Background: an optimization exercise with open tools, aiming at small area. Do not read the settings as production practice. The RTL was checked by simulation tests, not by an equivalence proof against the original design. Some runs may be left out. An edit can pass the tests and still lose a function that they never use. Power and IR drop assume default switching activity.

## flow/constraint.sdc

```tcl
create_clock -name core_clock -period 6.0 [get_ports {clk_sys}]
set_input_delay 1.2000 -clock core_clock [delete_from_list [all_inputs] [get_ports {clk_sys}]]
set_output_delay 1.2000 -clock core_clock [all_outputs]
set_load 0.01 [all_outputs]
```

## flow/design.v

```verilog
`timescale 1ns/1ns
module cb_crc32
(
    input                    [31:0] q                           ,
    input                     [7:0] d                           ,
    output                   [31:0] c
);
    assign c[0] = q[24] ^ q[30] ^ d[0] ^ d[6];
    assign c[1] = q[24] ^ q[25] ^ q[30] ^ q[31] ^ d[0] ^ d[1] ^ d[6] ^ d[7];
    assign c[2] = q[24] ^ q[25] ^ q[26] ^ q[30] ^ q[31] ^ d[0] ^ d[1] ^ d[2] ^ d[6] ^ d[7];
    assign c[3] = q[25] ^ q[26] ^ q[27] ^ q[31] ^ d[1] ^ d[2] ^ d[3] ^ d[7];
    assign c[4] = q[24] ^ q[26] ^ q[27] ^ q[28] ^ q[30] ^ d[0] ^ d[2] ^ d[3] ^ d[4] ^ d[6];
    assign c[5] = q[24] ^ q[25] ^ q[27] ^ q[28] ^ q[29] ^ q[30] ^ q[31] ^ d[0] ^ d[1] ^ d[3] ^ d[4] ^ d[5] ^ d[6] ^ d[7];
    assign c[6] = q[25] ^ q[26] ^ q[28] ^ q[29] ^ q[30] ^ q[31] ^ d[1] ^ d[2] ^ d[4] ^ d[5] ^ d[6] ^ d[7];
    assign c[7] = q[24] ^ q[26] ^ q[27] ^ q[29] ^ q[31] ^ d[0] ^ d[2] ^ d[3] ^ d[5] ^ d[7];
    assign c[8] = q[0] ^ q[24] ^ q[25] ^ q[27] ^ q[28] ^ d[0] ^ d[1] ^ d[3] ^ d[4];
    assign c[9] = q[1] ^ q[25] ^ q[26] ^ q[28] ^ q[29] ^ d[1] ^ d[2] ^ d[4] ^ d[5];
    assign c[10] = q[2] ^ q[24] ^ q[26] ^ q[27] ^ q[29] ^ d[0] ^ d[2] ^ d[3] ^ d[5];
    assign c[11] = q[3] ^ q[24] ^ q[25] ^ q[27] ^ q[28] ^ d[0] ^ d[1] ^ d[3] ^ d[4];
    assign c[12] = q[4] ^ q[24] ^ q[25] ^ q[26] ^ q[28] ^ q[29] ^ q[30] ^ d[0] ^ d[1] ^ d[2] ^ d[4] ^ d[5] ^ d[6];
    assign c[13] = q[5] ^ q[25] ^ q[26] ^ q[27] ^ q[29] ^ q[30] ^ q[31] ^ d[1] ^ d[2] ^ d[3] ^ d[5] ^ d[6] ^ d[7];
    assign c[14] = q[6] ^ q[26] ^ q[27] ^ q[28] ^ q[30] ^ q[31] ^ d[2] ^ d[3] ^ d[4] ^ d[6] ^ d[7];
    assign c[15] = q[7] ^ q[27] ^ q[28] ^ q[29] ^ q[31] ^ d[3] ^ d[4] ^ d[5] ^ d[7];
    assign c[16] = q[8] ^ q[24] ^ q[28] ^ q[29] ^ d[0] ^ d[4] ^ d[5];
    assign c[17] = q[9] ^ q[25] ^ q[29] ^ q[30] ^ d[1] ^ d[5] ^ d[6];
    assign c[18] = q[10] ^ q[26] ^ q[30] ^ q[31] ^ d[2] ^ d[6] ^ d[7];
    assign c[19] = q[11] ^ q[27] ^ q[31] ^ d[3] ^ d[7];
    assign c[20] = q[12] ^ q[28] ^ d[4];
    assign c[21] = q[13] ^ q[29] ^ d[5];
    assign c[22] = q[14] ^ q[24] ^ d[0];
    assign c[23] = q[15] ^ q[24] ^ q[25] ^ q[30] ^ d[0] ^ d[1] ^ d[6];
    assign c[24] = q[16] ^ q[25] ^ q[26] ^ q[31] ^ d[1] ^ d[2] ^ d[7];
    assign c[25] = q[17] ^ q[26] ^ q[27] ^ d[2] ^ d[3];
    assign c[26] = q[18] ^ q[24] ^ q[27] ^ q[28] ^ q[30] ^ d[0] ^ d[3] ^ d[4] ^ d[6];
    assign c[27] = q[19] ^ q[25] ^ q[28] ^ q[29] ^ q[31] ^ d[1] ^ d[4] ^ d[5] ^ d[7];
    assign c[28] = q[20] ^ q[26] ^ q[29] ^ q[30] ^ d[2] ^ d[5] ^ d[6];
    assign c[29] = q[21] ^ q[27] ^ q[30] ^ q[31] ^ d[3] ^ d[6] ^ d[7];
    assign c[30] = q[22] ^ q[28] ^ q[31] ^ d[4] ^ d[7];
    assign c[31] = q[23] ^ q[29] ^ d[5];
endmodule
`timescale 1ns/1ns
module pc_rx_deframe #
(
    parameter                       U_DLY = 1
)
(
    input                           clk_sys                     ,
    input                           rst_n                       ,
    input                     [7:0] pc_rx_data                  ,
    input                           pc_rx_data_valid            ,
    output reg                      fdram_wr_en                 ,
    output reg               [11:0] fdram_wr_addr               ,
    output reg                [7:0] fdram_wr_data               ,
    output                    [3:0] fififo_wr_en                ,
    output                   [71:0] fififo_wr_data              ,
    output                   [19:0] resp_info                   ,
    output reg                      resp_info_valid
);
wire                                v = pc_rx_data_valid        ;
wire                          [7:0] d = pc_rx_data              ;
reg                                 v1                          ;
reg                                 v2                          ;
reg                          [23:8] sr_hi                       ;
reg                           [7:0] sr_lo                       ;
wire                         [23:0] sr = {sr_hi, sr_lo}         ;
wire                         [31:0] w = {sr, d}                 ;
reg                                 busy                        ;
reg                           [3:0] s                           ;
reg                          [31:0] r                           ;
reg                          [31:0] len                         ;
reg                                 type1                       ;
reg                                 type2                       ;
reg                          [15:0] func                        ;
reg                                 p11                         ;
reg                          [11:0] start                       ;
reg                                 latch                       ;
reg                          [31:0] crcd                        ;
reg                                 clear                       ;
reg                                 pc                          ;
reg                          [31:0] lfsr                        ;
wire                         [31:0] lfsr_c                      ;
reg                           [1:0] ffen                        ;
reg                                 m                           ;
wire                                rz4  = ~|r[31:4]            ;
wire                                r7   = rz4 & (r[3:0] == 4'd7);
wire                                r10  = rz4 & (r[3:0] == 4'd10);
wire                                rle6 = rz4 & ~r[3] & ~&r[2:0];
wire                                rgt10 = ~(rz4 & (r[3:0] <= 4'd10));
wire                                lz4  = ~|len[31:4]          ;
wire                                lz3  = lz4 & ~len[3]        ;
wire                                llt4 = lz3 & ~len[2]        ;
wire                                llt6 = lz3 & ~(len[2] & len[1]);
wire                                leq4 = lz3 & (len[2:0] == 3'd4);
wire                                reg1 = (s <= 4'd5)          ;
wire                                e1 = reg1 ? (lz4 & (len[3:0] == s + 4'd1)) : r7;
wire                                e4 = reg1 ? (lz4 & (len[3:0] == s + 4'd4)) : r10;
wire                                ge = rle6 | llt6            ;
wire                                lt4 = llt4 | (~leq4 & rgt10);
wire                                sync = v & (w == 32'hef9119fe);
wire                                chk = busy & v & e1         ;
wire                                match = (crcd == w)         ;
always @ (posedge clk_sys or negedge rst_n)
begin
    if(rst_n == 1'b0)
        begin
            v1 <= 1'b0;
            v2 <= 1'b0;
            fdram_wr_data <= 8'd0;
            sr_lo <= 8'd0;
        end
    else
        begin
            v1 <= v;
            v2 <= v1;
            fdram_wr_data <= d;
            if(v == 1'b1)
                sr_lo <= d;
        end
end
always @ (posedge clk_sys)
begin
    if(v == 1'b1)
        sr_hi <= sr[15:0];
end
always @ (posedge clk_sys or negedge rst_n)
begin
    if(rst_n == 1'b0)
        begin
            busy <= 1'b0;
            s <= 4'd0;
        end
    else
        begin
            if(sync == 1'b1)
                busy <= 1'b1;
            else if((s >= 4'd9) && (ge == 1'b1))
                busy <= 1'b0;
            if(busy == 1'b0)
                s <= 4'd0;
            else if((v == 1'b1) && (s != 4'd15))
                s <= s + 4'd1;
        end
end
always @ (posedge clk_sys)
begin
    if((v == 1'b1) && (s == 4'd5))
        r <= w;
    else if((busy == 1'b1) && (v == 1'b1))
        r <= r - 32'd1;
end
always @ (posedge clk_sys)
begin
    if((v == 1'b1) && (s == 4'd1))
        begin
            type1 <= (w[15:0] == 16'h0001);
            type2 <= (w[15:0] == 16'h0002) | (w[15:0] == 16'h0003);
        end
end
always @ (posedge clk_sys or negedge rst_n)
begin
    if(rst_n == 1'b0)
        begin
            len <= 32'd0;
            p11 <= 1'b0;
            func <= 16'd0;
            start <= 12'd0;
        end
    else
        begin
            if((v1 == 1'b1) && (s == 4'd6))
                len <= r;
            p11 <= v & (s == 4'd11);
            if(p11 == 1'b1)
                func <= sr[15:0];
            if((v1 == 1'b1) && (s == 4'd11))
                start <= fdram_wr_addr;
        end
end
cb_crc32 u_cb_crc32
(
    .q                              (lfsr | {32{pc}}            ),
    .d                              (v1 ? sr[15:8] : sr[7:0]    ),
    .c                              (lfsr_c                     )
);
always @ (posedge clk_sys)
begin
    if(v2 == 1'b1)
        lfsr <= lfsr_c;
end
always @ (posedge clk_sys or negedge rst_n)
begin
    if(rst_n == 1'b0)
        begin
            clear <= 1'b0;
            pc <= 1'b1;
            latch <= 1'b0;
            crcd <= 32'd0;
        end
    else
        begin
            clear <= ~busy & v & (d == 8'hef);
            if(clear == 1'b1)
                pc <= 1'b1;
            else if(v2 == 1'b1)
                pc <= 1'b0;
            latch <= v2 & e4;
            if(latch == 1'b1)
                crcd <= lfsr;
        end
end
always @ (posedge clk_sys or negedge rst_n)
begin
    if(rst_n == 1'b0)
        begin
            fdram_wr_en <= 1'b0;
            fdram_wr_addr <= 12'd0;
            ffen <= 2'd0;
            resp_info_valid <= 1'b0;
            m <= 1'b0;
        end
    else
        begin
            fdram_wr_en <= v & (s >= 4'd10) & lt4;
            if(fdram_wr_en == 1'b1)
                fdram_wr_addr <= fdram_wr_addr + 12'd1;
            ffen <= {chk & match & type2, chk & match & type1};
            resp_info_valid <= chk & (type1 | type2);
            m <= match;
        end
end
assign fififo_wr_en = {1'b0, ffen, 1'b0};
assign fififo_wr_data = {func, 4'd0, start, m, 7'd0, len};
assign resp_info = {3'd0, m, func};
endmodule
```

## flow/run.sh

```bash
#!/bin/bash
# synth_recipe.tcl (not shown) runs the flow's synth.tcl, then flattens the netlist and writes it again
# the make line also repeats each setting of config.mk as NAME=value (left out here)
make -C /OpenROAD-flow-scripts/flow DESIGN_CONFIG=/design/flow/config.mk WORK_HOME=/design/flow/orfs CLKGATE_MAP_FILE= SYNTH_SCRIPT=/design/flow/synth_recipe.tcl finish
```

## flow/config.mk

```make
export PLATFORM = sky130hd
export DESIGN_NAME = pc_rx_deframe
export DESIGN_NICKNAME = pc_rx_deframe
export VERILOG_FILES = /design/flow/design.v
export SDC_FILE = /design/flow/constraint.sdc
export NUM_CORES = 4
export LEC_CHECK = 0
export CAP_MARGIN = 20
export CORE_MARGIN = 2
export CORE_UTILIZATION = 40
export PLACE_DENSITY = 0.6
export SLEW_MARGIN = 20
```

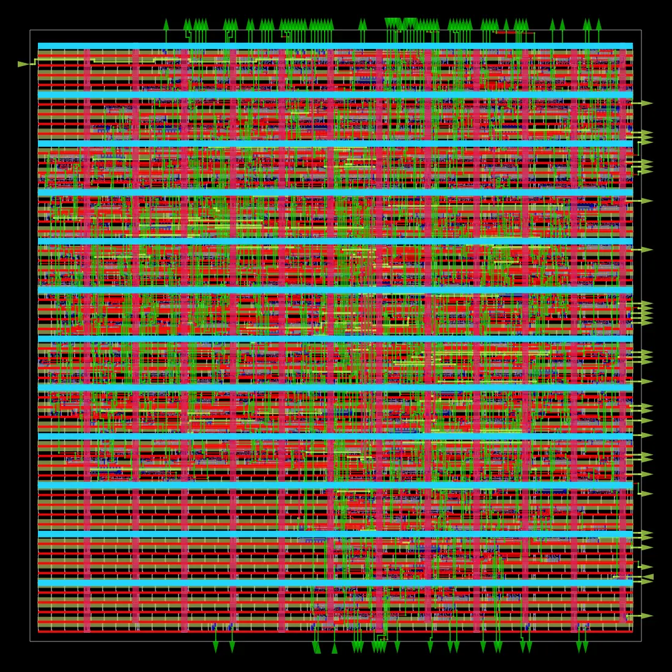
Fig. 1. Finished layout with every layer on (run 1).
fin cells: 1,355
Std-Cell Rows: 60
Die Wd: 170.4 um

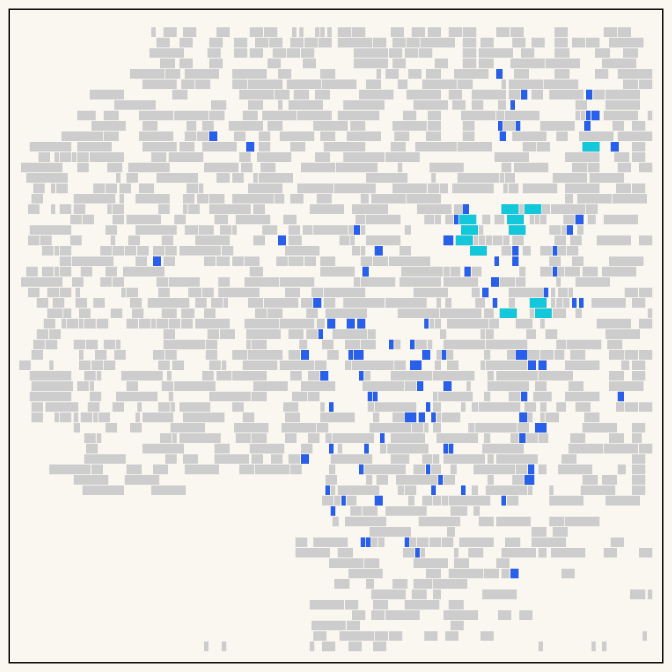
Fig. 2. Logic cells by family (run 1).
[NAND gates] blue | cells: 91
[adder and majority cells] cyan | cells: 12

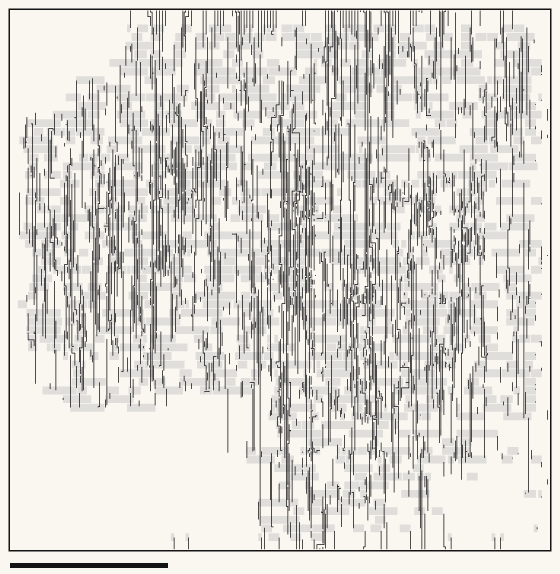
Fig. 3. The metal 2 layer (run 1).
The bar under the picture is 50 um long.
wire length on this layer: 13,000 um
main direction: vertical
share of all routed wire: 48%
nets with wire on the layer: 864
longest straight run: 93.8 um

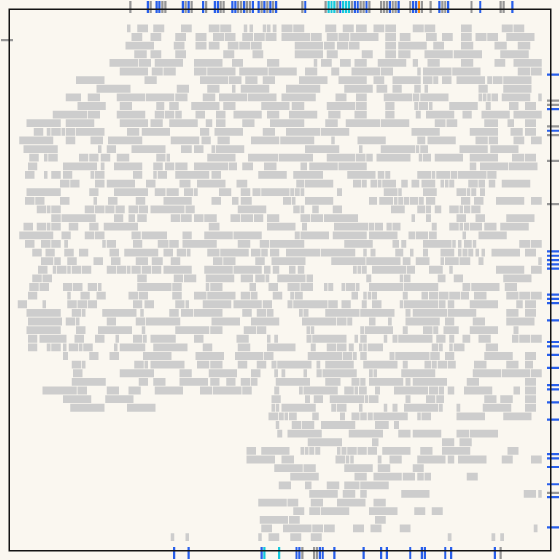
Fig. 4. Pin map (run 1).
Pins as bars across the die edge, other pins in grey.
[fififo_wr_data] blue | pins: 72 | direction: output | edge: 29 top, 26 right, 17 bottom
[pc_rx_data] cyan | pins: 8 | direction: input | edge: 6 top, 2 bottom
[resp_info_valid] orange | pins: 1 | direction: output | edge: top
all pins by edge: 72 top, 33 right, 23 bottom, 1 left

==> summary.txt, run 1 <==
- Top_reg_cell synth: dfrtp_1
- Commonest non-fill, non-tap cells in the layout: 160 x xnor2_1, 134 x dfrtp_1, 111 x clkdlybuf4s50_1
- Synth Warn #: 1
- Number of routed nets with antenna violations: 0
- Clock latency (worst-skew pair): 0.53 ns
- # resized after CTS: 0
- DRC: 0
- Post-CTS Repair Setup Buffers: 0
- Endpoints failing setup: 0
- Initial antenna violation count: 0
- Crit path max fanout: 35
- Total track usage: 18.80%
- Worst Skew: 0.02292 ns
- Clock buffer count from CTS: 25
- Crit. End Element: flip-flop
- Die ar.: 29,020 um2
- FF+latch count, synth: 218
- Clock period minus worst slack: 3.522 ns
- Layout filler cell count: 2,412
- Grt ovf: 0
- DR pass1 iterations: 4
- Final wirelength: 27.36 mm
- Flop pwr share: 38.6%
- Status: timing/DRC/antenna clean
- Max Buffers Root-to-Sink: 3
- Commonest non-fill, non-tap cell in the layout: xnor2_1
- Clock Pin Slew Worst Setup and Hold Paths: 0.06 ns
- First-pass GRT wire length: 42.02 mm
- P&R area growth vs syn: 18.19%
- IO buf count: 112
- Post-synth EDFFs: 82
- Average wire per standard cell: 20.19 um
- Diode count: 0
- Worst hold-check slack: 0.4451 ns
- Synth async-reset ratio: 62.39%
- Max rail drop VDD: 0.4062 mV
- P per Cell Area: 561.3 nW/um2
- Vias per cell: 5.197
- Kind of start point of the critical path: input port
==> run 1: cell usage after synthesis (12+ instances only) <==
master	instances
xnor2_1	160
dfrtp_1	135
o21ai_0	31
clkbuf_1	33
nor2_1	59
buf_4	36
inv_1	12
nor4_1	17
ha_1	12
nand2_1	42
mux2_2	101
edfxtp_1	82
nand3_1	19
xor2_1	48
nand4_1	20
==> run 1: per-stage QoR <==
stage | setup WS [ns] | instances
2_1_floorplan | 2.962 | 924
3_3_place_gp | 2.011 | 1309
3_5_place_dp | 1.981 | 1309
4_1_cts | 2.518 | 1355
5_1_grt | 2.270 | 1355
6_report | 2.478 | 1355
==> run 1: layer usage <==
metal  share of wire, %  vias up  GRT usage (%)
li1                   -     3278              -
met1                 46     3537          26.36
met2                 48      175          30.84
met3                4.3       52          2.256
met4                2.5        0          5.240
met5                  0        -              0
==> run 1: state kept, by name (all words and copies together) (netlist names), 2 cells and up <==
register       flops
r                 32
len               32
ffen               2
sr_lo              8
crcd              32
sr_hi             16
lfsr              32
fdram_wr_data      8
start             12
s                  4
fdram_wr_addr     12
func              16
==> run 1: power groups by stage <==
| stage | registers [W] | logic [W] | clock network [W] |
|---|---|---|---|
| final | 0.00283 | 0.00308 | 0.00143 |
| after global routing | 0.00291 | 0.00338 | 0.00152 |
| after CTS | 0.00284 | 0.00310 | 0.00147 |
| after detailed placement | 0.00287 | 0.00308 | 0 |
| after global placement | 0.00285 | 0.00303 | 0 |
| after floorplan | 0.00264 | 0.00232 | 0 |
==> run 1: worst paths after layout <==
path	from	to	slack, ns	cells after the start
max	pc_rx_data_valid	r[27]$_DFFE_PP_	2.48	5
min	clear$_DFF_PN0_	pc$_DFFE_PN1P_	0.45	1
max reg2reg	v1$_DFF_PN0_	lfsr[5]$_DFFE_PP_	2.88	5
min reg2reg	clear$_DFF_PN0_	pc$_DFFE_PN1P_	0.45	1
max in group asynchronous	rst_n	v2$_DFF_PN0_	4.25	2
min in group asynchronous	rst_n	len[19]$_DFFE_PN0P_	0.64	1
==> run 1: cell families after synthesis <==
group,count (synthesis),synth area share (%)
xor+xnor,212,17.28
buf+inv,90,4.352
flops,218,53.00
fa+ha+maj,12,1.356
other cells,1,0.03388
compound gates,58,2.995
mux,111,11.18
simple gates,207,9.800
==> run 1: critical path, stage by stage <==
cell and delay, ns:
clkdlybuf4s50_1 0.45, buf_4 0.36, nand3_1 0.57, nand2_1 0.76
buf_4 0.37
==> run 1: cell type report <==
class | count | area, um2 | share of cell area [%]
repair buffers | 122 | 1197 | 9.153
multi-input cells | 616 | 4777 | 36.52
clock buffers | 41 | 735.7 | 5.624
clock inverters | 5 | 32.53 | 0.2487
inverters | 12 | 45.04 | 0.3443
flip-flops and latches | 218 | 5868 | 44.85
well taps | 341 | 426.7 | 3.261
Fig. 5: run 1, cell classes on the final placement
The bar under the picture is 50 um long.
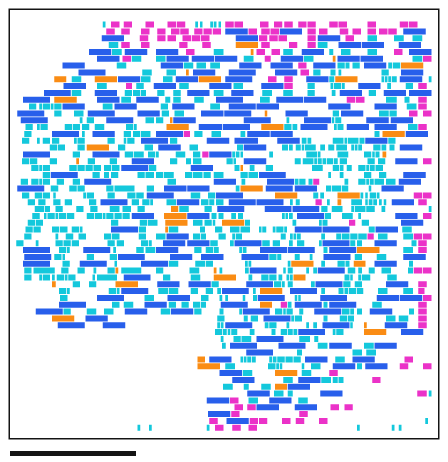

--- run 2 (diff from run 1) ---
--- a/flow/config.mk
+++ b/flow/config.mk
@@ -9,4 +9,7 @@
 export CORE_MARGIN = 2
 export CORE_UTILIZATION = 40
+export CTS_BUF_LIST = sky130_fd_sc_hd__clkbuf_8
+export CTS_CLUSTER_DIAMETER = 60
+export CTS_CLUSTER_SIZE = 18
 export PLACE_DENSITY = 0.6
 export SLEW_MARGIN = 20
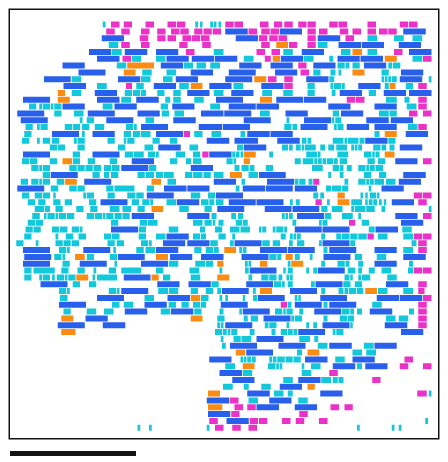
Fig. 6. Cell classes on the final placement (run 2).
The bar under the picture is 50 um long.
[combinational and other logic] cyan | cells: 628 | share of their area: 39%
[flops] blue | cells: 218 | share of their area: 47%
[other buffers and delay cells] magenta | cells: 122 | share of their area: 9.6%
[clock drivers and dummy loads] orange | cells: 46 | share of their area: 4.7%

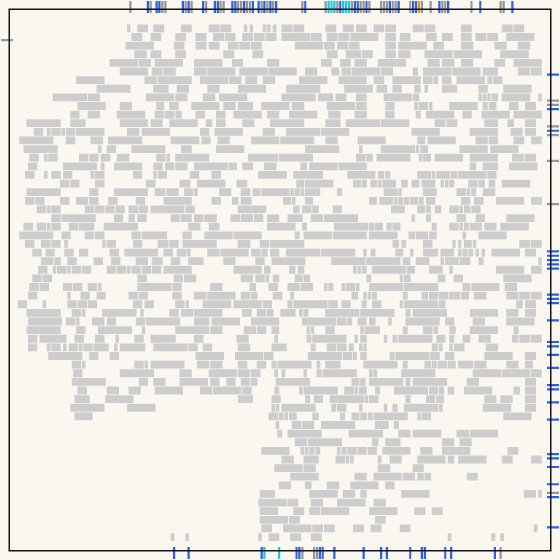
Fig. 7. Pin map (run 2).
Pins as bars across the die edge, other pins in grey.
[pc_rx_data] cyan | pins: 8 | direction: input | edge: 6 top, 2 bottom
[fififo_wr_data] blue | pins: 72 | direction: output | edge: 29 top, 26 right, 17 bottom
[resp_info_valid] orange | pins: 1 | direction: output | edge: top
all pins by edge: 72 top, 33 right, 23 bottom, 1 left

==> summary.txt, run 2 <==
- Status: timing/DRC/antenna clean
- Most common cell in the netlist: xnor2_1
- Hold Startpoint: clear$_DFF_PN0_
- Grt peak-use layer: met2
- Post-synth EDFFs: 82
- Clock Pin Slew Worst Setup and Hold Paths: 0.10 ns
- IO buf count: 112
- FF+latch count, synth: 218
- Cell family contributing the most delay on the critical path: simple AND/OR/NAND/NOR gates
- Worst r2r src: v1$_DFF_PN0_
- Worst hold-check slack: 0.4553 ns
- Initial antenna violation count: 0
- Vias per cell: 5.210
- Setup WS post-layout: 2.540 ns
- Worst Skew: 0.04345 ns
- Worst stage delay on the critical path: 0.74 ns
- Total track usage: 18.76%
- Max Buffers Root-to-Sink: 3
- Reg-to-Reg End: lfsr[5]$_DFFE_PP_
- Final wirelength: 27.19 mm
- Crit. End Element: flip-flop
- Crit path max fanout: 35
- P&R area growth vs syn: 16.51%
- Clock period minus worst slack: 3.460 ns
- Global Route met2 Usage: 30.68%
- Std-Cell Rows: 60
- Commonest non-fill, non-tap cell in the layout: xnor2_1
- Hold EP: pc$_DFFE_PN1P_
- Most common cell on crit path: buf_4
- Synth Warn #: 1
- Post-place setup slack: 1.981 ns
- Number of routed nets with antenna violations: 0
- Hold path depth: 1
- CP Cell Sequence: clkdlybuf4s50_1 > buf_4 > nand3_1 > nand2_1 > buf_4
- Commonest non-fill, non-tap cells in the layout: 160 x xnor2_1, 134 x dfrtp_1, 111 x clkdlybuf4s50_1
- Layout filler cell count: 2,432
- Endpoints failing setup: 0
- Average wire per standard cell: 20.06 um
- Max rail drop VDD: 0.4327 mV
- Kind of start point of the critical path: input port
- DRC: 0
- # resized after CTS: 0
- Clock latency (worst-skew pair): 0.57 ns
- Die ar.: 29,020 um2
- Grt ovf: 0
- Crit-path slowest cell: nand2_1
- Met3 Usage GRT: 2.512%
- Die Wd: 170.4 um
- R2R depth: 5
- Synth async-reset ratio: 62.39%
- Top cells by count, synth: 160 x xnor2_1, 135 x dfrtp_1, 101 x mux2_2
- First-pass GRT wire length: 41.93 mm
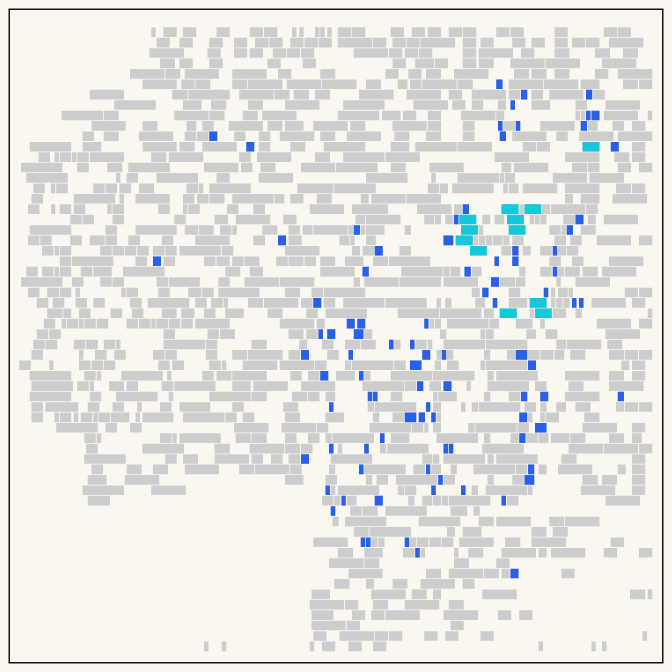
Fig. 8. Logic cells by family (run 2).
[NAND gates] blue | cells: 91
[adder and majority cells] cyan | cells: 12

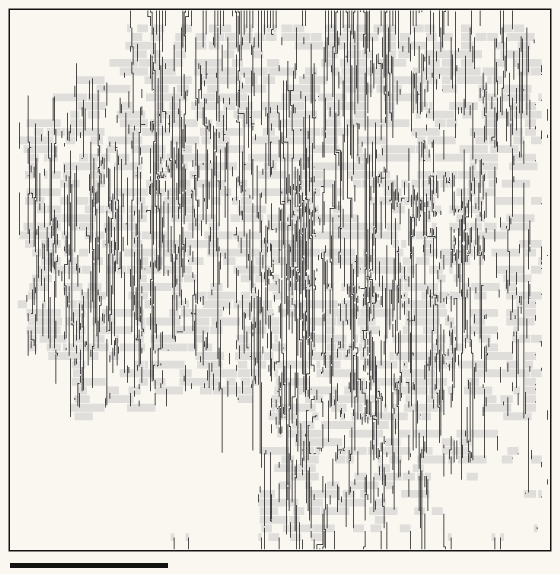
Fig. 9. The metal 2 layer (run 2).
The bar under the picture is 50 um long.
nets with wire on the layer: 861
share of all routed wire: 48%
main direction: vertical
longest straight run: 80.9 um

run 2: cell counts after synthesis:
No cell type changed its count.
run 2: final cells by class:
class / count / area [um2] / share of cell area (%)
Sequential cell: 218 / 5868 / 45.50
Multi-Input combinational cell: 616 / 4777 / 37.04
Timing Repair Buffer: 122 / 1197 / 9.284
Tap cell: 341 / 426.7 / 3.308
Clock buffer: 26 / 357.8 / 2.775
Clock inverter: 20 / 225.2 / 1.746
Inverter: 12 / 45.04 / 0.3492
run 2: power by group:
group          internal [W]  switching, W  total [W]
logic               0.00172       0.00135    0.00307
clock network      0.000509      0.000670    0.00118
registers           0.00223      0.000597    0.00283
run 2: worst max-delay path by stage:
stage	from	end	slack (ns)	cells past startpoint
after floorplan	pc_rx_data_valid	r[0]$_DFFE_PP_	2.96	4
after global placement	pc_rx_data_valid	r[11]$_DFFE_PP_	2.01	5
after detailed placement	pc_rx_data_valid	r[2]$_DFFE_PP_	1.98	5
after CTS	pc_rx_data_valid	r[10]$_DFFE_PP_	2.57	5
after global routing	pc_rx_data_valid	r[6]$_DFFE_PP_	2.33	5
final	pc_rx_data_valid	r[4]$_DFFE_PP_	2.54	5
run 2: stage by stage:
stage / power [W] / instances / utilization (%)
after floorplan: 0.004954 / 924 / -
after global placement: 0.005884 / 1309 / 45.56
after detailed placement: 0.005944 / 1309 / 45.56
after CTS: 0.007145 / 1355 / 47.72
after global routing: 0.007541 / 1355 / 47.72
final: 0.007078 / 1355 / 47.72
run 2: cell families after synthesis:
| kind of cell | synth area share, % |
|---|---|
| flip-flops | 53.00 |
| XOR/XNOR | 17.28 |
| AND/OR/NAND/NOR | 9.800 |
| multiplexers | 11.18 |
| buffers and inverters | 4.352 |
| AO/OA/AOI/OAI | 2.995 |
| adder cells (fa/ha/maj) | 1.356 |
| other | 0.03388 |
run 2: routing by layer:
layer	share of wire (%)	vias up
li1	-	3277
met1	45	3520
met2	48	218
met3	5.3	44
met4	2.0	0
met5	0	-
Fig. 10: run 2, finished layout with every layer on
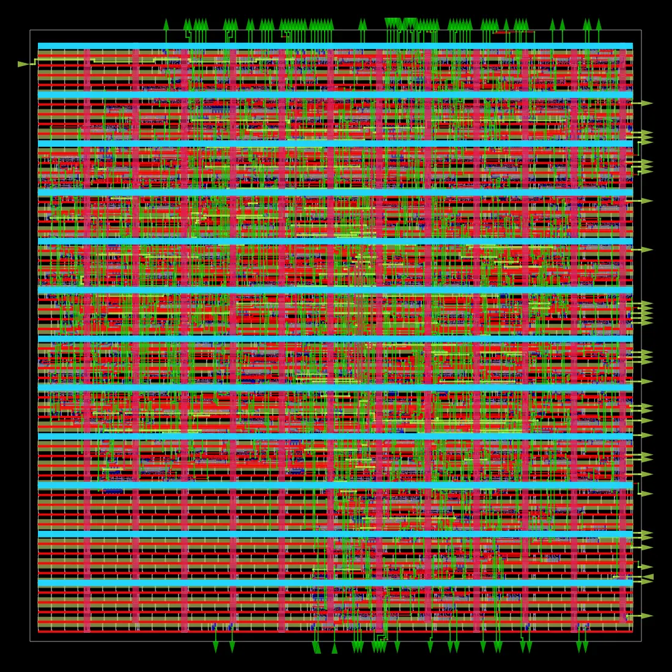

--- run 3 (diff from run 2) ---
--- a/flow/config.mk
+++ b/flow/config.mk
@@ -9,7 +9,7 @@
 export CORE_MARGIN = 2
 export CORE_UTILIZATION = 40
-export CTS_BUF_LIST = sky130_fd_sc_hd__clkbuf_8
-export CTS_CLUSTER_DIAMETER = 60
-export CTS_CLUSTER_SIZE = 18
+export CTS_BUF_LIST = sky130_fd_sc_hd__clkbuf_4
+export CTS_CLUSTER_DIAMETER = 50
+export CTS_CLUSTER_SIZE = 10
 export PLACE_DENSITY = 0.6
 export SLEW_MARGIN = 20
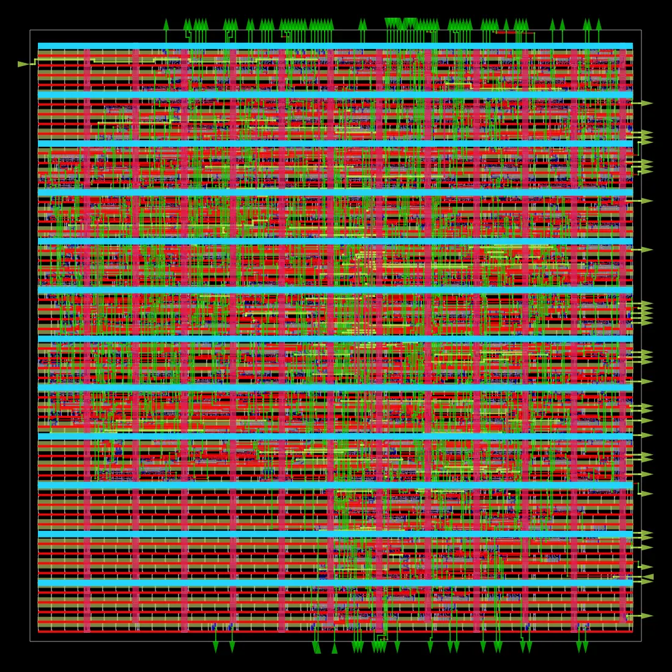
Fig. 11. Finished layout with every layer on (run 3).
final wirelength: 27.12 mm
Final Core Density: 46.95%
Die ar.: 29,020 um2
die height: 170.4 um

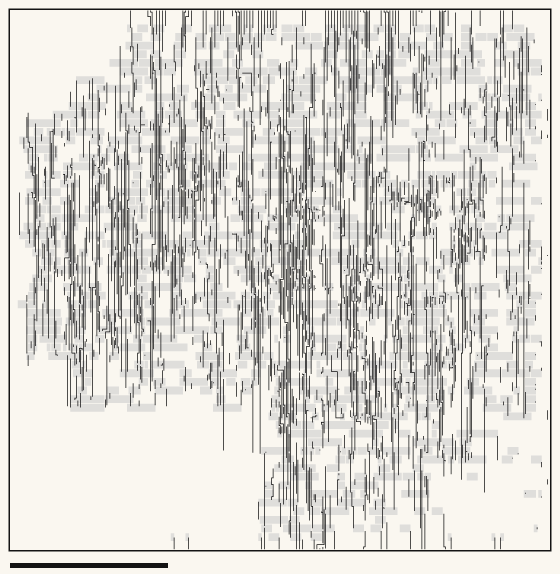
Fig. 12. The metal 2 layer (run 3).
The bar under the picture is 50 um long.
share of all routed wire: 47%
longest straight run: 76.7 um

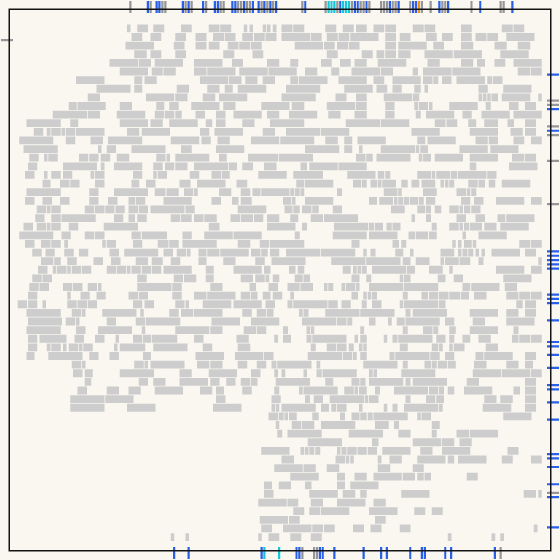
Fig. 13. Pin map (run 3).
Pins as bars across the die edge, other pins in grey.
[fififo_wr_data] blue | pins: 72 | direction: output | edge: 29 top, 26 right, 17 bottom
[pc_rx_data] cyan | pins: 8 | direction: input | edge: 6 top, 2 bottom
[resp_info_valid] orange | pins: 1 | direction: output | edge: top
all pins by edge: 72 top, 33 right, 23 bottom, 1 left

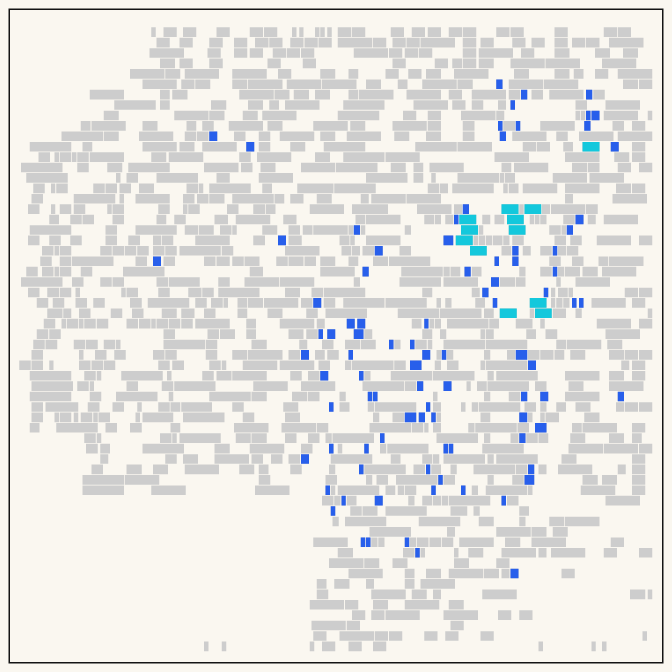
Fig. 14. Logic cells by family (run 3).
[NAND gates] blue | cells: 91
[adder and majority cells] cyan | cells: 12

==> summary.txt, run 3 <==
- Max Buffers Root-to-Sink: 3
- Post-synth EDFFs: 82
- Grt ovf: 0
- Fin. Hold Viols: 0
- Initial antenna violation count: 1
- Commonest non-fill, non-tap cell in the layout: xnor2_1
- Number of routed nets with antenna violations: 0
- Status: timing/DRC/antenna clean
- Crit. End Element: flip-flop
- Clock period minus worst slack: 3.282 ns
- Endpoints failing setup: 0
- First-pass GRT wire length: 41.74 mm
- Crit path max fanout: 35
- Total track usage: 18.66%
- Worst Skew: 0.1059 ns
- IO buf count: 112
- # resized after CTS: 0
- Synth Warn #: 1
- Post-place setup slack: 1.981 ns
- P&R area growth vs syn: 14.64%
- Clock Pin Slew Worst Setup and Hold Paths: 0.12 ns
- Commonest non-fill, non-tap cells in the layout: 160 x xnor2_1, 134 x dfrtp_1, 111 x clkdlybuf4s50_1
- P per Cell Area: 533.2 nW/um2
- DRC: 0
- Detailed router's first-iteration violation count: 434
- FF+latch count, synth: 218
- Std-Cell Rows: 60
- Top cells by count, synth: 160 x xnor2_1, 135 x dfrtp_1, 101 x mux2_2
- Die Wd: 170.4 um
- Clock latency (worst-skew pair): 0.74 ns
- Kind of start point of the critical path: input port
- Max rail drop VDD: 0.4093 mV
- Post-CTS Repair Setup Buffers: 0
- Average wire per standard cell: 19.94 um
- Clock sink count: 218
run 3: cell count changes in the layout (fill, tap and decap cells not counted), sizes merged:
cell and change:
clkinvlp -2, bufinv -1, clkbuf +15, diode +1
inv -10, clkinv +2
run 3: cell families (layout without fill, tap and decap cells):
logic type,count (synthesis),after routing,synth area share (%)
buffers and inverters,90,184,4.352
adder cells (fa/ha/maj),12,12,1.356
AO/OA/AOI/OAI,58,58,2.995
multiplexers,111,111,11.18
AND/OR/NAND/NOR,207,207,9.800
XOR/XNOR,212,212,17.28
other,1,17,0.03388
flip-flops,218,218,53.00
run 3: area by class of cell:
class                      count  area (um2)
antenna                        1       2.502
fill                        2460       14340
sequential                   218        5868
inverter                      12       45.04
clock inverter                 9       65.06
tap                          341       426.7
timing repair buffer         122        1197
clock buffer                  41       307.8
multi-input combinational    616        4777
run 3: power breakdown:
group	switching (W)	total, W	internal (W)	leakage [nW]
clock	0.000535	0.000863	0.000328	0.223
combinational	0.00135	0.00308	0.00172	2.17
sequential	0.000598	0.00283	0.00223	2.56
total	0.00249	0.00677	0.00428	4.96
run 3: through the flow:
step / utilization, % / total power [W] / instance area (um2) / hold slack [ns] / cells
4_1_cts: 46.94 / 0.006828 / 12690 / 0.4075 / 1359
3_5_place_dp: 45.56 / 0.005944 / 12310 / 0.4167 / 1309
6_report: 46.95 / 0.006766 / 12690 / 0.4210 / 1360
3_3_place_gp: 45.56 / 0.005884 / 12310 / 0.4170 / 1309
5_1_grt: 46.95 / 0.007230 / 12690 / 0.4123 / 1360
2_1_floorplan: - / 0.004954 / 11130 / 0.3487 / 924
run 3: routing by layer:
| metal | wire length [um] | up-vias | track usage, % |
|---|---|---|---|
| met3 | 1283 | 53 | 2.814 |
| met5 | 0 | - | 0 |
| li1 | - | 3286 | - |
| met4 | 663 | 0 | 5.277 |
| met1 | 12290 | 3553 | 25.78 |
| met2 | 12880 | 178 | 30.61 |
run 3: final timing paths:
path,from,to,slack [ns],depth (start not counted)
worst max register to register,v1$_DFF_PN0_,lfsr[5]$_DFFE_PP_,2.83,5
worst min register to register,clear$_DFF_PN0_,pc$_DFFE_PN1P_,0.45,1
max in group asynchronous,rst_n,v2$_DFF_PN0_,4.41,2
worst min-delay path,rst_n,len[7]$_DFFE_PN0P_,0.42,1
worst max-delay path,pc_rx_data_valid,r[20]$_DFFE_PP_,2.72,5
min in group core_clock,clear$_DFF_PN0_,pc$_DFFE_PN1P_,0.45,1
run 3: critical path, stage by stage:
cell and delay [ns]:
clkdlybuf4s50_1 0.45, buf_4 0.35, nand3_1 0.56, nand2_1 0.75, buf_4 0.36
Fig. 15: run 3, cell classes on the final placement
The bar under the picture is 50 um long.
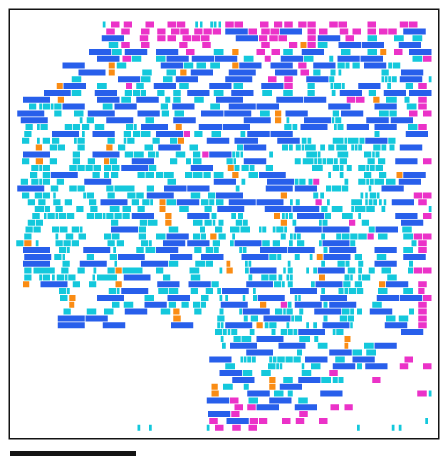

## Run 4: files that changed since run 3, shown whole
removed: flow/run.sh
==> flow/design.v <==
`timescale 1ns/1ns
module cb_crc32
(
    input                    [31:0] q                           ,
    input                     [7:0] d                           ,
    output                   [31:0] c
);
    wire t0 = q[24] ^ d[0];
    wire t1 = q[25] ^ d[1];
    wire t2 = q[26] ^ d[2];
    wire t3 = q[27] ^ d[3];
    wire t4 = q[28] ^ d[4];
    wire t5 = q[29] ^ d[5];
    wire t6 = q[30] ^ d[6];
    wire t7 = q[31] ^ d[7];
    wire x0 = t2 ^ t7;
    wire x1 = t0 ^ t6;
    wire x2 = t1 ^ t4;
    wire x3 = t5 ^ x2;
    wire x4 = t0 ^ t3;
    wire x5 = t3 ^ t7;
    wire x6 = t1 ^ x0;
    wire x7 = t6 ^ x0;
    wire x8 = t3 ^ t4;
    wire x9 = t5 ^ t6;
    wire x10 = t3 ^ x6;
    wire x11 = x1 ^ x8;
    wire x12 = t2 ^ x3;
    wire x13 = x2 ^ x4;
    wire x14 = t4 ^ t5;
    wire x15 = t5 ^ x4;
    wire x16 = t1 ^ x1;
    assign c[0] = x1;
    assign c[1] = t7 ^ x16;
    assign c[2] = x1 ^ x6;
    assign c[3] = x10;
    assign c[4] = t2 ^ x11;
    assign c[5] = x1 ^ x3 ^ x5;
    assign c[6] = x3 ^ x7;
    assign c[7] = x0 ^ x15;
    assign c[8] = q[0] ^ x13;
    assign c[9] = q[1] ^ x12;
    assign c[10] = q[2] ^ t2 ^ x15;
    assign c[11] = q[3] ^ x13;
    assign c[12] = q[4] ^ x1 ^ x12;
    assign c[13] = q[5] ^ x10 ^ x9;
    assign c[14] = q[6] ^ x7 ^ x8;
    assign c[15] = q[7] ^ x14 ^ x5;
    assign c[16] = q[8] ^ t0 ^ x14;
    assign c[17] = q[9] ^ t1 ^ x9;
    assign c[18] = q[10] ^ x7;
    assign c[19] = q[11] ^ x5;
    assign c[20] = q[12] ^ t4;
    assign c[21] = q[13] ^ t5;
    assign c[22] = q[14] ^ t0;
    assign c[23] = q[15] ^ x16;
    assign c[24] = q[16] ^ x6;
    assign c[25] = q[17] ^ t2 ^ t3;
    assign c[26] = q[18] ^ x11;
    assign c[27] = q[19] ^ t7 ^ x3;
    assign c[28] = q[20] ^ t2 ^ x9;
    assign c[29] = q[21] ^ t6 ^ x5;
    assign c[30] = q[22] ^ t4 ^ t7;
    assign c[31] = q[23] ^ t5;
endmodule
`timescale 1ns/1ns
module pc_rx_deframe #
(
    parameter                       U_DLY = 1
)
(
    input                           clk_sys                     ,
    input                           rst_n                       ,
    input                     [7:0] pc_rx_data                  ,
    input                           pc_rx_data_valid            ,
    output reg                      fdram_wr_en                 ,
    output reg               [11:0] fdram_wr_addr               ,
    output                    [7:0] fdram_wr_data               ,
    output                    [3:0] fififo_wr_en                ,
    output                   [71:0] fififo_wr_data              ,
    output                   [19:0] resp_info                   ,
    output reg                      resp_info_valid
);
wire                                v = pc_rx_data_valid        ;
wire                          [7:0] d = pc_rx_data              ;
reg                                 v1                          ;
reg                                 v2                          ;
reg                          [23:8] sr_hi                       ;
reg                           [7:0] sr_lo                       ;
wire                         [23:0] sr = {sr_hi, sr_lo}         ;
wire                         [31:0] w = {sr, d}                 ;
reg                                 busy                        ;
reg                           [3:0] s                           ;
reg                          [31:0] r                           ;
reg                          [31:0] len                         ;
reg                                 type1                       ;
reg                                 type2                       ;
reg                          [15:0] func                        ;
reg                                 p11                         ;
reg                          [11:0] start                       ;
reg                                 latch                       ;
reg                          [31:0] crcd                        ;
reg                                 cv                          ;
reg                                 clear                       ;
reg                                 pc                          ;
reg                          [31:0] lfsr                        ;
wire                         [31:0] lfsr_c                      ;
reg                           [1:0] ffen                        ;
reg                                 m                           ;
wire                                rz4  = ~|r[31:4]            ;
wire                                r7   = rz4 & (r[3:0] == 4'd7);
wire                                r10  = rz4 & (r[3:0] == 4'd10);
wire                                rle6 = rz4 & ~r[3] & ~&r[2:0];
wire                                rgt10 = ~(rz4 & (r[3:0] <= 4'd10));
wire                                lz4  = ~|len[31:4]          ;
wire                                lz3  = lz4 & ~len[3]        ;
wire                                llt4 = lz3 & ~len[2]        ;
wire                                llt6 = lz3 & ~(len[2] & len[1]);
wire                                leq4 = lz3 & (len[2:0] == 3'd4);
wire                                reg1 = (s <= 4'd5)          ;
wire                                e1 = reg1 ? (lz4 & (len[3:0] == s + 4'd1)) : r7;
wire                                e4 = reg1 ? (lz4 & (len[3:0] == s + 4'd4)) : r10;
wire                                ge = rle6 | llt6            ;
wire                                lt4 = llt4 | (~leq4 & rgt10);
wire                                sync = v & (w == 32'hef9119fe);
wire                                chk = busy & v & e1         ;
wire                                match = cv ? (crcd == w) : (w == 32'd0);
always @ (posedge clk_sys or negedge rst_n)
begin
    if(rst_n == 1'b0)
        begin
            v1 <= 1'b0;
            v2 <= 1'b0;
            sr_lo <= 8'd0;
        end
    else
        begin
            v1 <= v;
            v2 <= v1;
            if(v == 1'b1)
                sr_lo <= d;
        end
end
always @ (posedge clk_sys)
begin
    if(v == 1'b1)
        sr_hi <= sr[15:0];
end
always @ (posedge clk_sys or negedge rst_n)
begin
    if(rst_n == 1'b0)
        begin
            busy <= 1'b0;
            s <= 4'd0;
        end
    else
        begin
            if(sync == 1'b1)
                busy <= 1'b1;
            else if((s >= 4'd9) && (ge == 1'b1))
                busy <= 1'b0;
            if(busy == 1'b0)
                s <= 4'd0;
            else if((v == 1'b1) && (s != 4'd15))
                s <= s + 4'd1;
        end
end
always @ (posedge clk_sys)
begin
    if((v == 1'b1) && (s == 4'd5))
        r <= w;
    else if((busy == 1'b1) && (v == 1'b1))
        r <= r - 32'd1;
end
always @ (posedge clk_sys)
begin
    if((v == 1'b1) && (s == 4'd1))
        begin
            type1 <= (w[15:0] == 16'h0001);
            type2 <= (w[15:0] == 16'h0002) | (w[15:0] == 16'h0003);
        end
end
always @ (posedge clk_sys or negedge rst_n)
begin
    if(rst_n == 1'b0)
        begin
            len <= 32'd0;
            p11 <= 1'b0;
            func <= 16'd0;
            start <= 12'd0;
        end
    else
        begin
            if((v1 == 1'b1) && (s == 4'd6))
                len <= r;
            p11 <= v & (s == 4'd11);
            if(p11 == 1'b1)
                func <= sr[15:0];
            if((v1 == 1'b1) && (s == 4'd11))
                start <= fdram_wr_addr;
        end
end
cb_crc32 u_cb_crc32
(
    .q                              (lfsr | {32{pc}}            ),
    .d                              (v1 ? sr[15:8] : sr[7:0]    ),
    .c                              (lfsr_c                     )
);
always @ (posedge clk_sys)
begin
    if(v2 == 1'b1)
        lfsr <= lfsr_c;
end
always @ (posedge clk_sys or negedge rst_n)
begin
    if(rst_n == 1'b0)
        begin
            clear <= 1'b0;
            pc <= 1'b1;
            latch <= 1'b0;
            cv <= 1'b0;
        end
    else
        begin
            clear <= ~busy & v & (d == 8'hef);
            if(clear == 1'b1)
                pc <= 1'b1;
            else if(v2 == 1'b1)
                pc <= 1'b0;
            latch <= v2 & e4;
            if(latch == 1'b1)
                cv <= 1'b1;
        end
end
always @ (posedge clk_sys)
begin
    if(latch == 1'b1)
        crcd <= lfsr;
end
always @ (posedge clk_sys or negedge rst_n)
begin
    if(rst_n == 1'b0)
        begin
            fdram_wr_en <= 1'b0;
            fdram_wr_addr <= 12'd0;
            ffen <= 2'd0;
            resp_info_valid <= 1'b0;
            m <= 1'b0;
        end
    else
        begin
            fdram_wr_en <= v & (s >= 4'd10) & lt4;
            if(fdram_wr_en == 1'b1)
                fdram_wr_addr <= fdram_wr_addr + 12'd1;
            ffen <= {chk & match & type2, chk & match & type1};
            resp_info_valid <= chk & (type1 | type2);
            m <= match;
        end
end
assign fdram_wr_data = sr_lo;
assign fififo_wr_en = {1'b0, ffen, 1'b0};
assign fififo_wr_data = {func, 4'd0, start, m, 7'd0, len};
assign resp_info = {3'd0, m, func};
endmodule
==> flow/flow/run.sh <==
#!/bin/bash
# Standard ORFS layout with smaller port buffers and a lighter clock tree.
set -euo pipefail
cat >> config.mk <<'EOC'
export BUFFER_PORTS_ARGS = -buffer_cell sky130_fd_sc_hd__buf_1
export CTS_ARGS = -sink_clustering_enable -repair_clock_nets -buf_list sky130_fd_sc_hd__clkbuf_8 -sink_clustering_size 18 -sink_clustering_max_diameter 60 -dont_use_dummy_load
EOC
bash standard.sh finish > flow.log 2>&1
==> flow/standard.sh <==
#!/bin/bash
# synth_recipe.tcl (not shown) runs the flow's synth.tcl, then flattens the netlist and writes it again
# the make line also repeats each setting of config.mk as NAME=value (left out here)
make -C /OpenROAD-flow-scripts/flow DESIGN_CONFIG=/design/flow/config.mk WORK_HOME=/design/flow/orfs CLKGATE_MAP_FILE= SYNTH_SCRIPT=/design/flow/synth_recipe.tcl "${@:-finish}"
==> flow/config.mk <==
export PLATFORM = sky130hd
export DESIGN_NAME = pc_rx_deframe
export DESIGN_NICKNAME = pc_rx_deframe
export VERILOG_FILES = /design/flow/design.v
export SDC_FILE = /design/flow/constraint.sdc
export NUM_CORES = 4
export LEC_CHECK = 0
export CAP_MARGIN = 20
export CORE_MARGIN = 2
export CORE_UTILIZATION = 40
export PLACE_DENSITY = 0.6
export SLEW_MARGIN = 20
export BUFFER_PORTS_ARGS = -buffer_cell sky130_fd_sc_hd__buf_1
export CTS_ARGS = -sink_clustering_enable -repair_clock_nets -buf_list sky130_fd_sc_hd__clkbuf_8 -sink_clustering_size 18 -sink_clustering_max_diameter 60 -dont_use_dummy_load
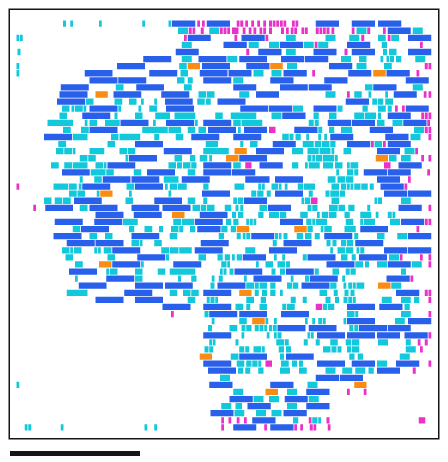
Fig. 16. Cell classes on the final placement (run 4).
The bar under the picture is 50 um long.
[clock drivers] orange | cells: 18 | share of their area: 2.3%
[other buffers and delay cells] magenta | cells: 119 | share of their area: 4.5%
[combinational and other logic] cyan | cells: 540 | share of their area: 38%
[flops] blue | cells: 211 | share of their area: 55%

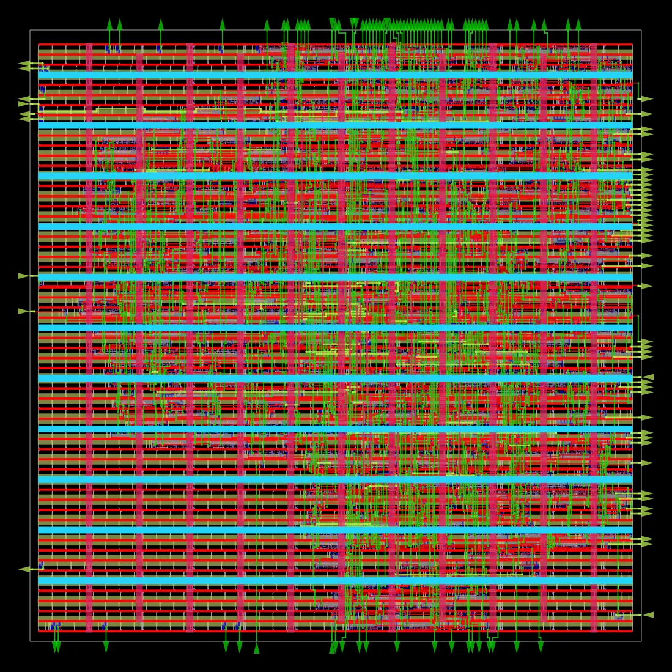
Fig. 17. Finished layout with every layer on (run 4).
die height: 164.4 um
fin cells: 1,218

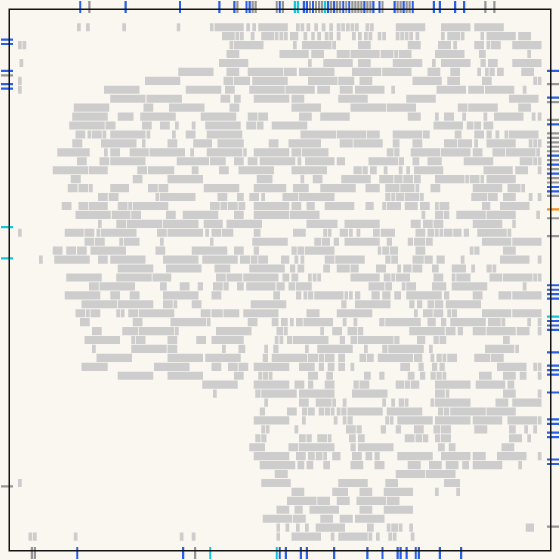
Fig. 18. Pin map (run 4).
Pins as bars across the die edge, other pins in grey.
[resp_info_valid] orange | pins: 1 | direction: output | edge: right
[fififo_wr_data] blue | pins: 72 | direction: output | edge: 26 right, 25 top, 16 bottom, 5 left
[pc_rx_data] cyan | pins: 8 | direction: input | edge: 3 top, 2 left, 2 bottom, 1 right

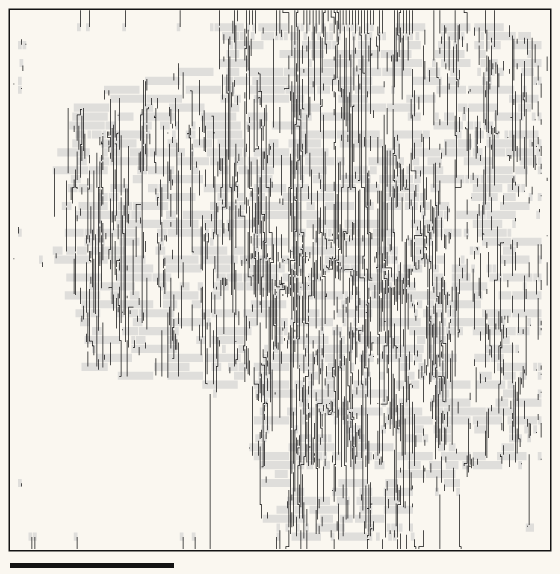
Fig. 19. The metal 2 layer (run 4).
The bar under the picture is 50 um long.
main direction: vertical
share of all routed wire: 48%

==> summary.txt, run 4 <==
- Status: timing/DRC/antenna clean
- Clock latency (worst-skew pair): 0.54 ns
- Vias per cell: 5.177
- Detailed router's first-iteration violation count: 482
- Met3 Usage GRT: 2.662%
- Commonest non-fill, non-tap cell in the layout: edfxtp_1
- Max Buffers Root-to-Sink: 3
- Kind of start point of the critical path: input port
- Clock Pin Slew Worst Setup and Hold Paths: 0.11 ns
- Dpl cells: 1,200
- Die ar.: 27,020 um2
- Hold Startpoint: clear$_DFF_PN0_
- # resized after CTS: 0
- Design Area, Final: 11,070 um2
- Clock period minus worst slack: 3.410 ns
- Reg2Reg Setup Slack: 2.90 ns
- Number of routed nets with antenna violations: 0
- Post-CTS Repair Setup Buffers: 0
- Std-Cell Rows: 58
- Post-DP Area: 10,820 um2
- P&R area growth vs syn: 7.589%
- CTS Hold Buffers Added: 0
- Diode count: 0
- Final wirelength: 23.83 mm
- Synth Warn #: 1
- Grt peak-use layer: met2
- FF+latch count, synth: 211
- Fin. Hold Viols: 0
- Initial antenna violation count: 0
- Max rail drop VDD: 0.2550 mV
- Average wire per standard cell: 19.57 um
- Worst r2r src: s[3]$_DFFE_PN0P_
- Most common cell in the netlist: edfxtp_1
- Synth async-reset ratio: 45.97%
- P per Cell Area: 501.0 nW/um2
- IO buf count: 112
- Top_reg_cell synth: edfxtp_1
- Post-synth EDFFs: 114
- Total track usage: 17.52%
- Endpoints failing setup: 0
- Crit-path slowest cell: and3_2
- Clock buffer count from CTS: 18
- Worst stage delay on the critical path: 0.91 ns
- Detail Placement HPWL: 16.69 mm
- Global Route met2 Usage: 28.79%
- CP Cell Sequence: buf_1 > buf_4 > and3_2 > nand2b_1 > buf_4
- DR pass1 iterations: 5
- DRC: 0
- Most common cell on crit path: buf_4
- Crit path max fanout: 65
- Commonest non-fill, non-tap cells in the layout: 114 x edfxtp_1, 111 x buf_1, 101 x xnor2_1
- Grt ovf: 0
- Crit. End Element: flip-flop
- Worst Skew: 0.05922 ns
- Top cells by count, synth: 114 x edfxtp_1, 101 x xnor2_1, 96 x dfrtp_1
- Met1 Resource Use GR: 23.92%
- Max frequency: 293.3 MHz
- First-pass GRT wire length: 36.27 mm
run 4: cell count changes after synthesis, sizes merged, moves of 13 or more:
cell / before / now
nor4: 18 / 31
nor2: 59 / 45
edfxtp: 82 / 114
mux2: 101 / 66
dfrtp: 135 / 96
clkbuf: 33 / 17
xnor2: 160 / 103
run 4: final cells by class:
| cell class | instances | area [um2] |
|---|---|---|
| Clock buffer | 18 | 247.7 |
| Inverter | 14 | 52.55 |
| Tap cell | 330 | 412.9 |
| Fill cell | 2382 | 14110 |
| Multi-Input combinational cell | 526 | 4026 |
| Timing Repair Buffer | 119 | 476.7 |
| Sequential cell | 211 | 5852 |
run 4: worst max-delay path: cells and delay by family:
family / cells / cell delay (ns)
AND/OR/NAND/NOR: 2 / 1.50
buffers and inverters: 3 / 0.83
run 4: through the flow:
| step | setup slack, ns | total power (W) | utilization [%] | hold slack (ns) |
|---|---|---|---|---|
| floorplan | 2.890 | 0.004300 | - | 0.3745 |
| global placement | 2.101 | 0.004821 | 42.97 | 0.4274 |
| detailed placement | 2.091 | 0.004860 | 42.97 | 0.4294 |
| CTS | 2.610 | 0.005594 | 43.95 | 0.4490 |
| global route | 2.363 | 0.005927 | 43.95 | 0.4673 |
| finish | 2.590 | 0.005545 | 43.95 | 0.4498 |
run 4: path summary, 6_finish.rpt:
path,to,depth (start not counted)
max in group asynchronous,s[2]$_DFFE_PN0P_,2
min in group asynchronous,len[3]$_DFFE_PN0P_,1
hold / removal,pc$_DFFE_PN1P_,1
setup / recovery,r[27]$_DFFE_PP_,5
hold reg to reg,pc$_DFFE_PN1P_,1
setup reg to reg,r[27]$_DFFE_PP_,5
run 4: cell families after synthesis:
kind of cell    count (synthesis)  synth area share, %
fa+ha+maj                      12                1.459
compound gates                 63                3.649
flops                         211                56.88
xor+xnor                      147                14.35
mux                            74                8.392
other cells                     1              0.03645
simple gates                  214                10.69
buf+inv                        80                4.537
run 4: metal layers:
metal	up-vias	wire, um
met2	155	11360
met5	-	0
li1	2953	-
met4	0	661
met3	39	1054
met1	3158	10760
run 4: power breakdown:
| group | internal [W] | switching (W) |
|---|---|---|
| clock network | 0.000270 | 0.000454 |
| logic | 0.00105 | 0.00116 |
| registers | 0.00218 | 0.000421 |
Fig. 20: run 4, logic cells by family
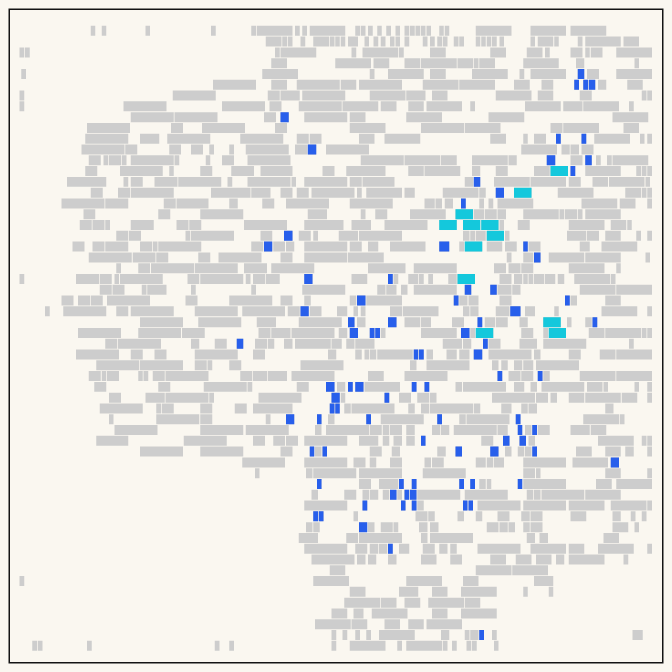

--- run 5 (diff from run 4) ---
==> flow/run.sh (new file) <==
#!/bin/bash
# synth_recipe.tcl (not shown) runs the flow's synth.tcl, then flattens the netlist and writes it again
# the make line also repeats each setting of config.mk as NAME=value (left out here)
make -C /OpenROAD-flow-scripts/flow DESIGN_CONFIG=/design/flow/config.mk WORK_HOME=/design/flow/orfs CLKGATE_MAP_FILE= SYNTH_SCRIPT=/design/flow/synth_recipe.tcl finish
==> flow/config.mk (replaced) <==
export PLATFORM = sky130hd
export DESIGN_NAME = pc_rx_deframe
export DESIGN_NICKNAME = pc_rx_deframe
export VERILOG_FILES = /design/flow/design.v
export SDC_FILE = /design/flow/constraint.sdc
export NUM_CORES = 4
export LEC_CHECK = 0
export CAP_MARGIN = 20
export CORE_MARGIN = 2
export CORE_UTILIZATION = 40
export CTS_BUF_LIST = sky130_fd_sc_hd__clkbuf_8
export CTS_CLUSTER_DIAMETER = 60
export CTS_CLUSTER_SIZE = 18
export PLACE_DENSITY = 0.6
export SLEW_MARGIN = 20
removed: flow/flow/run.sh
removed: flow/standard.sh
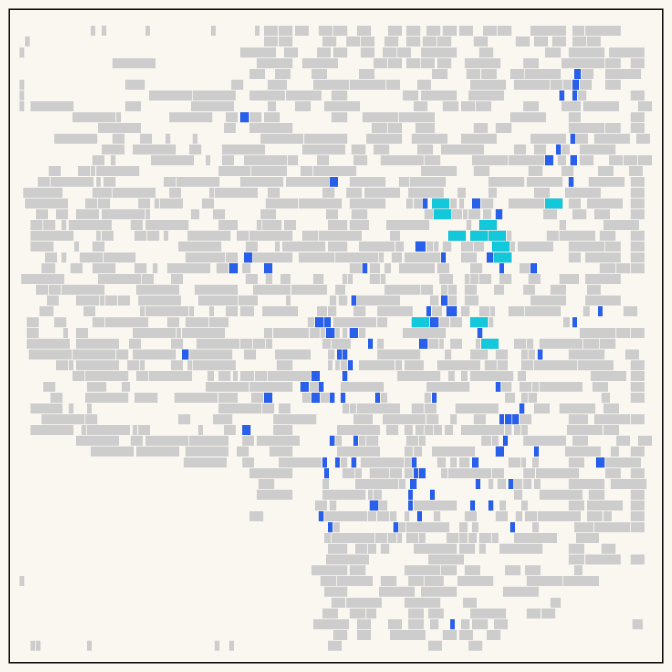
Fig. 21. Logic cells by family (run 5).
[adder and majority cells] cyan | cells: 12
[NAND gates] blue | cells: 87

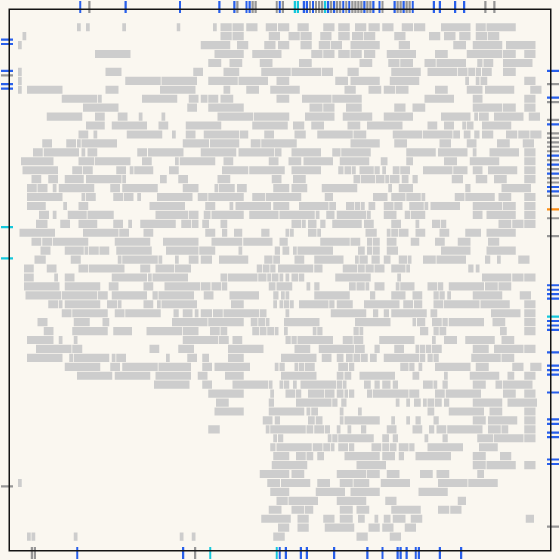
Fig. 22. Pin map (run 5).
Pins as bars across the die edge, other pins in grey.
[pc_rx_data] cyan | pins: 8 | direction: input | edge: 3 top, 2 left, 2 bottom, 1 right
[resp_info_valid] orange | pins: 1 | direction: output | edge: right
[fififo_wr_data] blue | pins: 72 | direction: output | edge: 26 right, 25 top, 16 bottom, 5 left

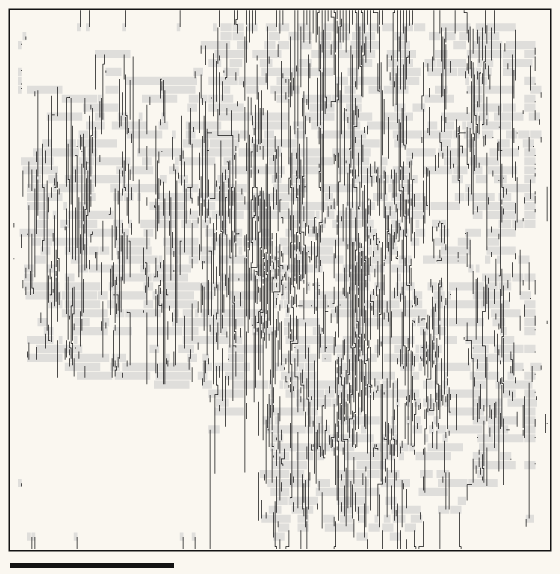
Fig. 23. The metal 2 layer (run 5).
The bar under the picture is 50 um long.
nets with wire on the layer: 794
main direction: vertical

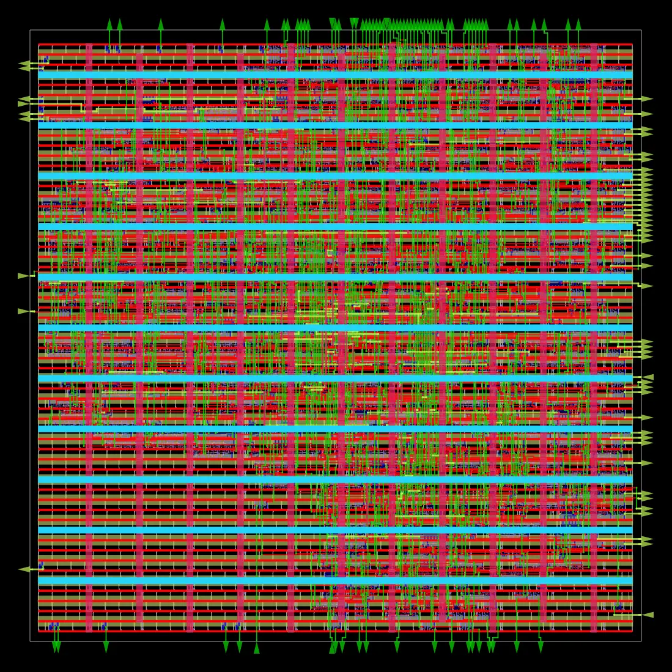
Fig. 24. Finished layout with every layer on (run 5).
Std-Cell Rows: 58
IO Pins: 129
Die ar.: 27,020 um2
Final Core Density: 47.64%
fin cells: 1,235

==> summary.txt, run 5 <==
- Status: timing/DRC/antenna clean
- CP Cell Sequence: clkdlybuf4s50_1
- DR pass1 iterations: 4
- Crit path max fanout: 9
- First-pass GRT wire length: 37.26 mm
- FF+latch count, synth: 211
- Post-synthesis compound-gate area fraction: 3.649%
- Grt ovf: 0
- Initial antenna violation count: 0
- Kind of start point of the critical path: flip-flop
- Crit. End Element: output port
- Clock latency (worst-skew pair): 0.54 ns
- Top_reg_cell synth: edfxtp_1
- Simple-Gate Fraction of Synth Area: 10.69%
- Die Wd: 164.4 um
- Layout filler cell count: 2,252
- Max Buffers Root-to-Sink: 3
- Setup WS post-layout: 2.887 ns
- Post-place setup slack: 2.401 ns
- Average wire per standard cell: 19.62 um
- Max frequency: 321.2 MHz
- Cell family contributing the most delay on the critical path: flip-flops
- Clock sink count: 211
- Max rail drop VDD: 0.4241 mV
- Largest family of logic cells by synthesized area: XOR/XNOR gates
- IO buf count: 112
- Crit-path slowest cell: dfrtp_1
- P per Cell Area: 514.3 nW/um2
- DRC: 0
- Post-synth EDFFs: 114
- Footprint of the multi-input gates: 4026 um2
- Xor and xnor area share after synthesis: 14.35%
[run 5: cell type report]
| cell class | instances | area share, % |
|---|---|---|
| clock buffer | 21 | 2.409 |
| clock inverter | 15 | 1.669 |
| inverter | 14 | 0.4380 |
| multi-input combinational | 526 | 33.56 |
| sequential | 211 | 48.78 |
| tap | 330 | 3.442 |
| timing repair buffer | 118 | 9.700 |
[run 5: through the flow]
step                      area [um2]  instances
final                          12000       1235
after global routing           12000       1235
after CTS                      12000       1235
after detailed placement       11510       1199
after global placement         11510       1199
after floorplan                10340        817
[run 5: routing by layer]
layer  vias to the layer above  GRT usage [%]  routed length [um]
met5                         -              0                   0
met3                        43          2.386                1112
li1                       2958              -                   -
met2                       182          30.52               11920
met1                      3167          24.94               10730
met4                         0          4.506                 472
[run 5: worst paths after layout]
kind	startpoint	to	slack [ns]	depth (start not counted)
max	sr_lo[0]$_DFFE_PN0P_	fdram_wr_data[0]	2.89	1
min	lfsr[16]$_DFFE_PP_	crcd[16]$_DFFE_PP_	0.44	0
max reg2reg	v1$_DFF_PN0_	lfsr[12]$_DFFE_PP_	2.97	5
min reg2reg	lfsr[16]$_DFFE_PP_	crcd[16]$_DFFE_PP_	0.44	0
max in group asynchronous	rst_n	pc$_DFFE_PN1P_	4.30	2
min in group asynchronous	rst_n	len[6]$_DFFE_PN0P_	0.78	1
[run 5: cells by family (layout without fill, tap and decap cells)]
| family | after synthesis | count (layout) |
|---|---|---|
| AOI/OAI and AO/OA | 63 | 63 |
| buffers and inverters | 80 | 168 |
| and+or+nand+nor | 214 | 214 |
| muxes | 74 | 74 |
| xor gates and xnor gates | 147 | 147 |
| adders and majority gates | 12 | 12 |
| DFF | 211 | 211 |
| other | 1 | 16 |
[run 5: power by group]
group	switching, W	internal, W	total (W)
Combinational	0.00117	0.00136	0.00252
Clock	0.000555	0.000488	0.00104
Sequential	0.000423	0.00218	0.00260
Fig. 25: run 5, cell classes on the final placement
The bar under the picture is 50 um long.
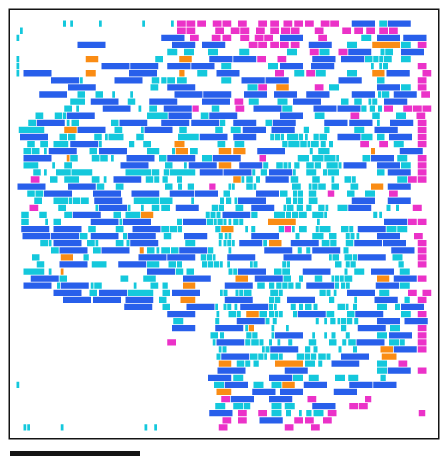

--- run 6 (diff from run 5) ---
==> flow/flow/run.sh (new file) <==
#!/bin/bash
# Standard ORFS layout with smaller port buffers, a lighter clock tree and
# combinational cells taken down to their smallest drive after floorplan.
set -euo pipefail
HERE=$(pwd)
cat >> config.mk <<EOC
export BUFFER_PORTS_ARGS = -buffer_cell sky130_fd_sc_hd__buf_1
export CTS_ARGS = -sink_clustering_enable -repair_clock_nets -buf_list sky130_fd_sc_hd__clkbuf_16 -sink_clustering_size 34 -sink_clustering_max_diameter 100 -dont_use_dummy_load
export POST_FLOORPLAN_TCL = $HERE/flow/downsize.tcl
EOC
bash standard.sh finish > flow.log 2>&1
==> flow/flow/downsize.tcl (new file) <==
# Swap every combinational cell to the smallest drive strength of the same
# function (the later repair steps size up again where timing needs it).
set dont_use [split $::env(DONT_USE_CELLS)]
set db [ord::get_db]
array set best {}
foreach lib [$db getLibs] {
  foreach m [$lib getMasters] {
    set n [$m getName]
    if {[$m getType] ne "CORE"} { continue }
    if {[lsearch -exact $dont_use $n] >= 0} { continue }
    if {![regexp {^(sky130_fd_sc_hd__[a-z0-9]+)_([0-9]+)$} $n -> base drive]} { continue }
    set a [expr {[$m getWidth] * [$m getHeight]}]
    if {![info exists best($base)] || $a < [lindex $best($base) 0]} {
      set best($base) [list $a $m]
    }
  }
}
set n 0
foreach inst [[ord::get_db_block] getInsts] {
  set m [$inst getMaster]
  set name [$m getName]
  if {![regexp {^(sky130_fd_sc_hd__([a-z0-9]+))_([0-9]+)$} $name -> base short drive]} { continue }
  if {[regexp {^(df|edf|sdf|sedf|dl|conb|tap|fill|decap|clkdly|dlygate)} $short]} { continue }
  if {![info exists best($base)]} { continue }
  set bm [lindex $best($base) 1]
  if {$bm eq $m} { continue }
  if {[lindex $best($base) 0] < [expr {[$m getWidth] * [$m getHeight]}]} {
    $inst swapMaster $bm
    incr n
  }
}
puts "downsize: swapped $n cells"
==> flow/standard.sh (new file) <==
#!/bin/bash
# synth_recipe.tcl (not shown) runs the flow's synth.tcl, then flattens the netlist and writes it again
# the make line also repeats each setting of config.mk as NAME=value (left out here)
make -C /OpenROAD-flow-scripts/flow DESIGN_CONFIG=/design/flow/config.mk WORK_HOME=/design/flow/orfs CLKGATE_MAP_FILE= SYNTH_SCRIPT=/design/flow/synth_recipe.tcl "${@:-finish}"
--- a/flow/config.mk
+++ b/flow/config.mk
@@ -9,7 +9,7 @@
 export CORE_MARGIN = 2
 export CORE_UTILIZATION = 40
-export CTS_BUF_LIST = sky130_fd_sc_hd__clkbuf_8
-export CTS_CLUSTER_DIAMETER = 60
-export CTS_CLUSTER_SIZE = 18
 export PLACE_DENSITY = 0.6
 export SLEW_MARGIN = 20
+export BUFFER_PORTS_ARGS = -buffer_cell sky130_fd_sc_hd__buf_1
+export CTS_ARGS = -sink_clustering_enable -repair_clock_nets -buf_list sky130_fd_sc_hd__clkbuf_16 -sink_clustering_size 34 -sink_clustering_max_diameter 100 -dont_use_dummy_load
+export POST_FLOORPLAN_TCL = /design/flow/flow/downsize.tcl
removed: flow/run.sh
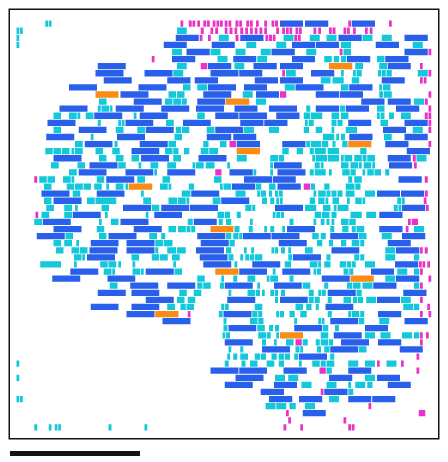
Fig. 26. Cell classes on the final placement (run 6).
The bar under the picture is 50 um long.
[combinational and other logic] cyan | cells: 540 | share of their area: 37%
[flops] blue | cells: 211 | share of their area: 56%
[other buffers and delay cells] magenta | cells: 120 | share of their area: 4.6%
[clock drivers] orange | cells: 11 | share of their area: 2.6%

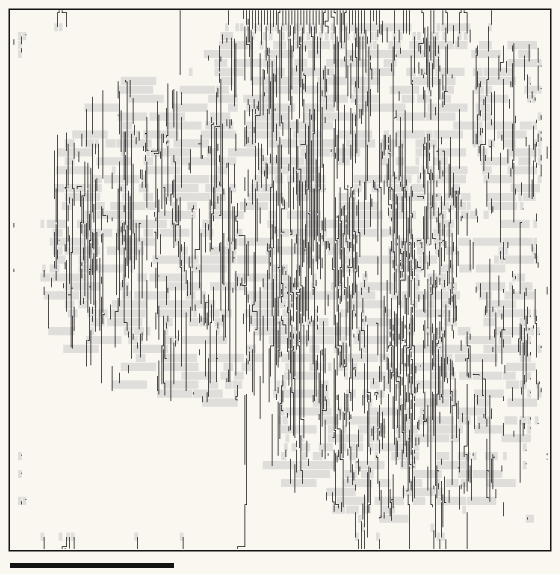
Fig. 27. The metal 2 layer (run 6).
The bar under the picture is 50 um long.
wire length on this layer: 11,300 um
share of all routed wire: 49%

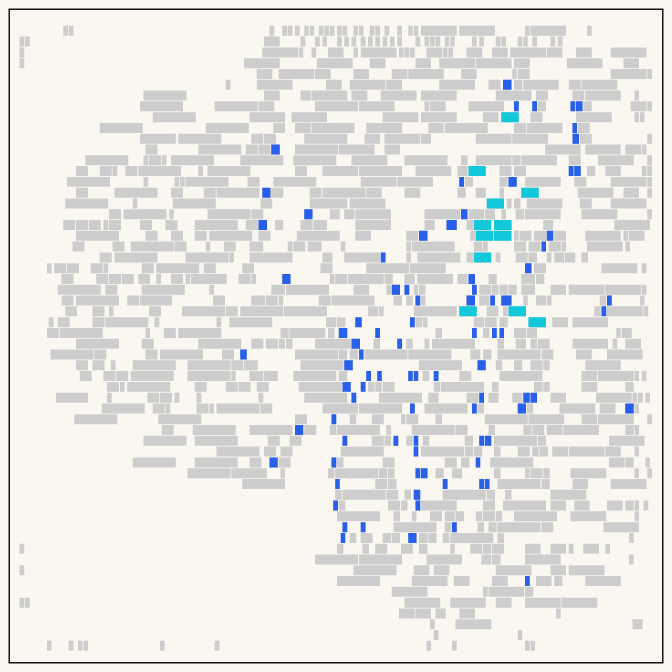
Fig. 28. Logic cells by family (run 6).
[adder and majority cells] cyan | cells: 12
[NAND gates] blue | cells: 87

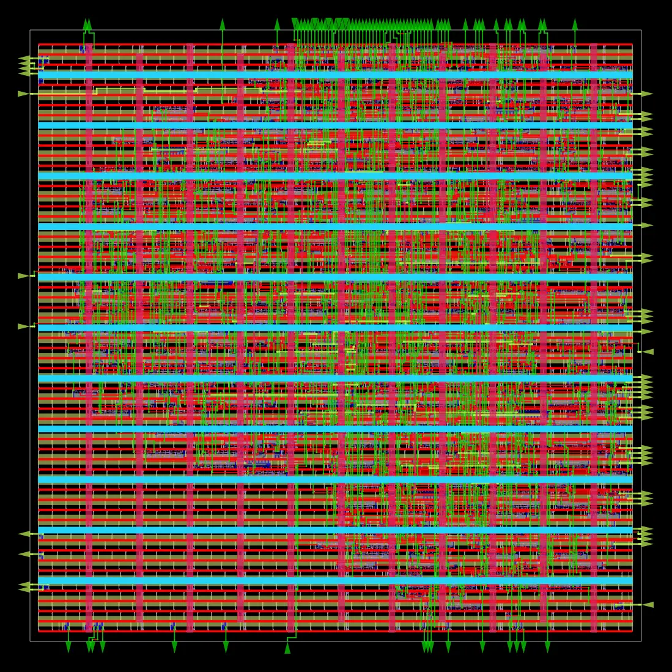
Fig. 29. Finished layout with every layer on (run 6).
Design Area, Final: 10,890 um2
fin cells: 1,212
Final Core Density: 43.23%

==> summary.txt, run 6 <==
- P per Cell Area: 500.7 nW/um2
- Post-synth EDFFs: 114
- Synth async-reset ratio: 45.97%
- Average wire per standard cell: 19.00 um
- Clock latency (worst-skew pair): 0.48 ns
- Overall power: 0.005451 W
- R2R depth: 5
- Status: timing/DRC/antenna clean
- Die Wd: 164.4 um
- Crit. End Element: flip-flop
- Clock sink count: 211
- Max frequency: 289.3 MHz
- Layout filler cell count: 2,406
- Clock period minus worst slack: 3.456 ns
- Hold EP: crcd[27]$_DFFE_PP_
- Fin. Hold Viols: 0
- Vias per cell: 5.156
- Commonest non-fill, non-tap cells in the layout: 114 x edfxtp_1, 111 x buf_1, 103 x xnor2_1
- # resized after CTS: 0
- Std-Cell Rows: 58
- Grt ovf: 0
- Max Buffers Root-to-Sink: 3
- Clock buffer count from CTS: 11
- Die ar.: 27,020 um2
- P&R area growth vs syn: 5.826%
- Max rail drop VDD: 0.3535 mV
- Total track usage: 16.90%
- Diode count: 0
- First-pass GRT wire length: 35.06 mm
- Critical Path Source: pc_rx_data_valid
- Detail Placement HPWL: 16.54 mm
- Reg2Reg Setup Slack: 2.70 ns
- Top_reg_cell synth: edfxtp_1
- FF+latch count, synth: 211
- Most common cell in the netlist: edfxtp_1
- Endpoints failing setup: 0
- Worst Skew: 0.04788 ns
- Post-CTS Repair Setup Buffers: 0
- Commonest non-fill, non-tap cell in the layout: edfxtp_1
- Kind of start point of the critical path: input port
## run 6: cell counts after synthesis
No cell type changed its count.
## run 6: critical path, cell delays in order
cell	delay, ns
buf_1	0.08
buf_4	0.36
and3_2	0.91
nand2b_1	0.60
buf_4	0.39
## run 6: worst max-delay path by stage
stage | end | slack (ns) | cells past startpoint
finish | r[28]$_DFFE_PP_ | 2.54 | 5
detailed placement | r[0]$_DFFE_PP_ | 2.09 | 5
floorplan | r[0]$_DFFE_PP_ | 2.89 | 4
global route | r[28]$_DFFE_PP_ | 2.33 | 5
CTS | r[28]$_DFFE_PP_ | 2.56 | 5
global placement | r[0]$_DFFE_PP_ | 2.11 | 5
## run 6: area by class of cell
| cell class | count | area share (%) |
|---|---|---|
| Clock buffer | 11 | 2.528 |
| Timing Repair Buffer | 120 | 4.448 |
| Inverter | 14 | 0.4827 |
| Sequential cell | 211 | 53.75 |
| Multi-Input combinational cell | 526 | 35.00 |
| Tap cell | 330 | 3.793 |
## run 6: kinds of logic (layout without fill, tap and decap cells)
kind of cell	after synthesis	count (layout)	synth area share [%]
adder cells (fa/ha/maj)	12	12	1.459
AND/OR/NAND/NOR	214	214	10.69
flip-flops	211	211	56.88
AO/OA/AOI/OAI	63	63	3.649
other	1	16	0.03645
XOR/XNOR	147	147	14.35
buffers and inverters	80	145	4.537
multiplexers	74	74	8.392
## run 6: routing by layer
| layer | track usage, % | part of all wire (%) | vias up |
|---|---|---|---|
| li1 | - | - | 2939 |
| met1 | 23.74 | 46 | 3142 |
| met2 | 28.32 | 49 | 140 |
| met3 | 1.657 | 3.6 | 28 |
| met4 | 4.111 | 1.9 | 0 |
| met5 | 0 | 0 | - |
## run 6: where the power goes
part	internal (W)	switching [W]	total (W)
sequential	0.00218	0.000410	0.00259
combinational	0.000994	0.00110	0.00209
clock	0.000332	0.000436	0.000768
total	0.00351	0.00195	0.00545
## run 6: metrics by stage
step                      utilization [%]  setup WS, ns  std cells
after floorplan                         -         2.890        817
after global placement              42.14         2.108       1201
after detailed placement            42.14         2.094       1201
after CTS                           43.23         2.561       1212
after global routing                43.23         2.329       1212
final                               43.23         2.544       1212
Fig. 30: run 6, pin map
Pins as bars across the die edge, other pins in grey.
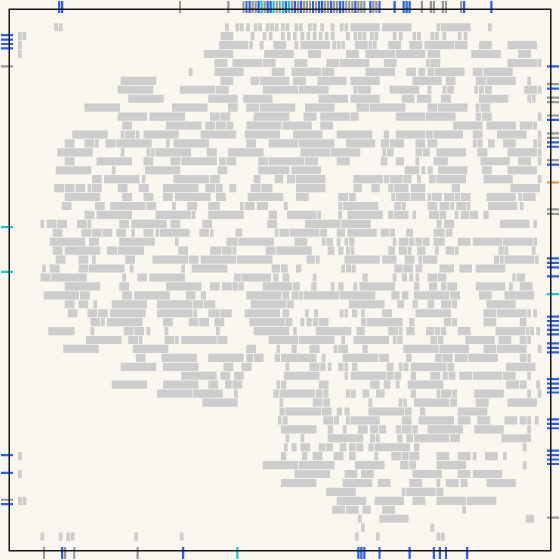

--- run 7 (diff from run 6) ---
==> flow/flow/run.sh (replaced) <==
#!/bin/bash
# Standard ORFS layout with smaller port buffers, a lighter clock tree and
# combinational cells taken down to their smallest drive after floorplan.
set -euo pipefail
HERE=$(pwd)
cat >> config.mk <<EOC
export BUFFER_PORTS_ARGS = -buffer_cell sky130_fd_sc_hd__buf_1
export CTS_ARGS = -sink_clustering_enable -repair_clock_nets -buf_list sky130_fd_sc_hd__clkbuf_4 -sink_clustering_size 9 -sink_clustering_max_diameter 40 -dont_use_dummy_load
export POST_FLOORPLAN_TCL = $HERE/flow/downsize.tcl
EOC
bash standard.sh finish > flow.log 2>&1
--- a/flow/config.mk
+++ b/flow/config.mk
@@ -12,4 +12,4 @@
 export SLEW_MARGIN = 20
 export BUFFER_PORTS_ARGS = -buffer_cell sky130_fd_sc_hd__buf_1
-export CTS_ARGS = -sink_clustering_enable -repair_clock_nets -buf_list sky130_fd_sc_hd__clkbuf_16 -sink_clustering_size 34 -sink_clustering_max_diameter 100 -dont_use_dummy_load
+export CTS_ARGS = -sink_clustering_enable -repair_clock_nets -buf_list sky130_fd_sc_hd__clkbuf_4 -sink_clustering_size 9 -sink_clustering_max_diameter 40 -dont_use_dummy_load
 export POST_FLOORPLAN_TCL = /design/flow/flow/downsize.tcl
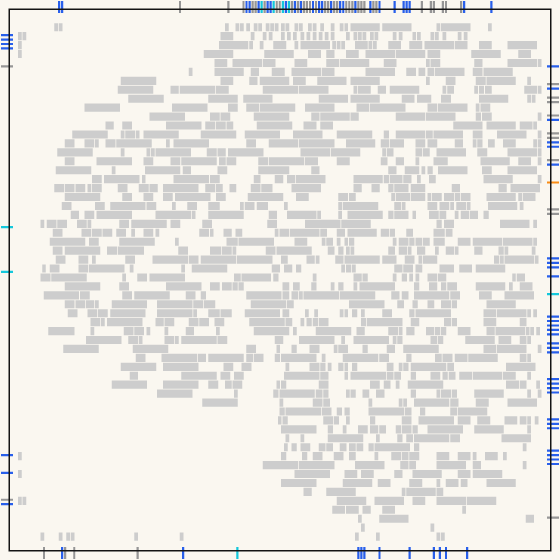
Fig. 31. Pin map (run 7).
Pins as bars across the die edge, other pins in grey.
[fififo_wr_data] blue | pins: 72 | direction: output | edge: 29 right, 25 top, 11 bottom, 7 left
[resp_info_valid] orange | pins: 1 | direction: output | edge: right
[pc_rx_data] cyan | pins: 8 | direction: input | edge: 4 top, 2 left, 1 bottom, 1 right
all pins by edge: 61 top, 41 right, 16 bottom, 11 left

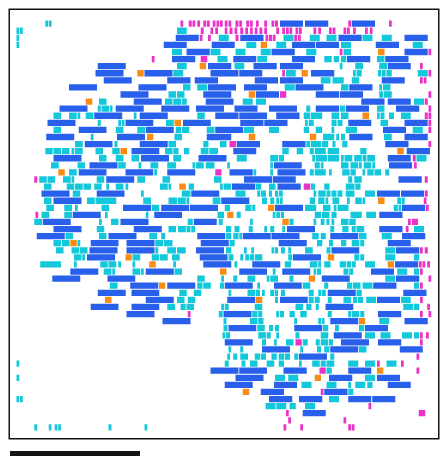
Fig. 32. Cell classes on the final placement (run 7).
The bar under the picture is 50 um long.
[other buffers and delay cells] magenta | cells: 120 | share of their area: 4.6%
[combinational and other logic] cyan | cells: 540 | share of their area: 37%
[clock drivers] orange | cells: 34 | share of their area: 2.4%
[flops] blue | cells: 211 | share of their area: 56%

==> summary.txt, run 7 <==
- Top_reg_cell synth: edfxtp_1
- Clock buffer count from CTS: 34
- Simple-Gate Fraction of Synth Area: 10.69%
- Largest family of logic cells by synthesized area: XOR/XNOR gates
- Die height: 164.4 um
- Crit. End Element: flip-flop
- Clock latency (worst-skew pair): 0.65 ns
- Endpoints failing setup: 0
- Synth async-reset ratio: 45.97%
- Commonest non-fill, non-tap cell in the layout: edfxtp_1
- Die Wd: 164.4 um
- Average wire per standard cell: 18.84 um
- Post-synthesis compound-gate area fraction: 3.649%
- IO buf count: 112
- First-pass GRT wire length: 35.64 mm
- Xor and xnor area share after synthesis: 14.35%
- Reg2Reg Setup Slack: 2.63 ns
- Max Buffers Root-to-Sink: 3
- Mux share of post-synthesis cell area: 8.392%
- CTS Hold Buffers Added: 0
- Most common cell in the netlist: edfxtp_1
- Total track usage: 17.37%
- Crit path max fanout: 33
- FF+latch count, synth: 211
- Detail Placement HPWL: 16.54 mm
- Hold Startpoint: lfsr[6]$_DFFE_PP_
- Status: timing/DRC/antenna clean
- Clock period minus worst slack: 3.374 ns
- Kind of start point of the critical path: flip-flop
- Vias per cell: 5.108
- R2R depth: 5
- Clock Pin Slew Worst Setup and Hold Paths: 0.10 ns
- DR pass1 iterations: 4
- Worst stage delay on the critical path: 0.96 ns
- Reg-to-Reg End: lfsr[12]$_DFFE_PP_
- Worst Skew: 0.1103 ns
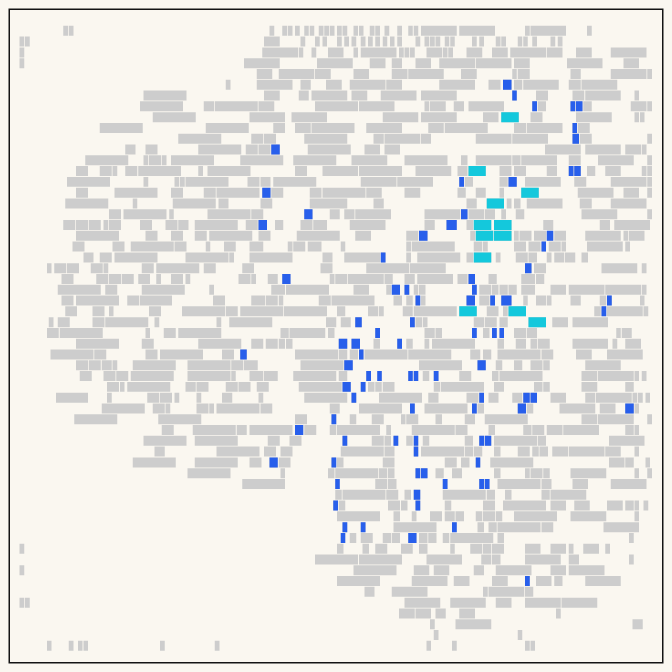
Fig. 33. Logic cells by family (run 7).
[adder and majority cells] cyan | cells: 12
[NAND gates] blue | cells: 87

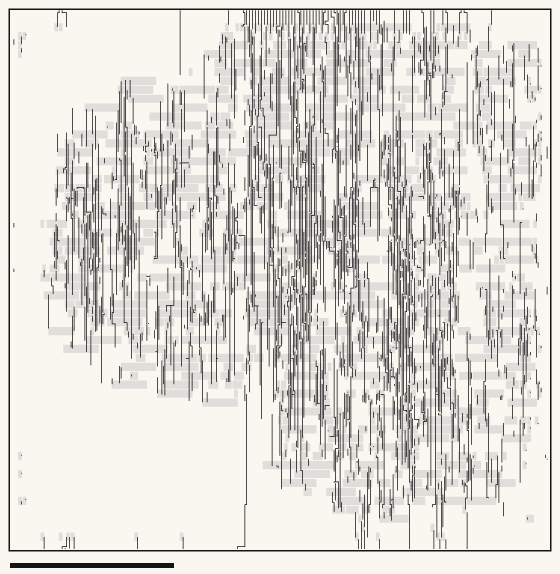
Fig. 34. The metal 2 layer (run 7).
The bar under the picture is 50 um long.
share of all routed wire: 48%
longest straight run: 69.0 um
nets with wire on the layer: 778
wire length on this layer: 11,200 um

## run 7: cell counts after synthesis
No cell type changed its count.
## run 7: through the flow
step	hold WS (ns)	utilization [%]	worst slack [ns]	instance area, um2	instances
floorplan	0.3745	-	2.890	10340	817
global placement	0.4336	42.14	2.108	10610	1201
detailed placement	0.4182	42.14	2.094	10610	1201
CTS	0.4399	43.15	2.537	10870	1235
global route	0.4591	43.16	2.364	10870	1236
finish	0.4408	43.16	2.626	10870	1236
## run 7: area by class of cell
class / count / area, um2
antenna: 1 / 2.502
clock buffer: 34 / 255.2
fill: 2419 / 14310
inverter: 14 / 52.55
multi-input combinational: 526 / 3810
sequential: 211 / 5852
tap: 330 / 412.9
timing repair buffer: 120 / 484.2
## run 7: cell families after synthesis
family | after synthesis
mux | 74
xor+xnor | 147
compound gates | 63
buf+inv | 80
other cells | 1
fa+ha+maj | 12
simple gates | 214
flops | 211
## run 7: power by group
group          internal [W]  switching [W]  leakage [nW]
clock              0.000261       0.000462         0.156
combinational      0.000993        0.00110          1.55
sequential          0.00218       0.000409          2.33
total               0.00344        0.00197          4.04
## run 7: critical path: cells and delay by family, from the launching register on
kind             cells  cell delay [ns]
XOR/XNOR             4             1.97
flip-flops           1             0.96
AND/OR/NAND/NOR      1             0.13
## run 7: how the worst max path moves through the flow
stage / depth (start not counted) / to / start / slack (ns)
global placement: 5 / r[0]$_DFFE_PP_ / pc_rx_data_valid / 2.11
detailed placement: 5 / r[0]$_DFFE_PP_ / pc_rx_data_valid / 2.09
CTS: 5 / lfsr[12]$_DFFE_PP_ / pc$_DFFE_PN1P_ / 2.54
global route: 5 / lfsr[12]$_DFFE_PP_ / pc$_DFFE_PN1P_ / 2.36
finish: 5 / lfsr[12]$_DFFE_PP_ / pc$_DFFE_PN1P_ / 2.63
floorplan: 4 / r[0]$_DFFE_PP_ / pc_rx_data_valid / 2.89
## run 7: layer usage
layer	track usage [%]	share of wire, %
met1	23.60	45
met4	6.561	2.5
met5	0	0
met3	3.014	4.4
met2	27.92	48
Fig. 35: run 7, finished layout with every layer on
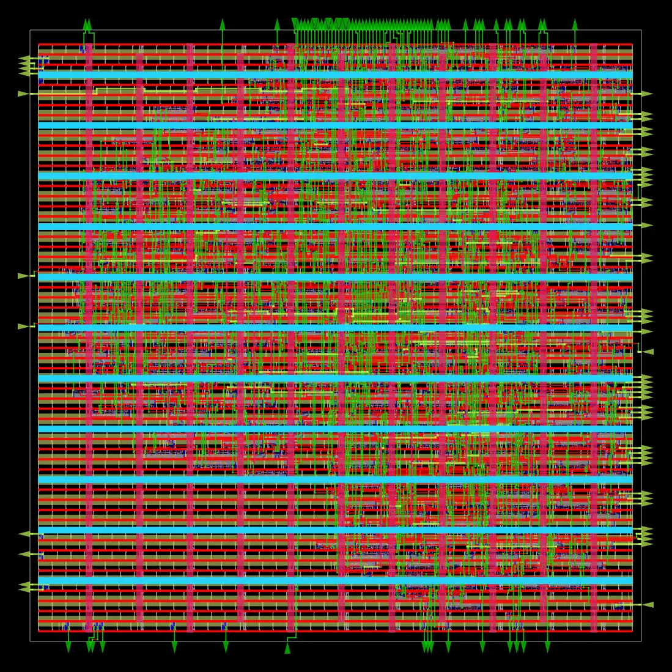

--- run 8 (diff from run 7) ---
==> flow/flow/run.sh (replaced) <==
#!/bin/bash
# Standard ORFS layout with smaller port buffers, a lighter clock tree and
# combinational cells taken down to their smallest drive after floorplan.
set -euo pipefail
HERE=$(pwd)
cat >> config.mk <<EOC
export BUFFER_PORTS_ARGS = -buffer_cell sky130_fd_sc_hd__buf_1
export CTS_ARGS = -sink_clustering_enable -repair_clock_nets -buf_list sky130_fd_sc_hd__clkbuf_8 -sink_clustering_size 18 -sink_clustering_max_diameter 60 -dont_use_dummy_load
export POST_FLOORPLAN_TCL = $HERE/flow/downsize.tcl
EOC
bash standard.sh finish > flow.log 2>&1
==> flow/config.mk (replaced) <==
export PLATFORM = sky130hd
export DESIGN_NAME = pc_rx_deframe
export DESIGN_NICKNAME = pc_rx_deframe
export VERILOG_FILES = /design/flow/design.v
export SDC_FILE = /design/flow/constraint.sdc
export NUM_CORES = 4
export LEC_CHECK = 0
export CAP_MARGIN = 20
export CORE_MARGIN = 2
export CORE_UTILIZATION = 65
export PLACE_DENSITY = 0.8
export SLEW_MARGIN = 20
export BUFFER_PORTS_ARGS = -buffer_cell sky130_fd_sc_hd__buf_1
export CTS_ARGS = -sink_clustering_enable -repair_clock_nets -buf_list sky130_fd_sc_hd__clkbuf_8 -sink_clustering_size 18 -sink_clustering_max_diameter 60 -dont_use_dummy_load
export POST_FLOORPLAN_TCL = /design/flow/flow/downsize.tcl
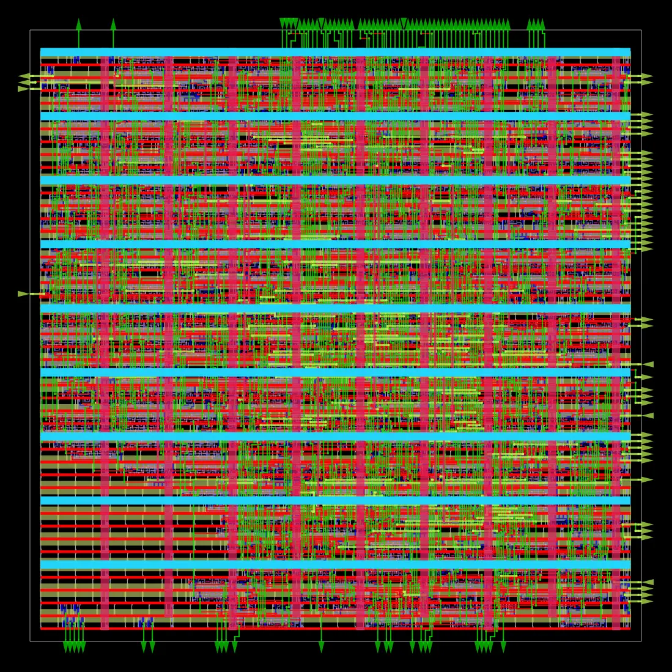
Fig. 36. Finished layout with every layer on (run 8).
Std-Cell Rows: 45
Design Area, Final: 10,670 um2
die height: 129.8 um
Die Wd: 129.8 um
Die ar.: 16,850 um2

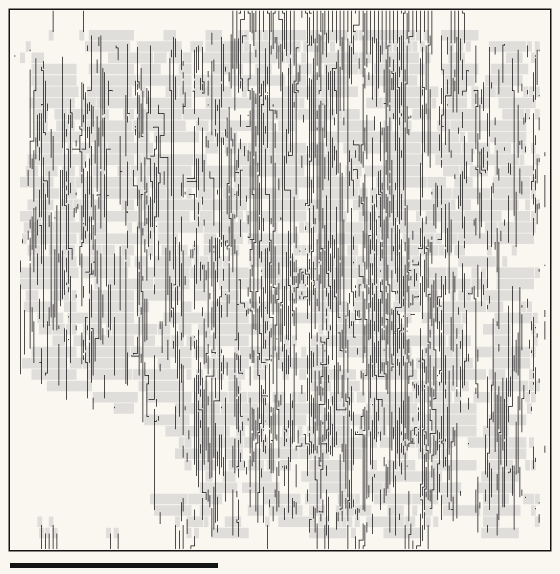
Fig. 37. The metal 2 layer (run 8).
The bar under the picture is 50 um long.
main direction: vertical
share of all routed wire: 50%
longest straight run: 55.8 um
nets with wire on the layer: 808
wire length on this layer: 10,900 um

==> summary.txt, run 8 <==
- Crit. End Element: flip-flop
- Diode count: 0
- # resized after CTS: 0
- CTS Hold Buffers Added: 0
- Fin. Hold Viols: 0
- Max Buffers Root-to-Sink: 3
- Worst Skew: 0.04084 ns
- Overall power: 0.005376 W
- Layout filler cell count: 1,099
- Vias per cell: 5.862
- Detail Placement HPWL: 15.70 mm
- Commonest non-fill, non-tap cell in the layout: edfxtp_1
- Post-CTS Repair Setup Buffers: 0
- Status: timing/DRC/antenna clean
- Routed met2 length: 10.95 mm
- Max frequency: 290.5 MHz
- Met1 Wirelength: 8.872 mm
- IO Pins: 129
- Grt ovf: 0
- DR pass1 iterations: 5
- Clock period minus worst slack: 3.442 ns
- Crit path max fanout: 65
- Clock latency (worst-skew pair): 0.50 ns
- P&R area growth vs syn: 3.697%
- WL met3: 1.519 mm
- Post-synth EDFFs: 114
- FF+latch count, synth: 211
- Detailed router's first-iteration violation count: 511
- DR top layer: met4
- First-pass GRT wire length: 34.49 mm
- Max rail drop VDD: 0.7405 mV
- Commonest non-fill, non-tap cells in the layout: 114 x edfxtp_1, 111 x buf_1, 103 x xnor2_1
- IO buf count: 112
- Kind of start point of the critical path: input port
- Endpoints failing setup: 0
- Clock buffer count from CTS: 16
- Final wirelength: 21.97 mm
- Average wire per standard cell: 20.05 um
- Initial antenna violation count: 0
- Reg2Reg Setup Slack: 2.79 ns
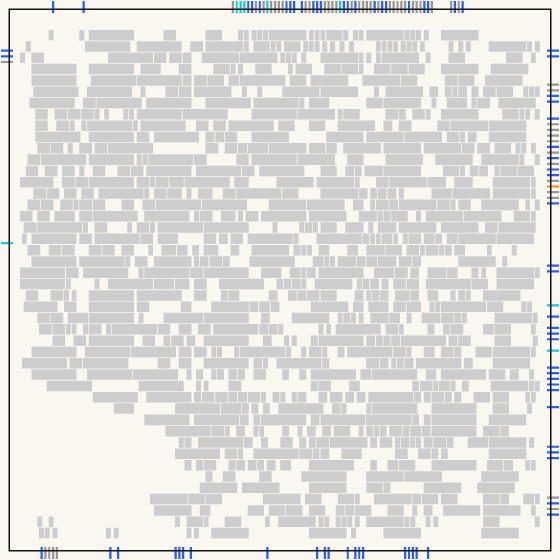
Fig. 38. Pin map (run 8).
Pins as bars across the die edge, other pins in grey.
[fififo_wr_data] blue | pins: 72 | direction: output | edge: 27 right, 23 top, 20 bottom, 2 left
[pc_rx_data] cyan | pins: 8 | direction: input | edge: 5 top, 2 right, 1 left
[resp_info_valid] orange | pins: 1 | direction: output | edge: right
all pins by edge: 58 top, 43 right, 24 bottom, 4 left

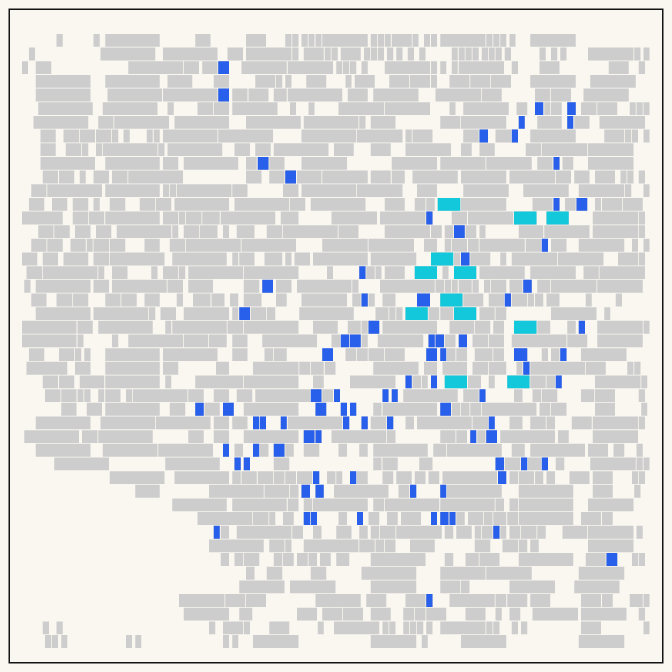
Fig. 39. Logic cells by family (run 8).
[NAND gates] blue | cells: 87
[adder and majority cells] cyan | cells: 12

==> run 8: logic make-up (layout without fill, tap and decap cells) <==
family	Yosys count	count (layout)	synth area share, %
other	1	16	0.03645
xor gates and xnor gates	147	147	14.35
muxes	74	74	8.392
adders and majority gates	12	12	1.459
and+or+nand+nor	214	214	10.69
AOI/OAI and AO/OA	63	63	3.649
DFF	211	211	56.88
buffers and inverters	80	148	4.537
==> run 8: path summary, 6_finish.rpt <==
kind	startpoint	depth (start not counted)	end
worst max-delay path	pc_rx_data_valid	5	r[17]$_DFFE_PP_
worst min-delay path	lfsr[25]$_DFFE_PP_	0	crcd[25]$_DFFE_PP_
worst max register to register	pc$_DFFE_PN1P_	5	lfsr[12]$_DFFE_PP_
min in group asynchronous	rst_n	1	len[3]$_DFFE_PN0P_
max in group asynchronous	rst_n	2	func[4]$_DFFE_PN0P_
worst min register to register	lfsr[25]$_DFFE_PP_	0	crcd[25]$_DFFE_PP_
==> run 8: final cells by class <==
cell class | count | area (um2) | share of cell area [%]
sequential | 211 | 5852 | 54.86
inverter | 14 | 52.55 | 0.4926
clock buffer | 16 | 220.2 | 2.064
tap | 211 | 264.0 | 2.475
timing repair buffer | 118 | 469.2 | 4.398
multi-input combinational | 526 | 3810 | 35.71
==> run 8: metal layers <==
metal	track usage (%)	vias up
met5	0	-
met4	8.096	0
met3	3.936	40
met2	45.03	271
met1	35.65	3176
li1	-	2938
==> run 8: critical path, cell delays in order <==
cell,delay (ns)
buf_1,0.07
buf_4,0.36
and3_2,0.91
nand2b_1,0.65
buf_4,0.39
==> run 8: stage by stage <==
step | utilization, % | std cells | hold slack, ns | setup slack (ns) | cell area, um2
floorplan | - | 817 | 0.3745 | 2.890 | 10340
global placement | 68.22 | 1080 | 0.4375 | 2.163 | 10450
detailed placement | 68.22 | 1080 | 0.4362 | 2.107 | 10450
CTS | 69.66 | 1096 | 0.4253 | 2.599 | 10670
global route | 69.66 | 1096 | 0.4314 | 2.373 | 10670
finish | 69.66 | 1096 | 0.4175 | 2.558 | 10670
==> run 8: power by group <==
group,leakage (nW),internal (W),switching [W],total [W]
clock,0.115,0.000242,0.000422,0.000664
sequential,2.33,0.00218,0.000419,0.00260
combinational,1.54,0.000992,0.00112,0.00211
total,3.99,0.00342,0.00196,0.00538
Fig. 40: run 8, cell classes on the final placement
The bar under the picture is 50 um long.
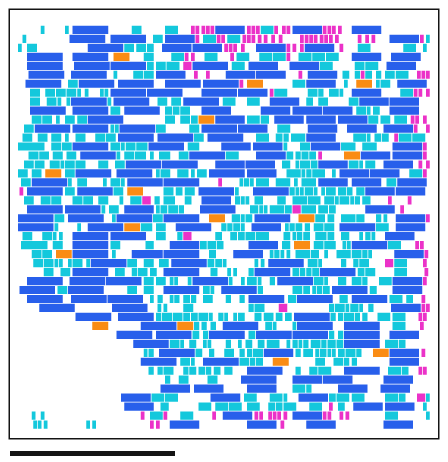

--- run 9 (diff from run 8) ---
--- a/flow/config.mk
+++ b/flow/config.mk
@@ -8,6 +8,6 @@
 export CAP_MARGIN = 20
 export CORE_MARGIN = 2
-export CORE_UTILIZATION = 65
-export PLACE_DENSITY = 0.8
+export CORE_UTILIZATION = 80
+export PLACE_DENSITY = 0.9
 export SLEW_MARGIN = 20
 export BUFFER_PORTS_ARGS = -buffer_cell sky130_fd_sc_hd__buf_1
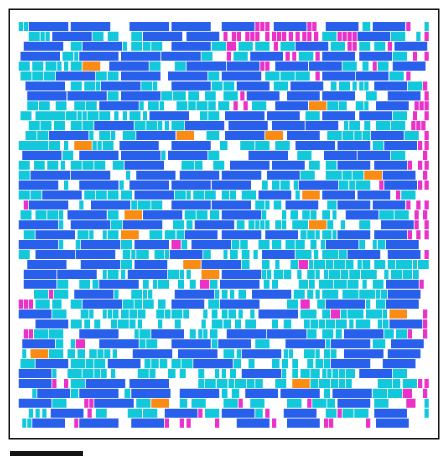
Fig. 41. Cell classes on the final placement (run 9).
The bar under the picture is 20 um long.
[combinational and other logic] cyan | cells: 540 | share of their area: 37%
[other buffers and delay cells] magenta | cells: 120 | share of their area: 4.6%
[flops] blue | cells: 211 | share of their area: 56%
[clock drivers] orange | cells: 16 | share of their area: 2.1%

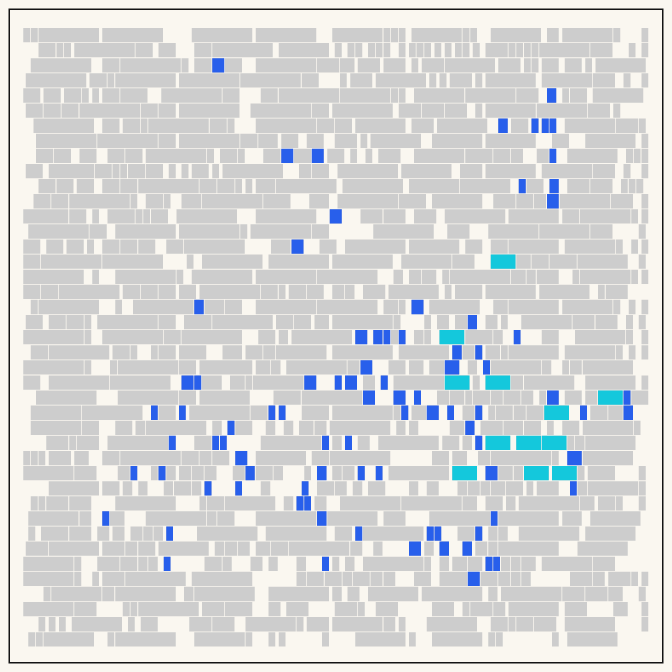
Fig. 42. Logic cells by family (run 9).
[adder and majority cells] cyan | cells: 12
[NAND gates] blue | cells: 87

==> summary.txt, run 9 <==
- Status: timing/DRC/antenna clean
- Post-CTS Repair Setup Buffers: 0
- Most common cell in the netlist: edfxtp_1
- CTS Hold Buffers Added: 0
- Number of routed nets with antenna violations: 0
- Commonest non-fill, non-tap cells in the layout: 114 x edfxtp_1, 111 x buf_1, 103 x xnor2_1
- Total track usage: 34.01%
- FF+latch count, synth: 211
- Worst r2r src: pc$_DFFE_PN1P_
- Top cells by count, synth: 114 x edfxtp_1, 101 x xnor2_1, 96 x dfrtp_1
- Synth Warn #: 1
- DRC: 0
- Grt ovf: 0
- Final wirelength: 23.05 mm
- Max Buffers Root-to-Sink: 3
- Commonest non-fill, non-tap cell in the layout: edfxtp_1
- # resized after CTS: 0
- Fin. Hold Viols: 0
- Max frequency: 312.8 MHz
- Clock period minus worst slack: 3.197 ns
- Critical Path Source: pc$_DFFE_PN1P_
- Layout filler cell count: 704
- Max rail drop VDD: 0.6879 mV
- Average wire per standard cell: 21.77 um
- Post-synth EDFFs: 114
- Top_reg_cell synth: edfxtp_1
- DR pass1 iterations: 6
- Clock buffer count from CTS: 16
- Clock sink count: 211
- Die ar.: 13,780 um2
- Detail Placement HPWL: 16.48 mm
- Worst Skew: 0.05280 ns
- Synth async-reset ratio: 45.97%
- Clock latency (worst-skew pair): 0.52 ns
- P per Cell Area: 513.2 nW/um2
- Overall power: 0.005457 W
- Std-Cell Rows: 41
- Hold Startpoint: lfsr[2]$_DFFE_PP_
- Crit path max fanout: 33
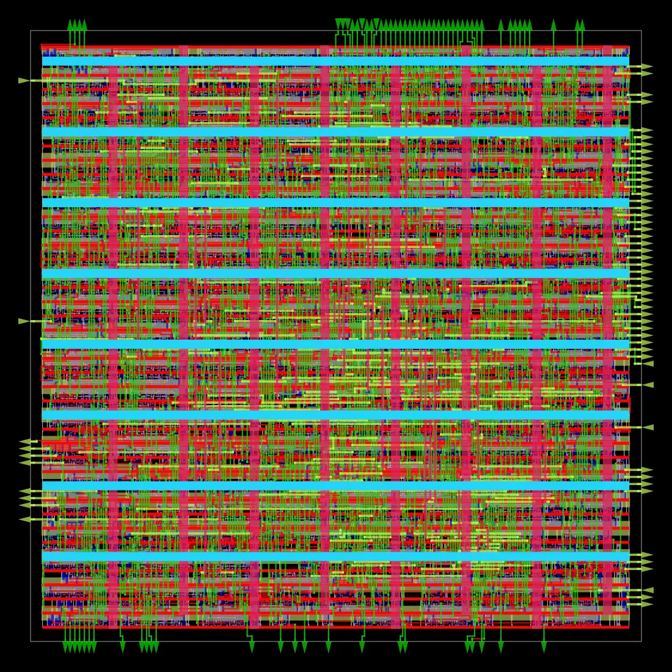
Fig. 43. Finished layout with every layer on (run 9).
Die Wd: 117.4 um
Final Core Density: 84.60%
die height: 117.4 um

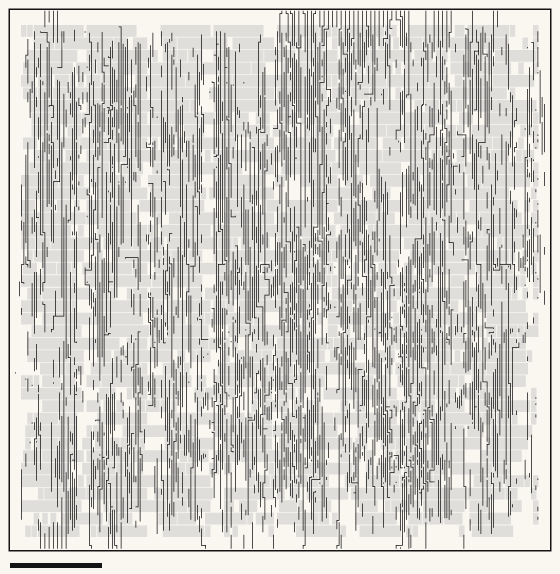
Fig. 44. The metal 2 layer (run 9).
The bar under the picture is 20 um long.
wire length on this layer: 11,300 um
main direction: vertical
share of all routed wire: 49%

-- run 9: per-layer routing --
layer / track usage, % / part of all wire [%] / up-vias
met2: 55.81 / 49 / 416
met5: 0 / 0 / -
li1: - / - / 2952
met4: 11.22 / 3.2 / 0
met3: 4.767 / 9.1 / 68
met1: 47.84 / 39 / 3289
-- run 9: area by class of cell --
type | instances | area (um2) | area share [%]
flip-flops and latches | 211 | 5852 | 55.04
multi-input cells | 526 | 3809 | 35.82
repair buffers | 120 | 484.2 | 4.554
clock buffers | 16 | 220.2 | 2.071
well taps | 172 | 215.2 | 2.024
inverters | 14 | 52.55 | 0.4942
-- run 9: power by group --
group          internal [W]  switching, W  total (W)
Combinational      0.000996       0.00118    0.00217
Sequential          0.00218      0.000433    0.00261
Clock              0.000242      0.000427   0.000669
Total               0.00342       0.00204    0.00546
-- run 9: per-stage QoR --
step                      setup WS, ns  instance area, um2  cells  hold slack [ns]
after global placement           2.799               10410   1043           0.4229
after CTS                        2.790               10630   1059           0.4572
after detailed placement         2.785               10410   1043           0.4141
after floorplan                  2.890               10340    817           0.3745
final                            2.803               10630   1059           0.4622
after global routing             2.649               10630   1059           0.4815
-- run 9: critical path, stage by stage (launching register included) --
cell and delay [ns]:
dfstp_2 0.92, nor2_1 0.15, xor2_1 0.56, xor2_1 0.22, xnor2_1 0.65, xnor3_1 0.44
-- run 9: path summary, 6_finish.rpt --
path	depth (start not counted)	endpoint	slack [ns]
min reg2reg	0	crcd[2]$_DFFE_PP_	0.46
max reg2reg	5	lfsr[12]$_DFFE_PP_	2.80
max in group asynchronous	2	func[10]$_DFFE_PN0P_	4.11
min	0	crcd[2]$_DFFE_PP_	0.46
max	5	lfsr[12]$_DFFE_PP_	2.80
min in group asynchronous	1	len[16]$_DFFE_PN0P_	0.62
-- run 9: logic make-up after synthesis --
kind of cell	share of synthesized area [%]
flops	56.88
fa+ha+maj	1.459
other cells	0.03645
compound gates	3.649
simple gates	10.69
mux	8.392
buf+inv	4.537
xor+xnor	14.35
Fig. 45: run 9, pin map
Pins as bars across the die edge, other pins in grey.
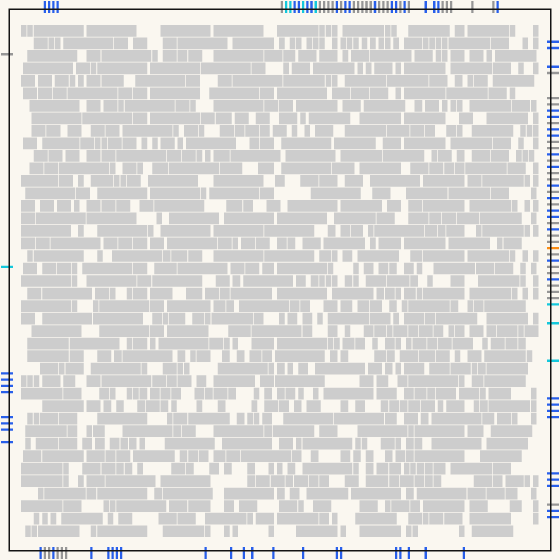

--- run 10 (diff from run 9) ---
--- a/flow/config.mk
+++ b/flow/config.mk
@@ -8,6 +8,6 @@
 export CAP_MARGIN = 20
 export CORE_MARGIN = 2
-export CORE_UTILIZATION = 80
-export PLACE_DENSITY = 0.9
+export CORE_UTILIZATION = 40
+export PLACE_DENSITY = 0.6
 export SLEW_MARGIN = 20
 export BUFFER_PORTS_ARGS = -buffer_cell sky130_fd_sc_hd__buf_1
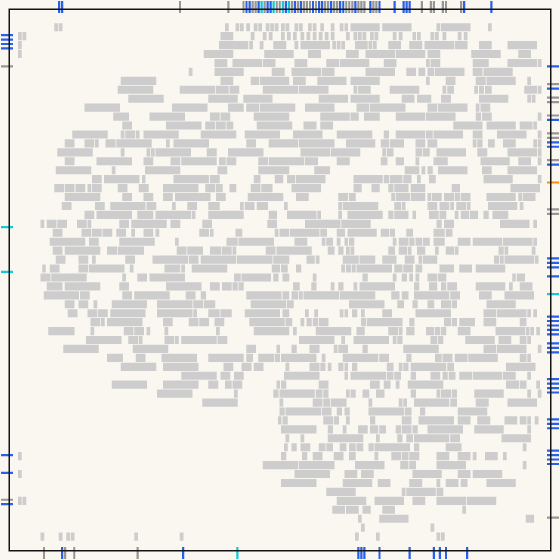
Fig. 46. Pin map (run 10).
Pins as bars across the die edge, other pins in grey.
[pc_rx_data] cyan | pins: 8 | direction: input | edge: 4 top, 2 left, 1 bottom, 1 right
[fififo_wr_data] blue | pins: 72 | direction: output | edge: 29 right, 25 top, 11 bottom, 7 left
[resp_info_valid] orange | pins: 1 | direction: output | edge: right
all pins by edge: 61 top, 41 right, 16 bottom, 11 left

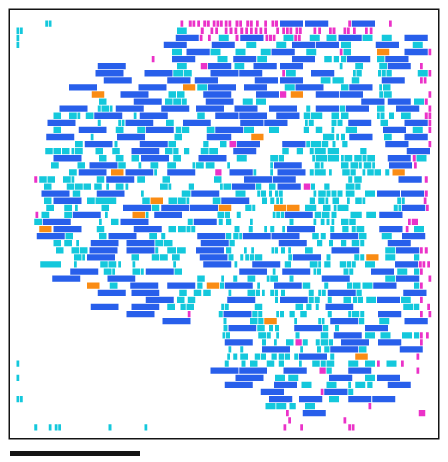
Fig. 47. Cell classes on the final placement (run 10).
The bar under the picture is 50 um long.
[flops] blue | cells: 211 | share of their area: 56%
[combinational and other logic] cyan | cells: 540 | share of their area: 37%
[other buffers and delay cells] magenta | cells: 120 | share of their area: 4.6%
[clock drivers] orange | cells: 18 | share of their area: 2.4%

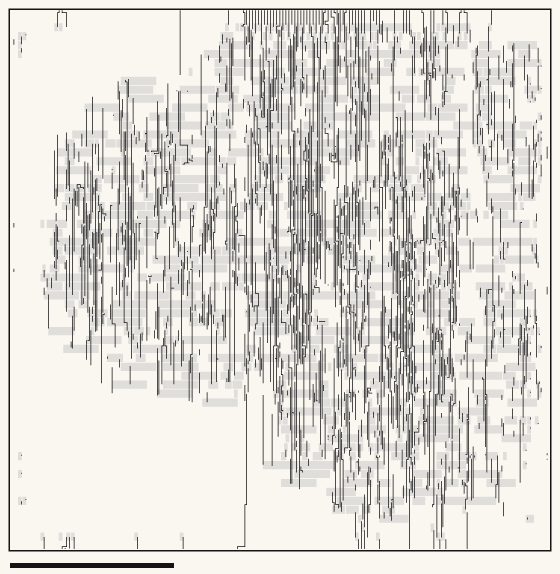
Fig. 48. The metal 2 layer (run 10).
The bar under the picture is 50 um long.
share of all routed wire: 48%
longest straight run: 68.3 um

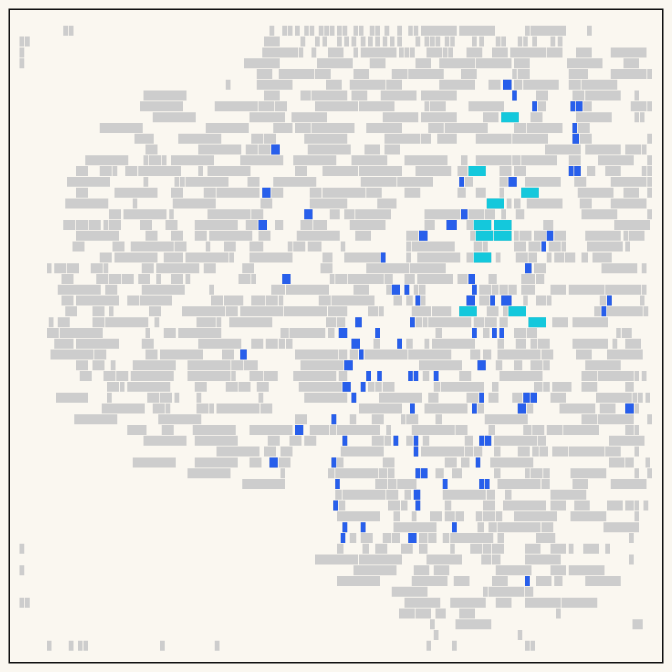
Fig. 49. Logic cells by family (run 10).
[adder and majority cells] cyan | cells: 12
[NAND gates] blue | cells: 87

==> summary.txt, run 10 <==
- Status: timing/DRC/antenna clean
- FF+latch count, synth: 211
- Layout filler cell count: 2,417
- Fin cells: 1,219
- Synth async-reset ratio: 45.97%
- Max rail drop VDD: 0.3158 mV
- Max frequency: 292.9 MHz
- Max Buffers Root-to-Sink: 3
- Top_reg_cell synth: edfxtp_1
- Clock period minus worst slack: 3.414 ns
- Std-Cell Rows: 58
- DRC: 0
- Post-CTS Repair Setup Buffers: 0
- Footprint of the multi-input gates: 3810 um2
- Detail Placement HPWL: 16.54 mm
- Clock sink count: 211
- Post-DP Area: 10,610 um2
- Design Area, Final: 10,860 um2
- P per Cell Area: 496.3 nW/um2
- Detailed router's first-iteration violation count: 568
- IO Pins: 129
- Worst Skew: 0.08521 ns
- Post-synth EDFFs: 114
- Grt ovf: 0
- First-pass GRT wire length: 35.25 mm
- Dpl cells: 1,201
- Initial antenna violation count: 0
- Most common cell in the netlist: edfxtp_1
- Average wire per standard cell: 18.91 um
- Number of routed nets with antenna violations: 0
- Die ar.: 27,020 um2
- IO buf count: 112
- Worst hold-check slack: 0.3714 ns
- Clock Pin Slew Worst Setup and Hold Paths: 0.11 ns
- Final Core Density: 43.12%
- Crit path max fanout: 33
- Clock buffer count from CTS: 18
- Total track usage: 17.06%
- Die Wd: 164.4 um
- Clock latency (worst-skew pair): 0.53 ns
- Final wirelength: 23.05 mm
- CTS Hold Buffers Added: 0
- Synth Warn #: 1
- Die height: 164.4 um
## run 10: cell counts after synthesis
Identical to the previous run, type by type.
## run 10: final cells by class
| class | count | area share [%] |
|---|---|---|
| sequential | 211 | 53.89 |
| multi-input combinational | 526 | 35.08 |
| timing repair buffer | 120 | 4.459 |
| tap | 330 | 3.802 |
| clock buffer | 18 | 2.281 |
| inverter | 14 | 0.4839 |
## run 10: path summary, 6_finish.rpt
check / depth (start not counted) / slack [ns] / start / to
worst max-delay path: 5 / 2.59 / pc$_DFFE_PN1P_ / lfsr[12]$_DFFE_PP_
max in group asynchronous: 2 / 4.18 / rst_n / cv$_DFFE_PN0P_
worst min register to register: 0 / 0.37 / lfsr[7]$_DFFE_PP_ / crcd[7]$_DFFE_PP_
worst max register to register: 5 / 2.59 / pc$_DFFE_PN1P_ / lfsr[12]$_DFFE_PP_
worst min-delay path: 0 / 0.37 / lfsr[7]$_DFFE_PP_ / crcd[7]$_DFFE_PP_
min in group asynchronous: 1 / 0.61 / rst_n / len[15]$_DFFE_PN0P_
## run 10: metrics by stage
step / total power (W) / setup slack, ns
6_report: 0.005390 / 2.586
5_1_grt: 0.005777 / 2.332
4_1_cts: 0.005462 / 2.511
3_5_place_dp: 0.004740 / 2.094
3_3_place_gp: 0.004684 / 2.108
2_1_floorplan: 0.004300 / 2.890
## run 10: cell families (layout without fill, tap and decap cells)
kind of cell,after synthesis,after routing,share of synthesized area [%]
adder cells (fa/ha/maj),12,12,1.459
AO/OA/AOI/OAI,63,63,3.649
AND/OR/NAND/NOR,214,214,10.69
buffers and inverters,80,152,4.537
XOR/XNOR,147,147,14.35
multiplexers,74,74,8.392
flip-flops,211,211,56.88
other,1,16,0.03645
## run 10: critical path, stage by stage, from the launching register on
cell and delay [ns]:
dfstp_2 0.95, nor2_1 0.13, xor2_1 0.62, xor2_1 0.22
xnor2_1 0.69, xnor3_1 0.44
## run 10: power breakdown
| group | switching (W) | internal [W] |
|---|---|---|
| clock | 0.000441 | 0.000270 |
| sequential | 0.000408 | 0.00218 |
| combinational | 0.00110 | 0.000993 |
## run 10: layer usage
layer  up-vias  wire [um]  track usage, %
met4         0        534           4.664
met3        38       1057           2.386
met1      3117      10360           23.79
met5         -          0               0
met2       159      11100           28.03
li1       2947          -               -

port drivers added, routing unchanged:
No port has a modelled driver above. Below, the same layouts with a new extraction and two added sets of constraints.
Step 1, drivers: a clkbuf_16 drives clk_sys and a buf_2 each remaining input, both assumed.
Step 2 times the ports against the registers' clock, not the clock port: input delays grow and output delays shrink by t, the midpoint of the rising clock arrivals with the driver on.
a / b / c = no drivers / after step 1 / after step 2; a / b = the first two.
run | t (ns) | setup slack, ns | pins driven straight from the clock port
run 1 | 0.564 | 2.478 / 2.493 / 1.929 | 1
run 2 | 0.599 | 2.540 / 2.554 / 1.955 | 1
run 3 | 0.725 | 2.718 / 2.726 / 2.001 | 1
run 4 | 0.552 | 2.590 / 2.608 / 2.056 | 1
run 5 | 0.567 | 2.887 / 2.845 / 2.419 | 1
run 6 | 0.499 | 2.544 / 2.565 / 2.065 | 1
run 7 | 0.643 | 2.626 / 2.626 / 2.052 | 1
run 8 | 0.522 | 2.558 / 2.566 / 2.043 | 1
run 9 | 0.536 | 2.803 / 2.803 / 2.705 | 1
run 10 | 0.528 | 2.586 / 2.586 / 2.094 | 1
After both steps setup and hold are still met in every run listed. The setup slack of run 3, which loses most, moves by +0.008 ns with the drivers and by -0.717 ns with both steps.
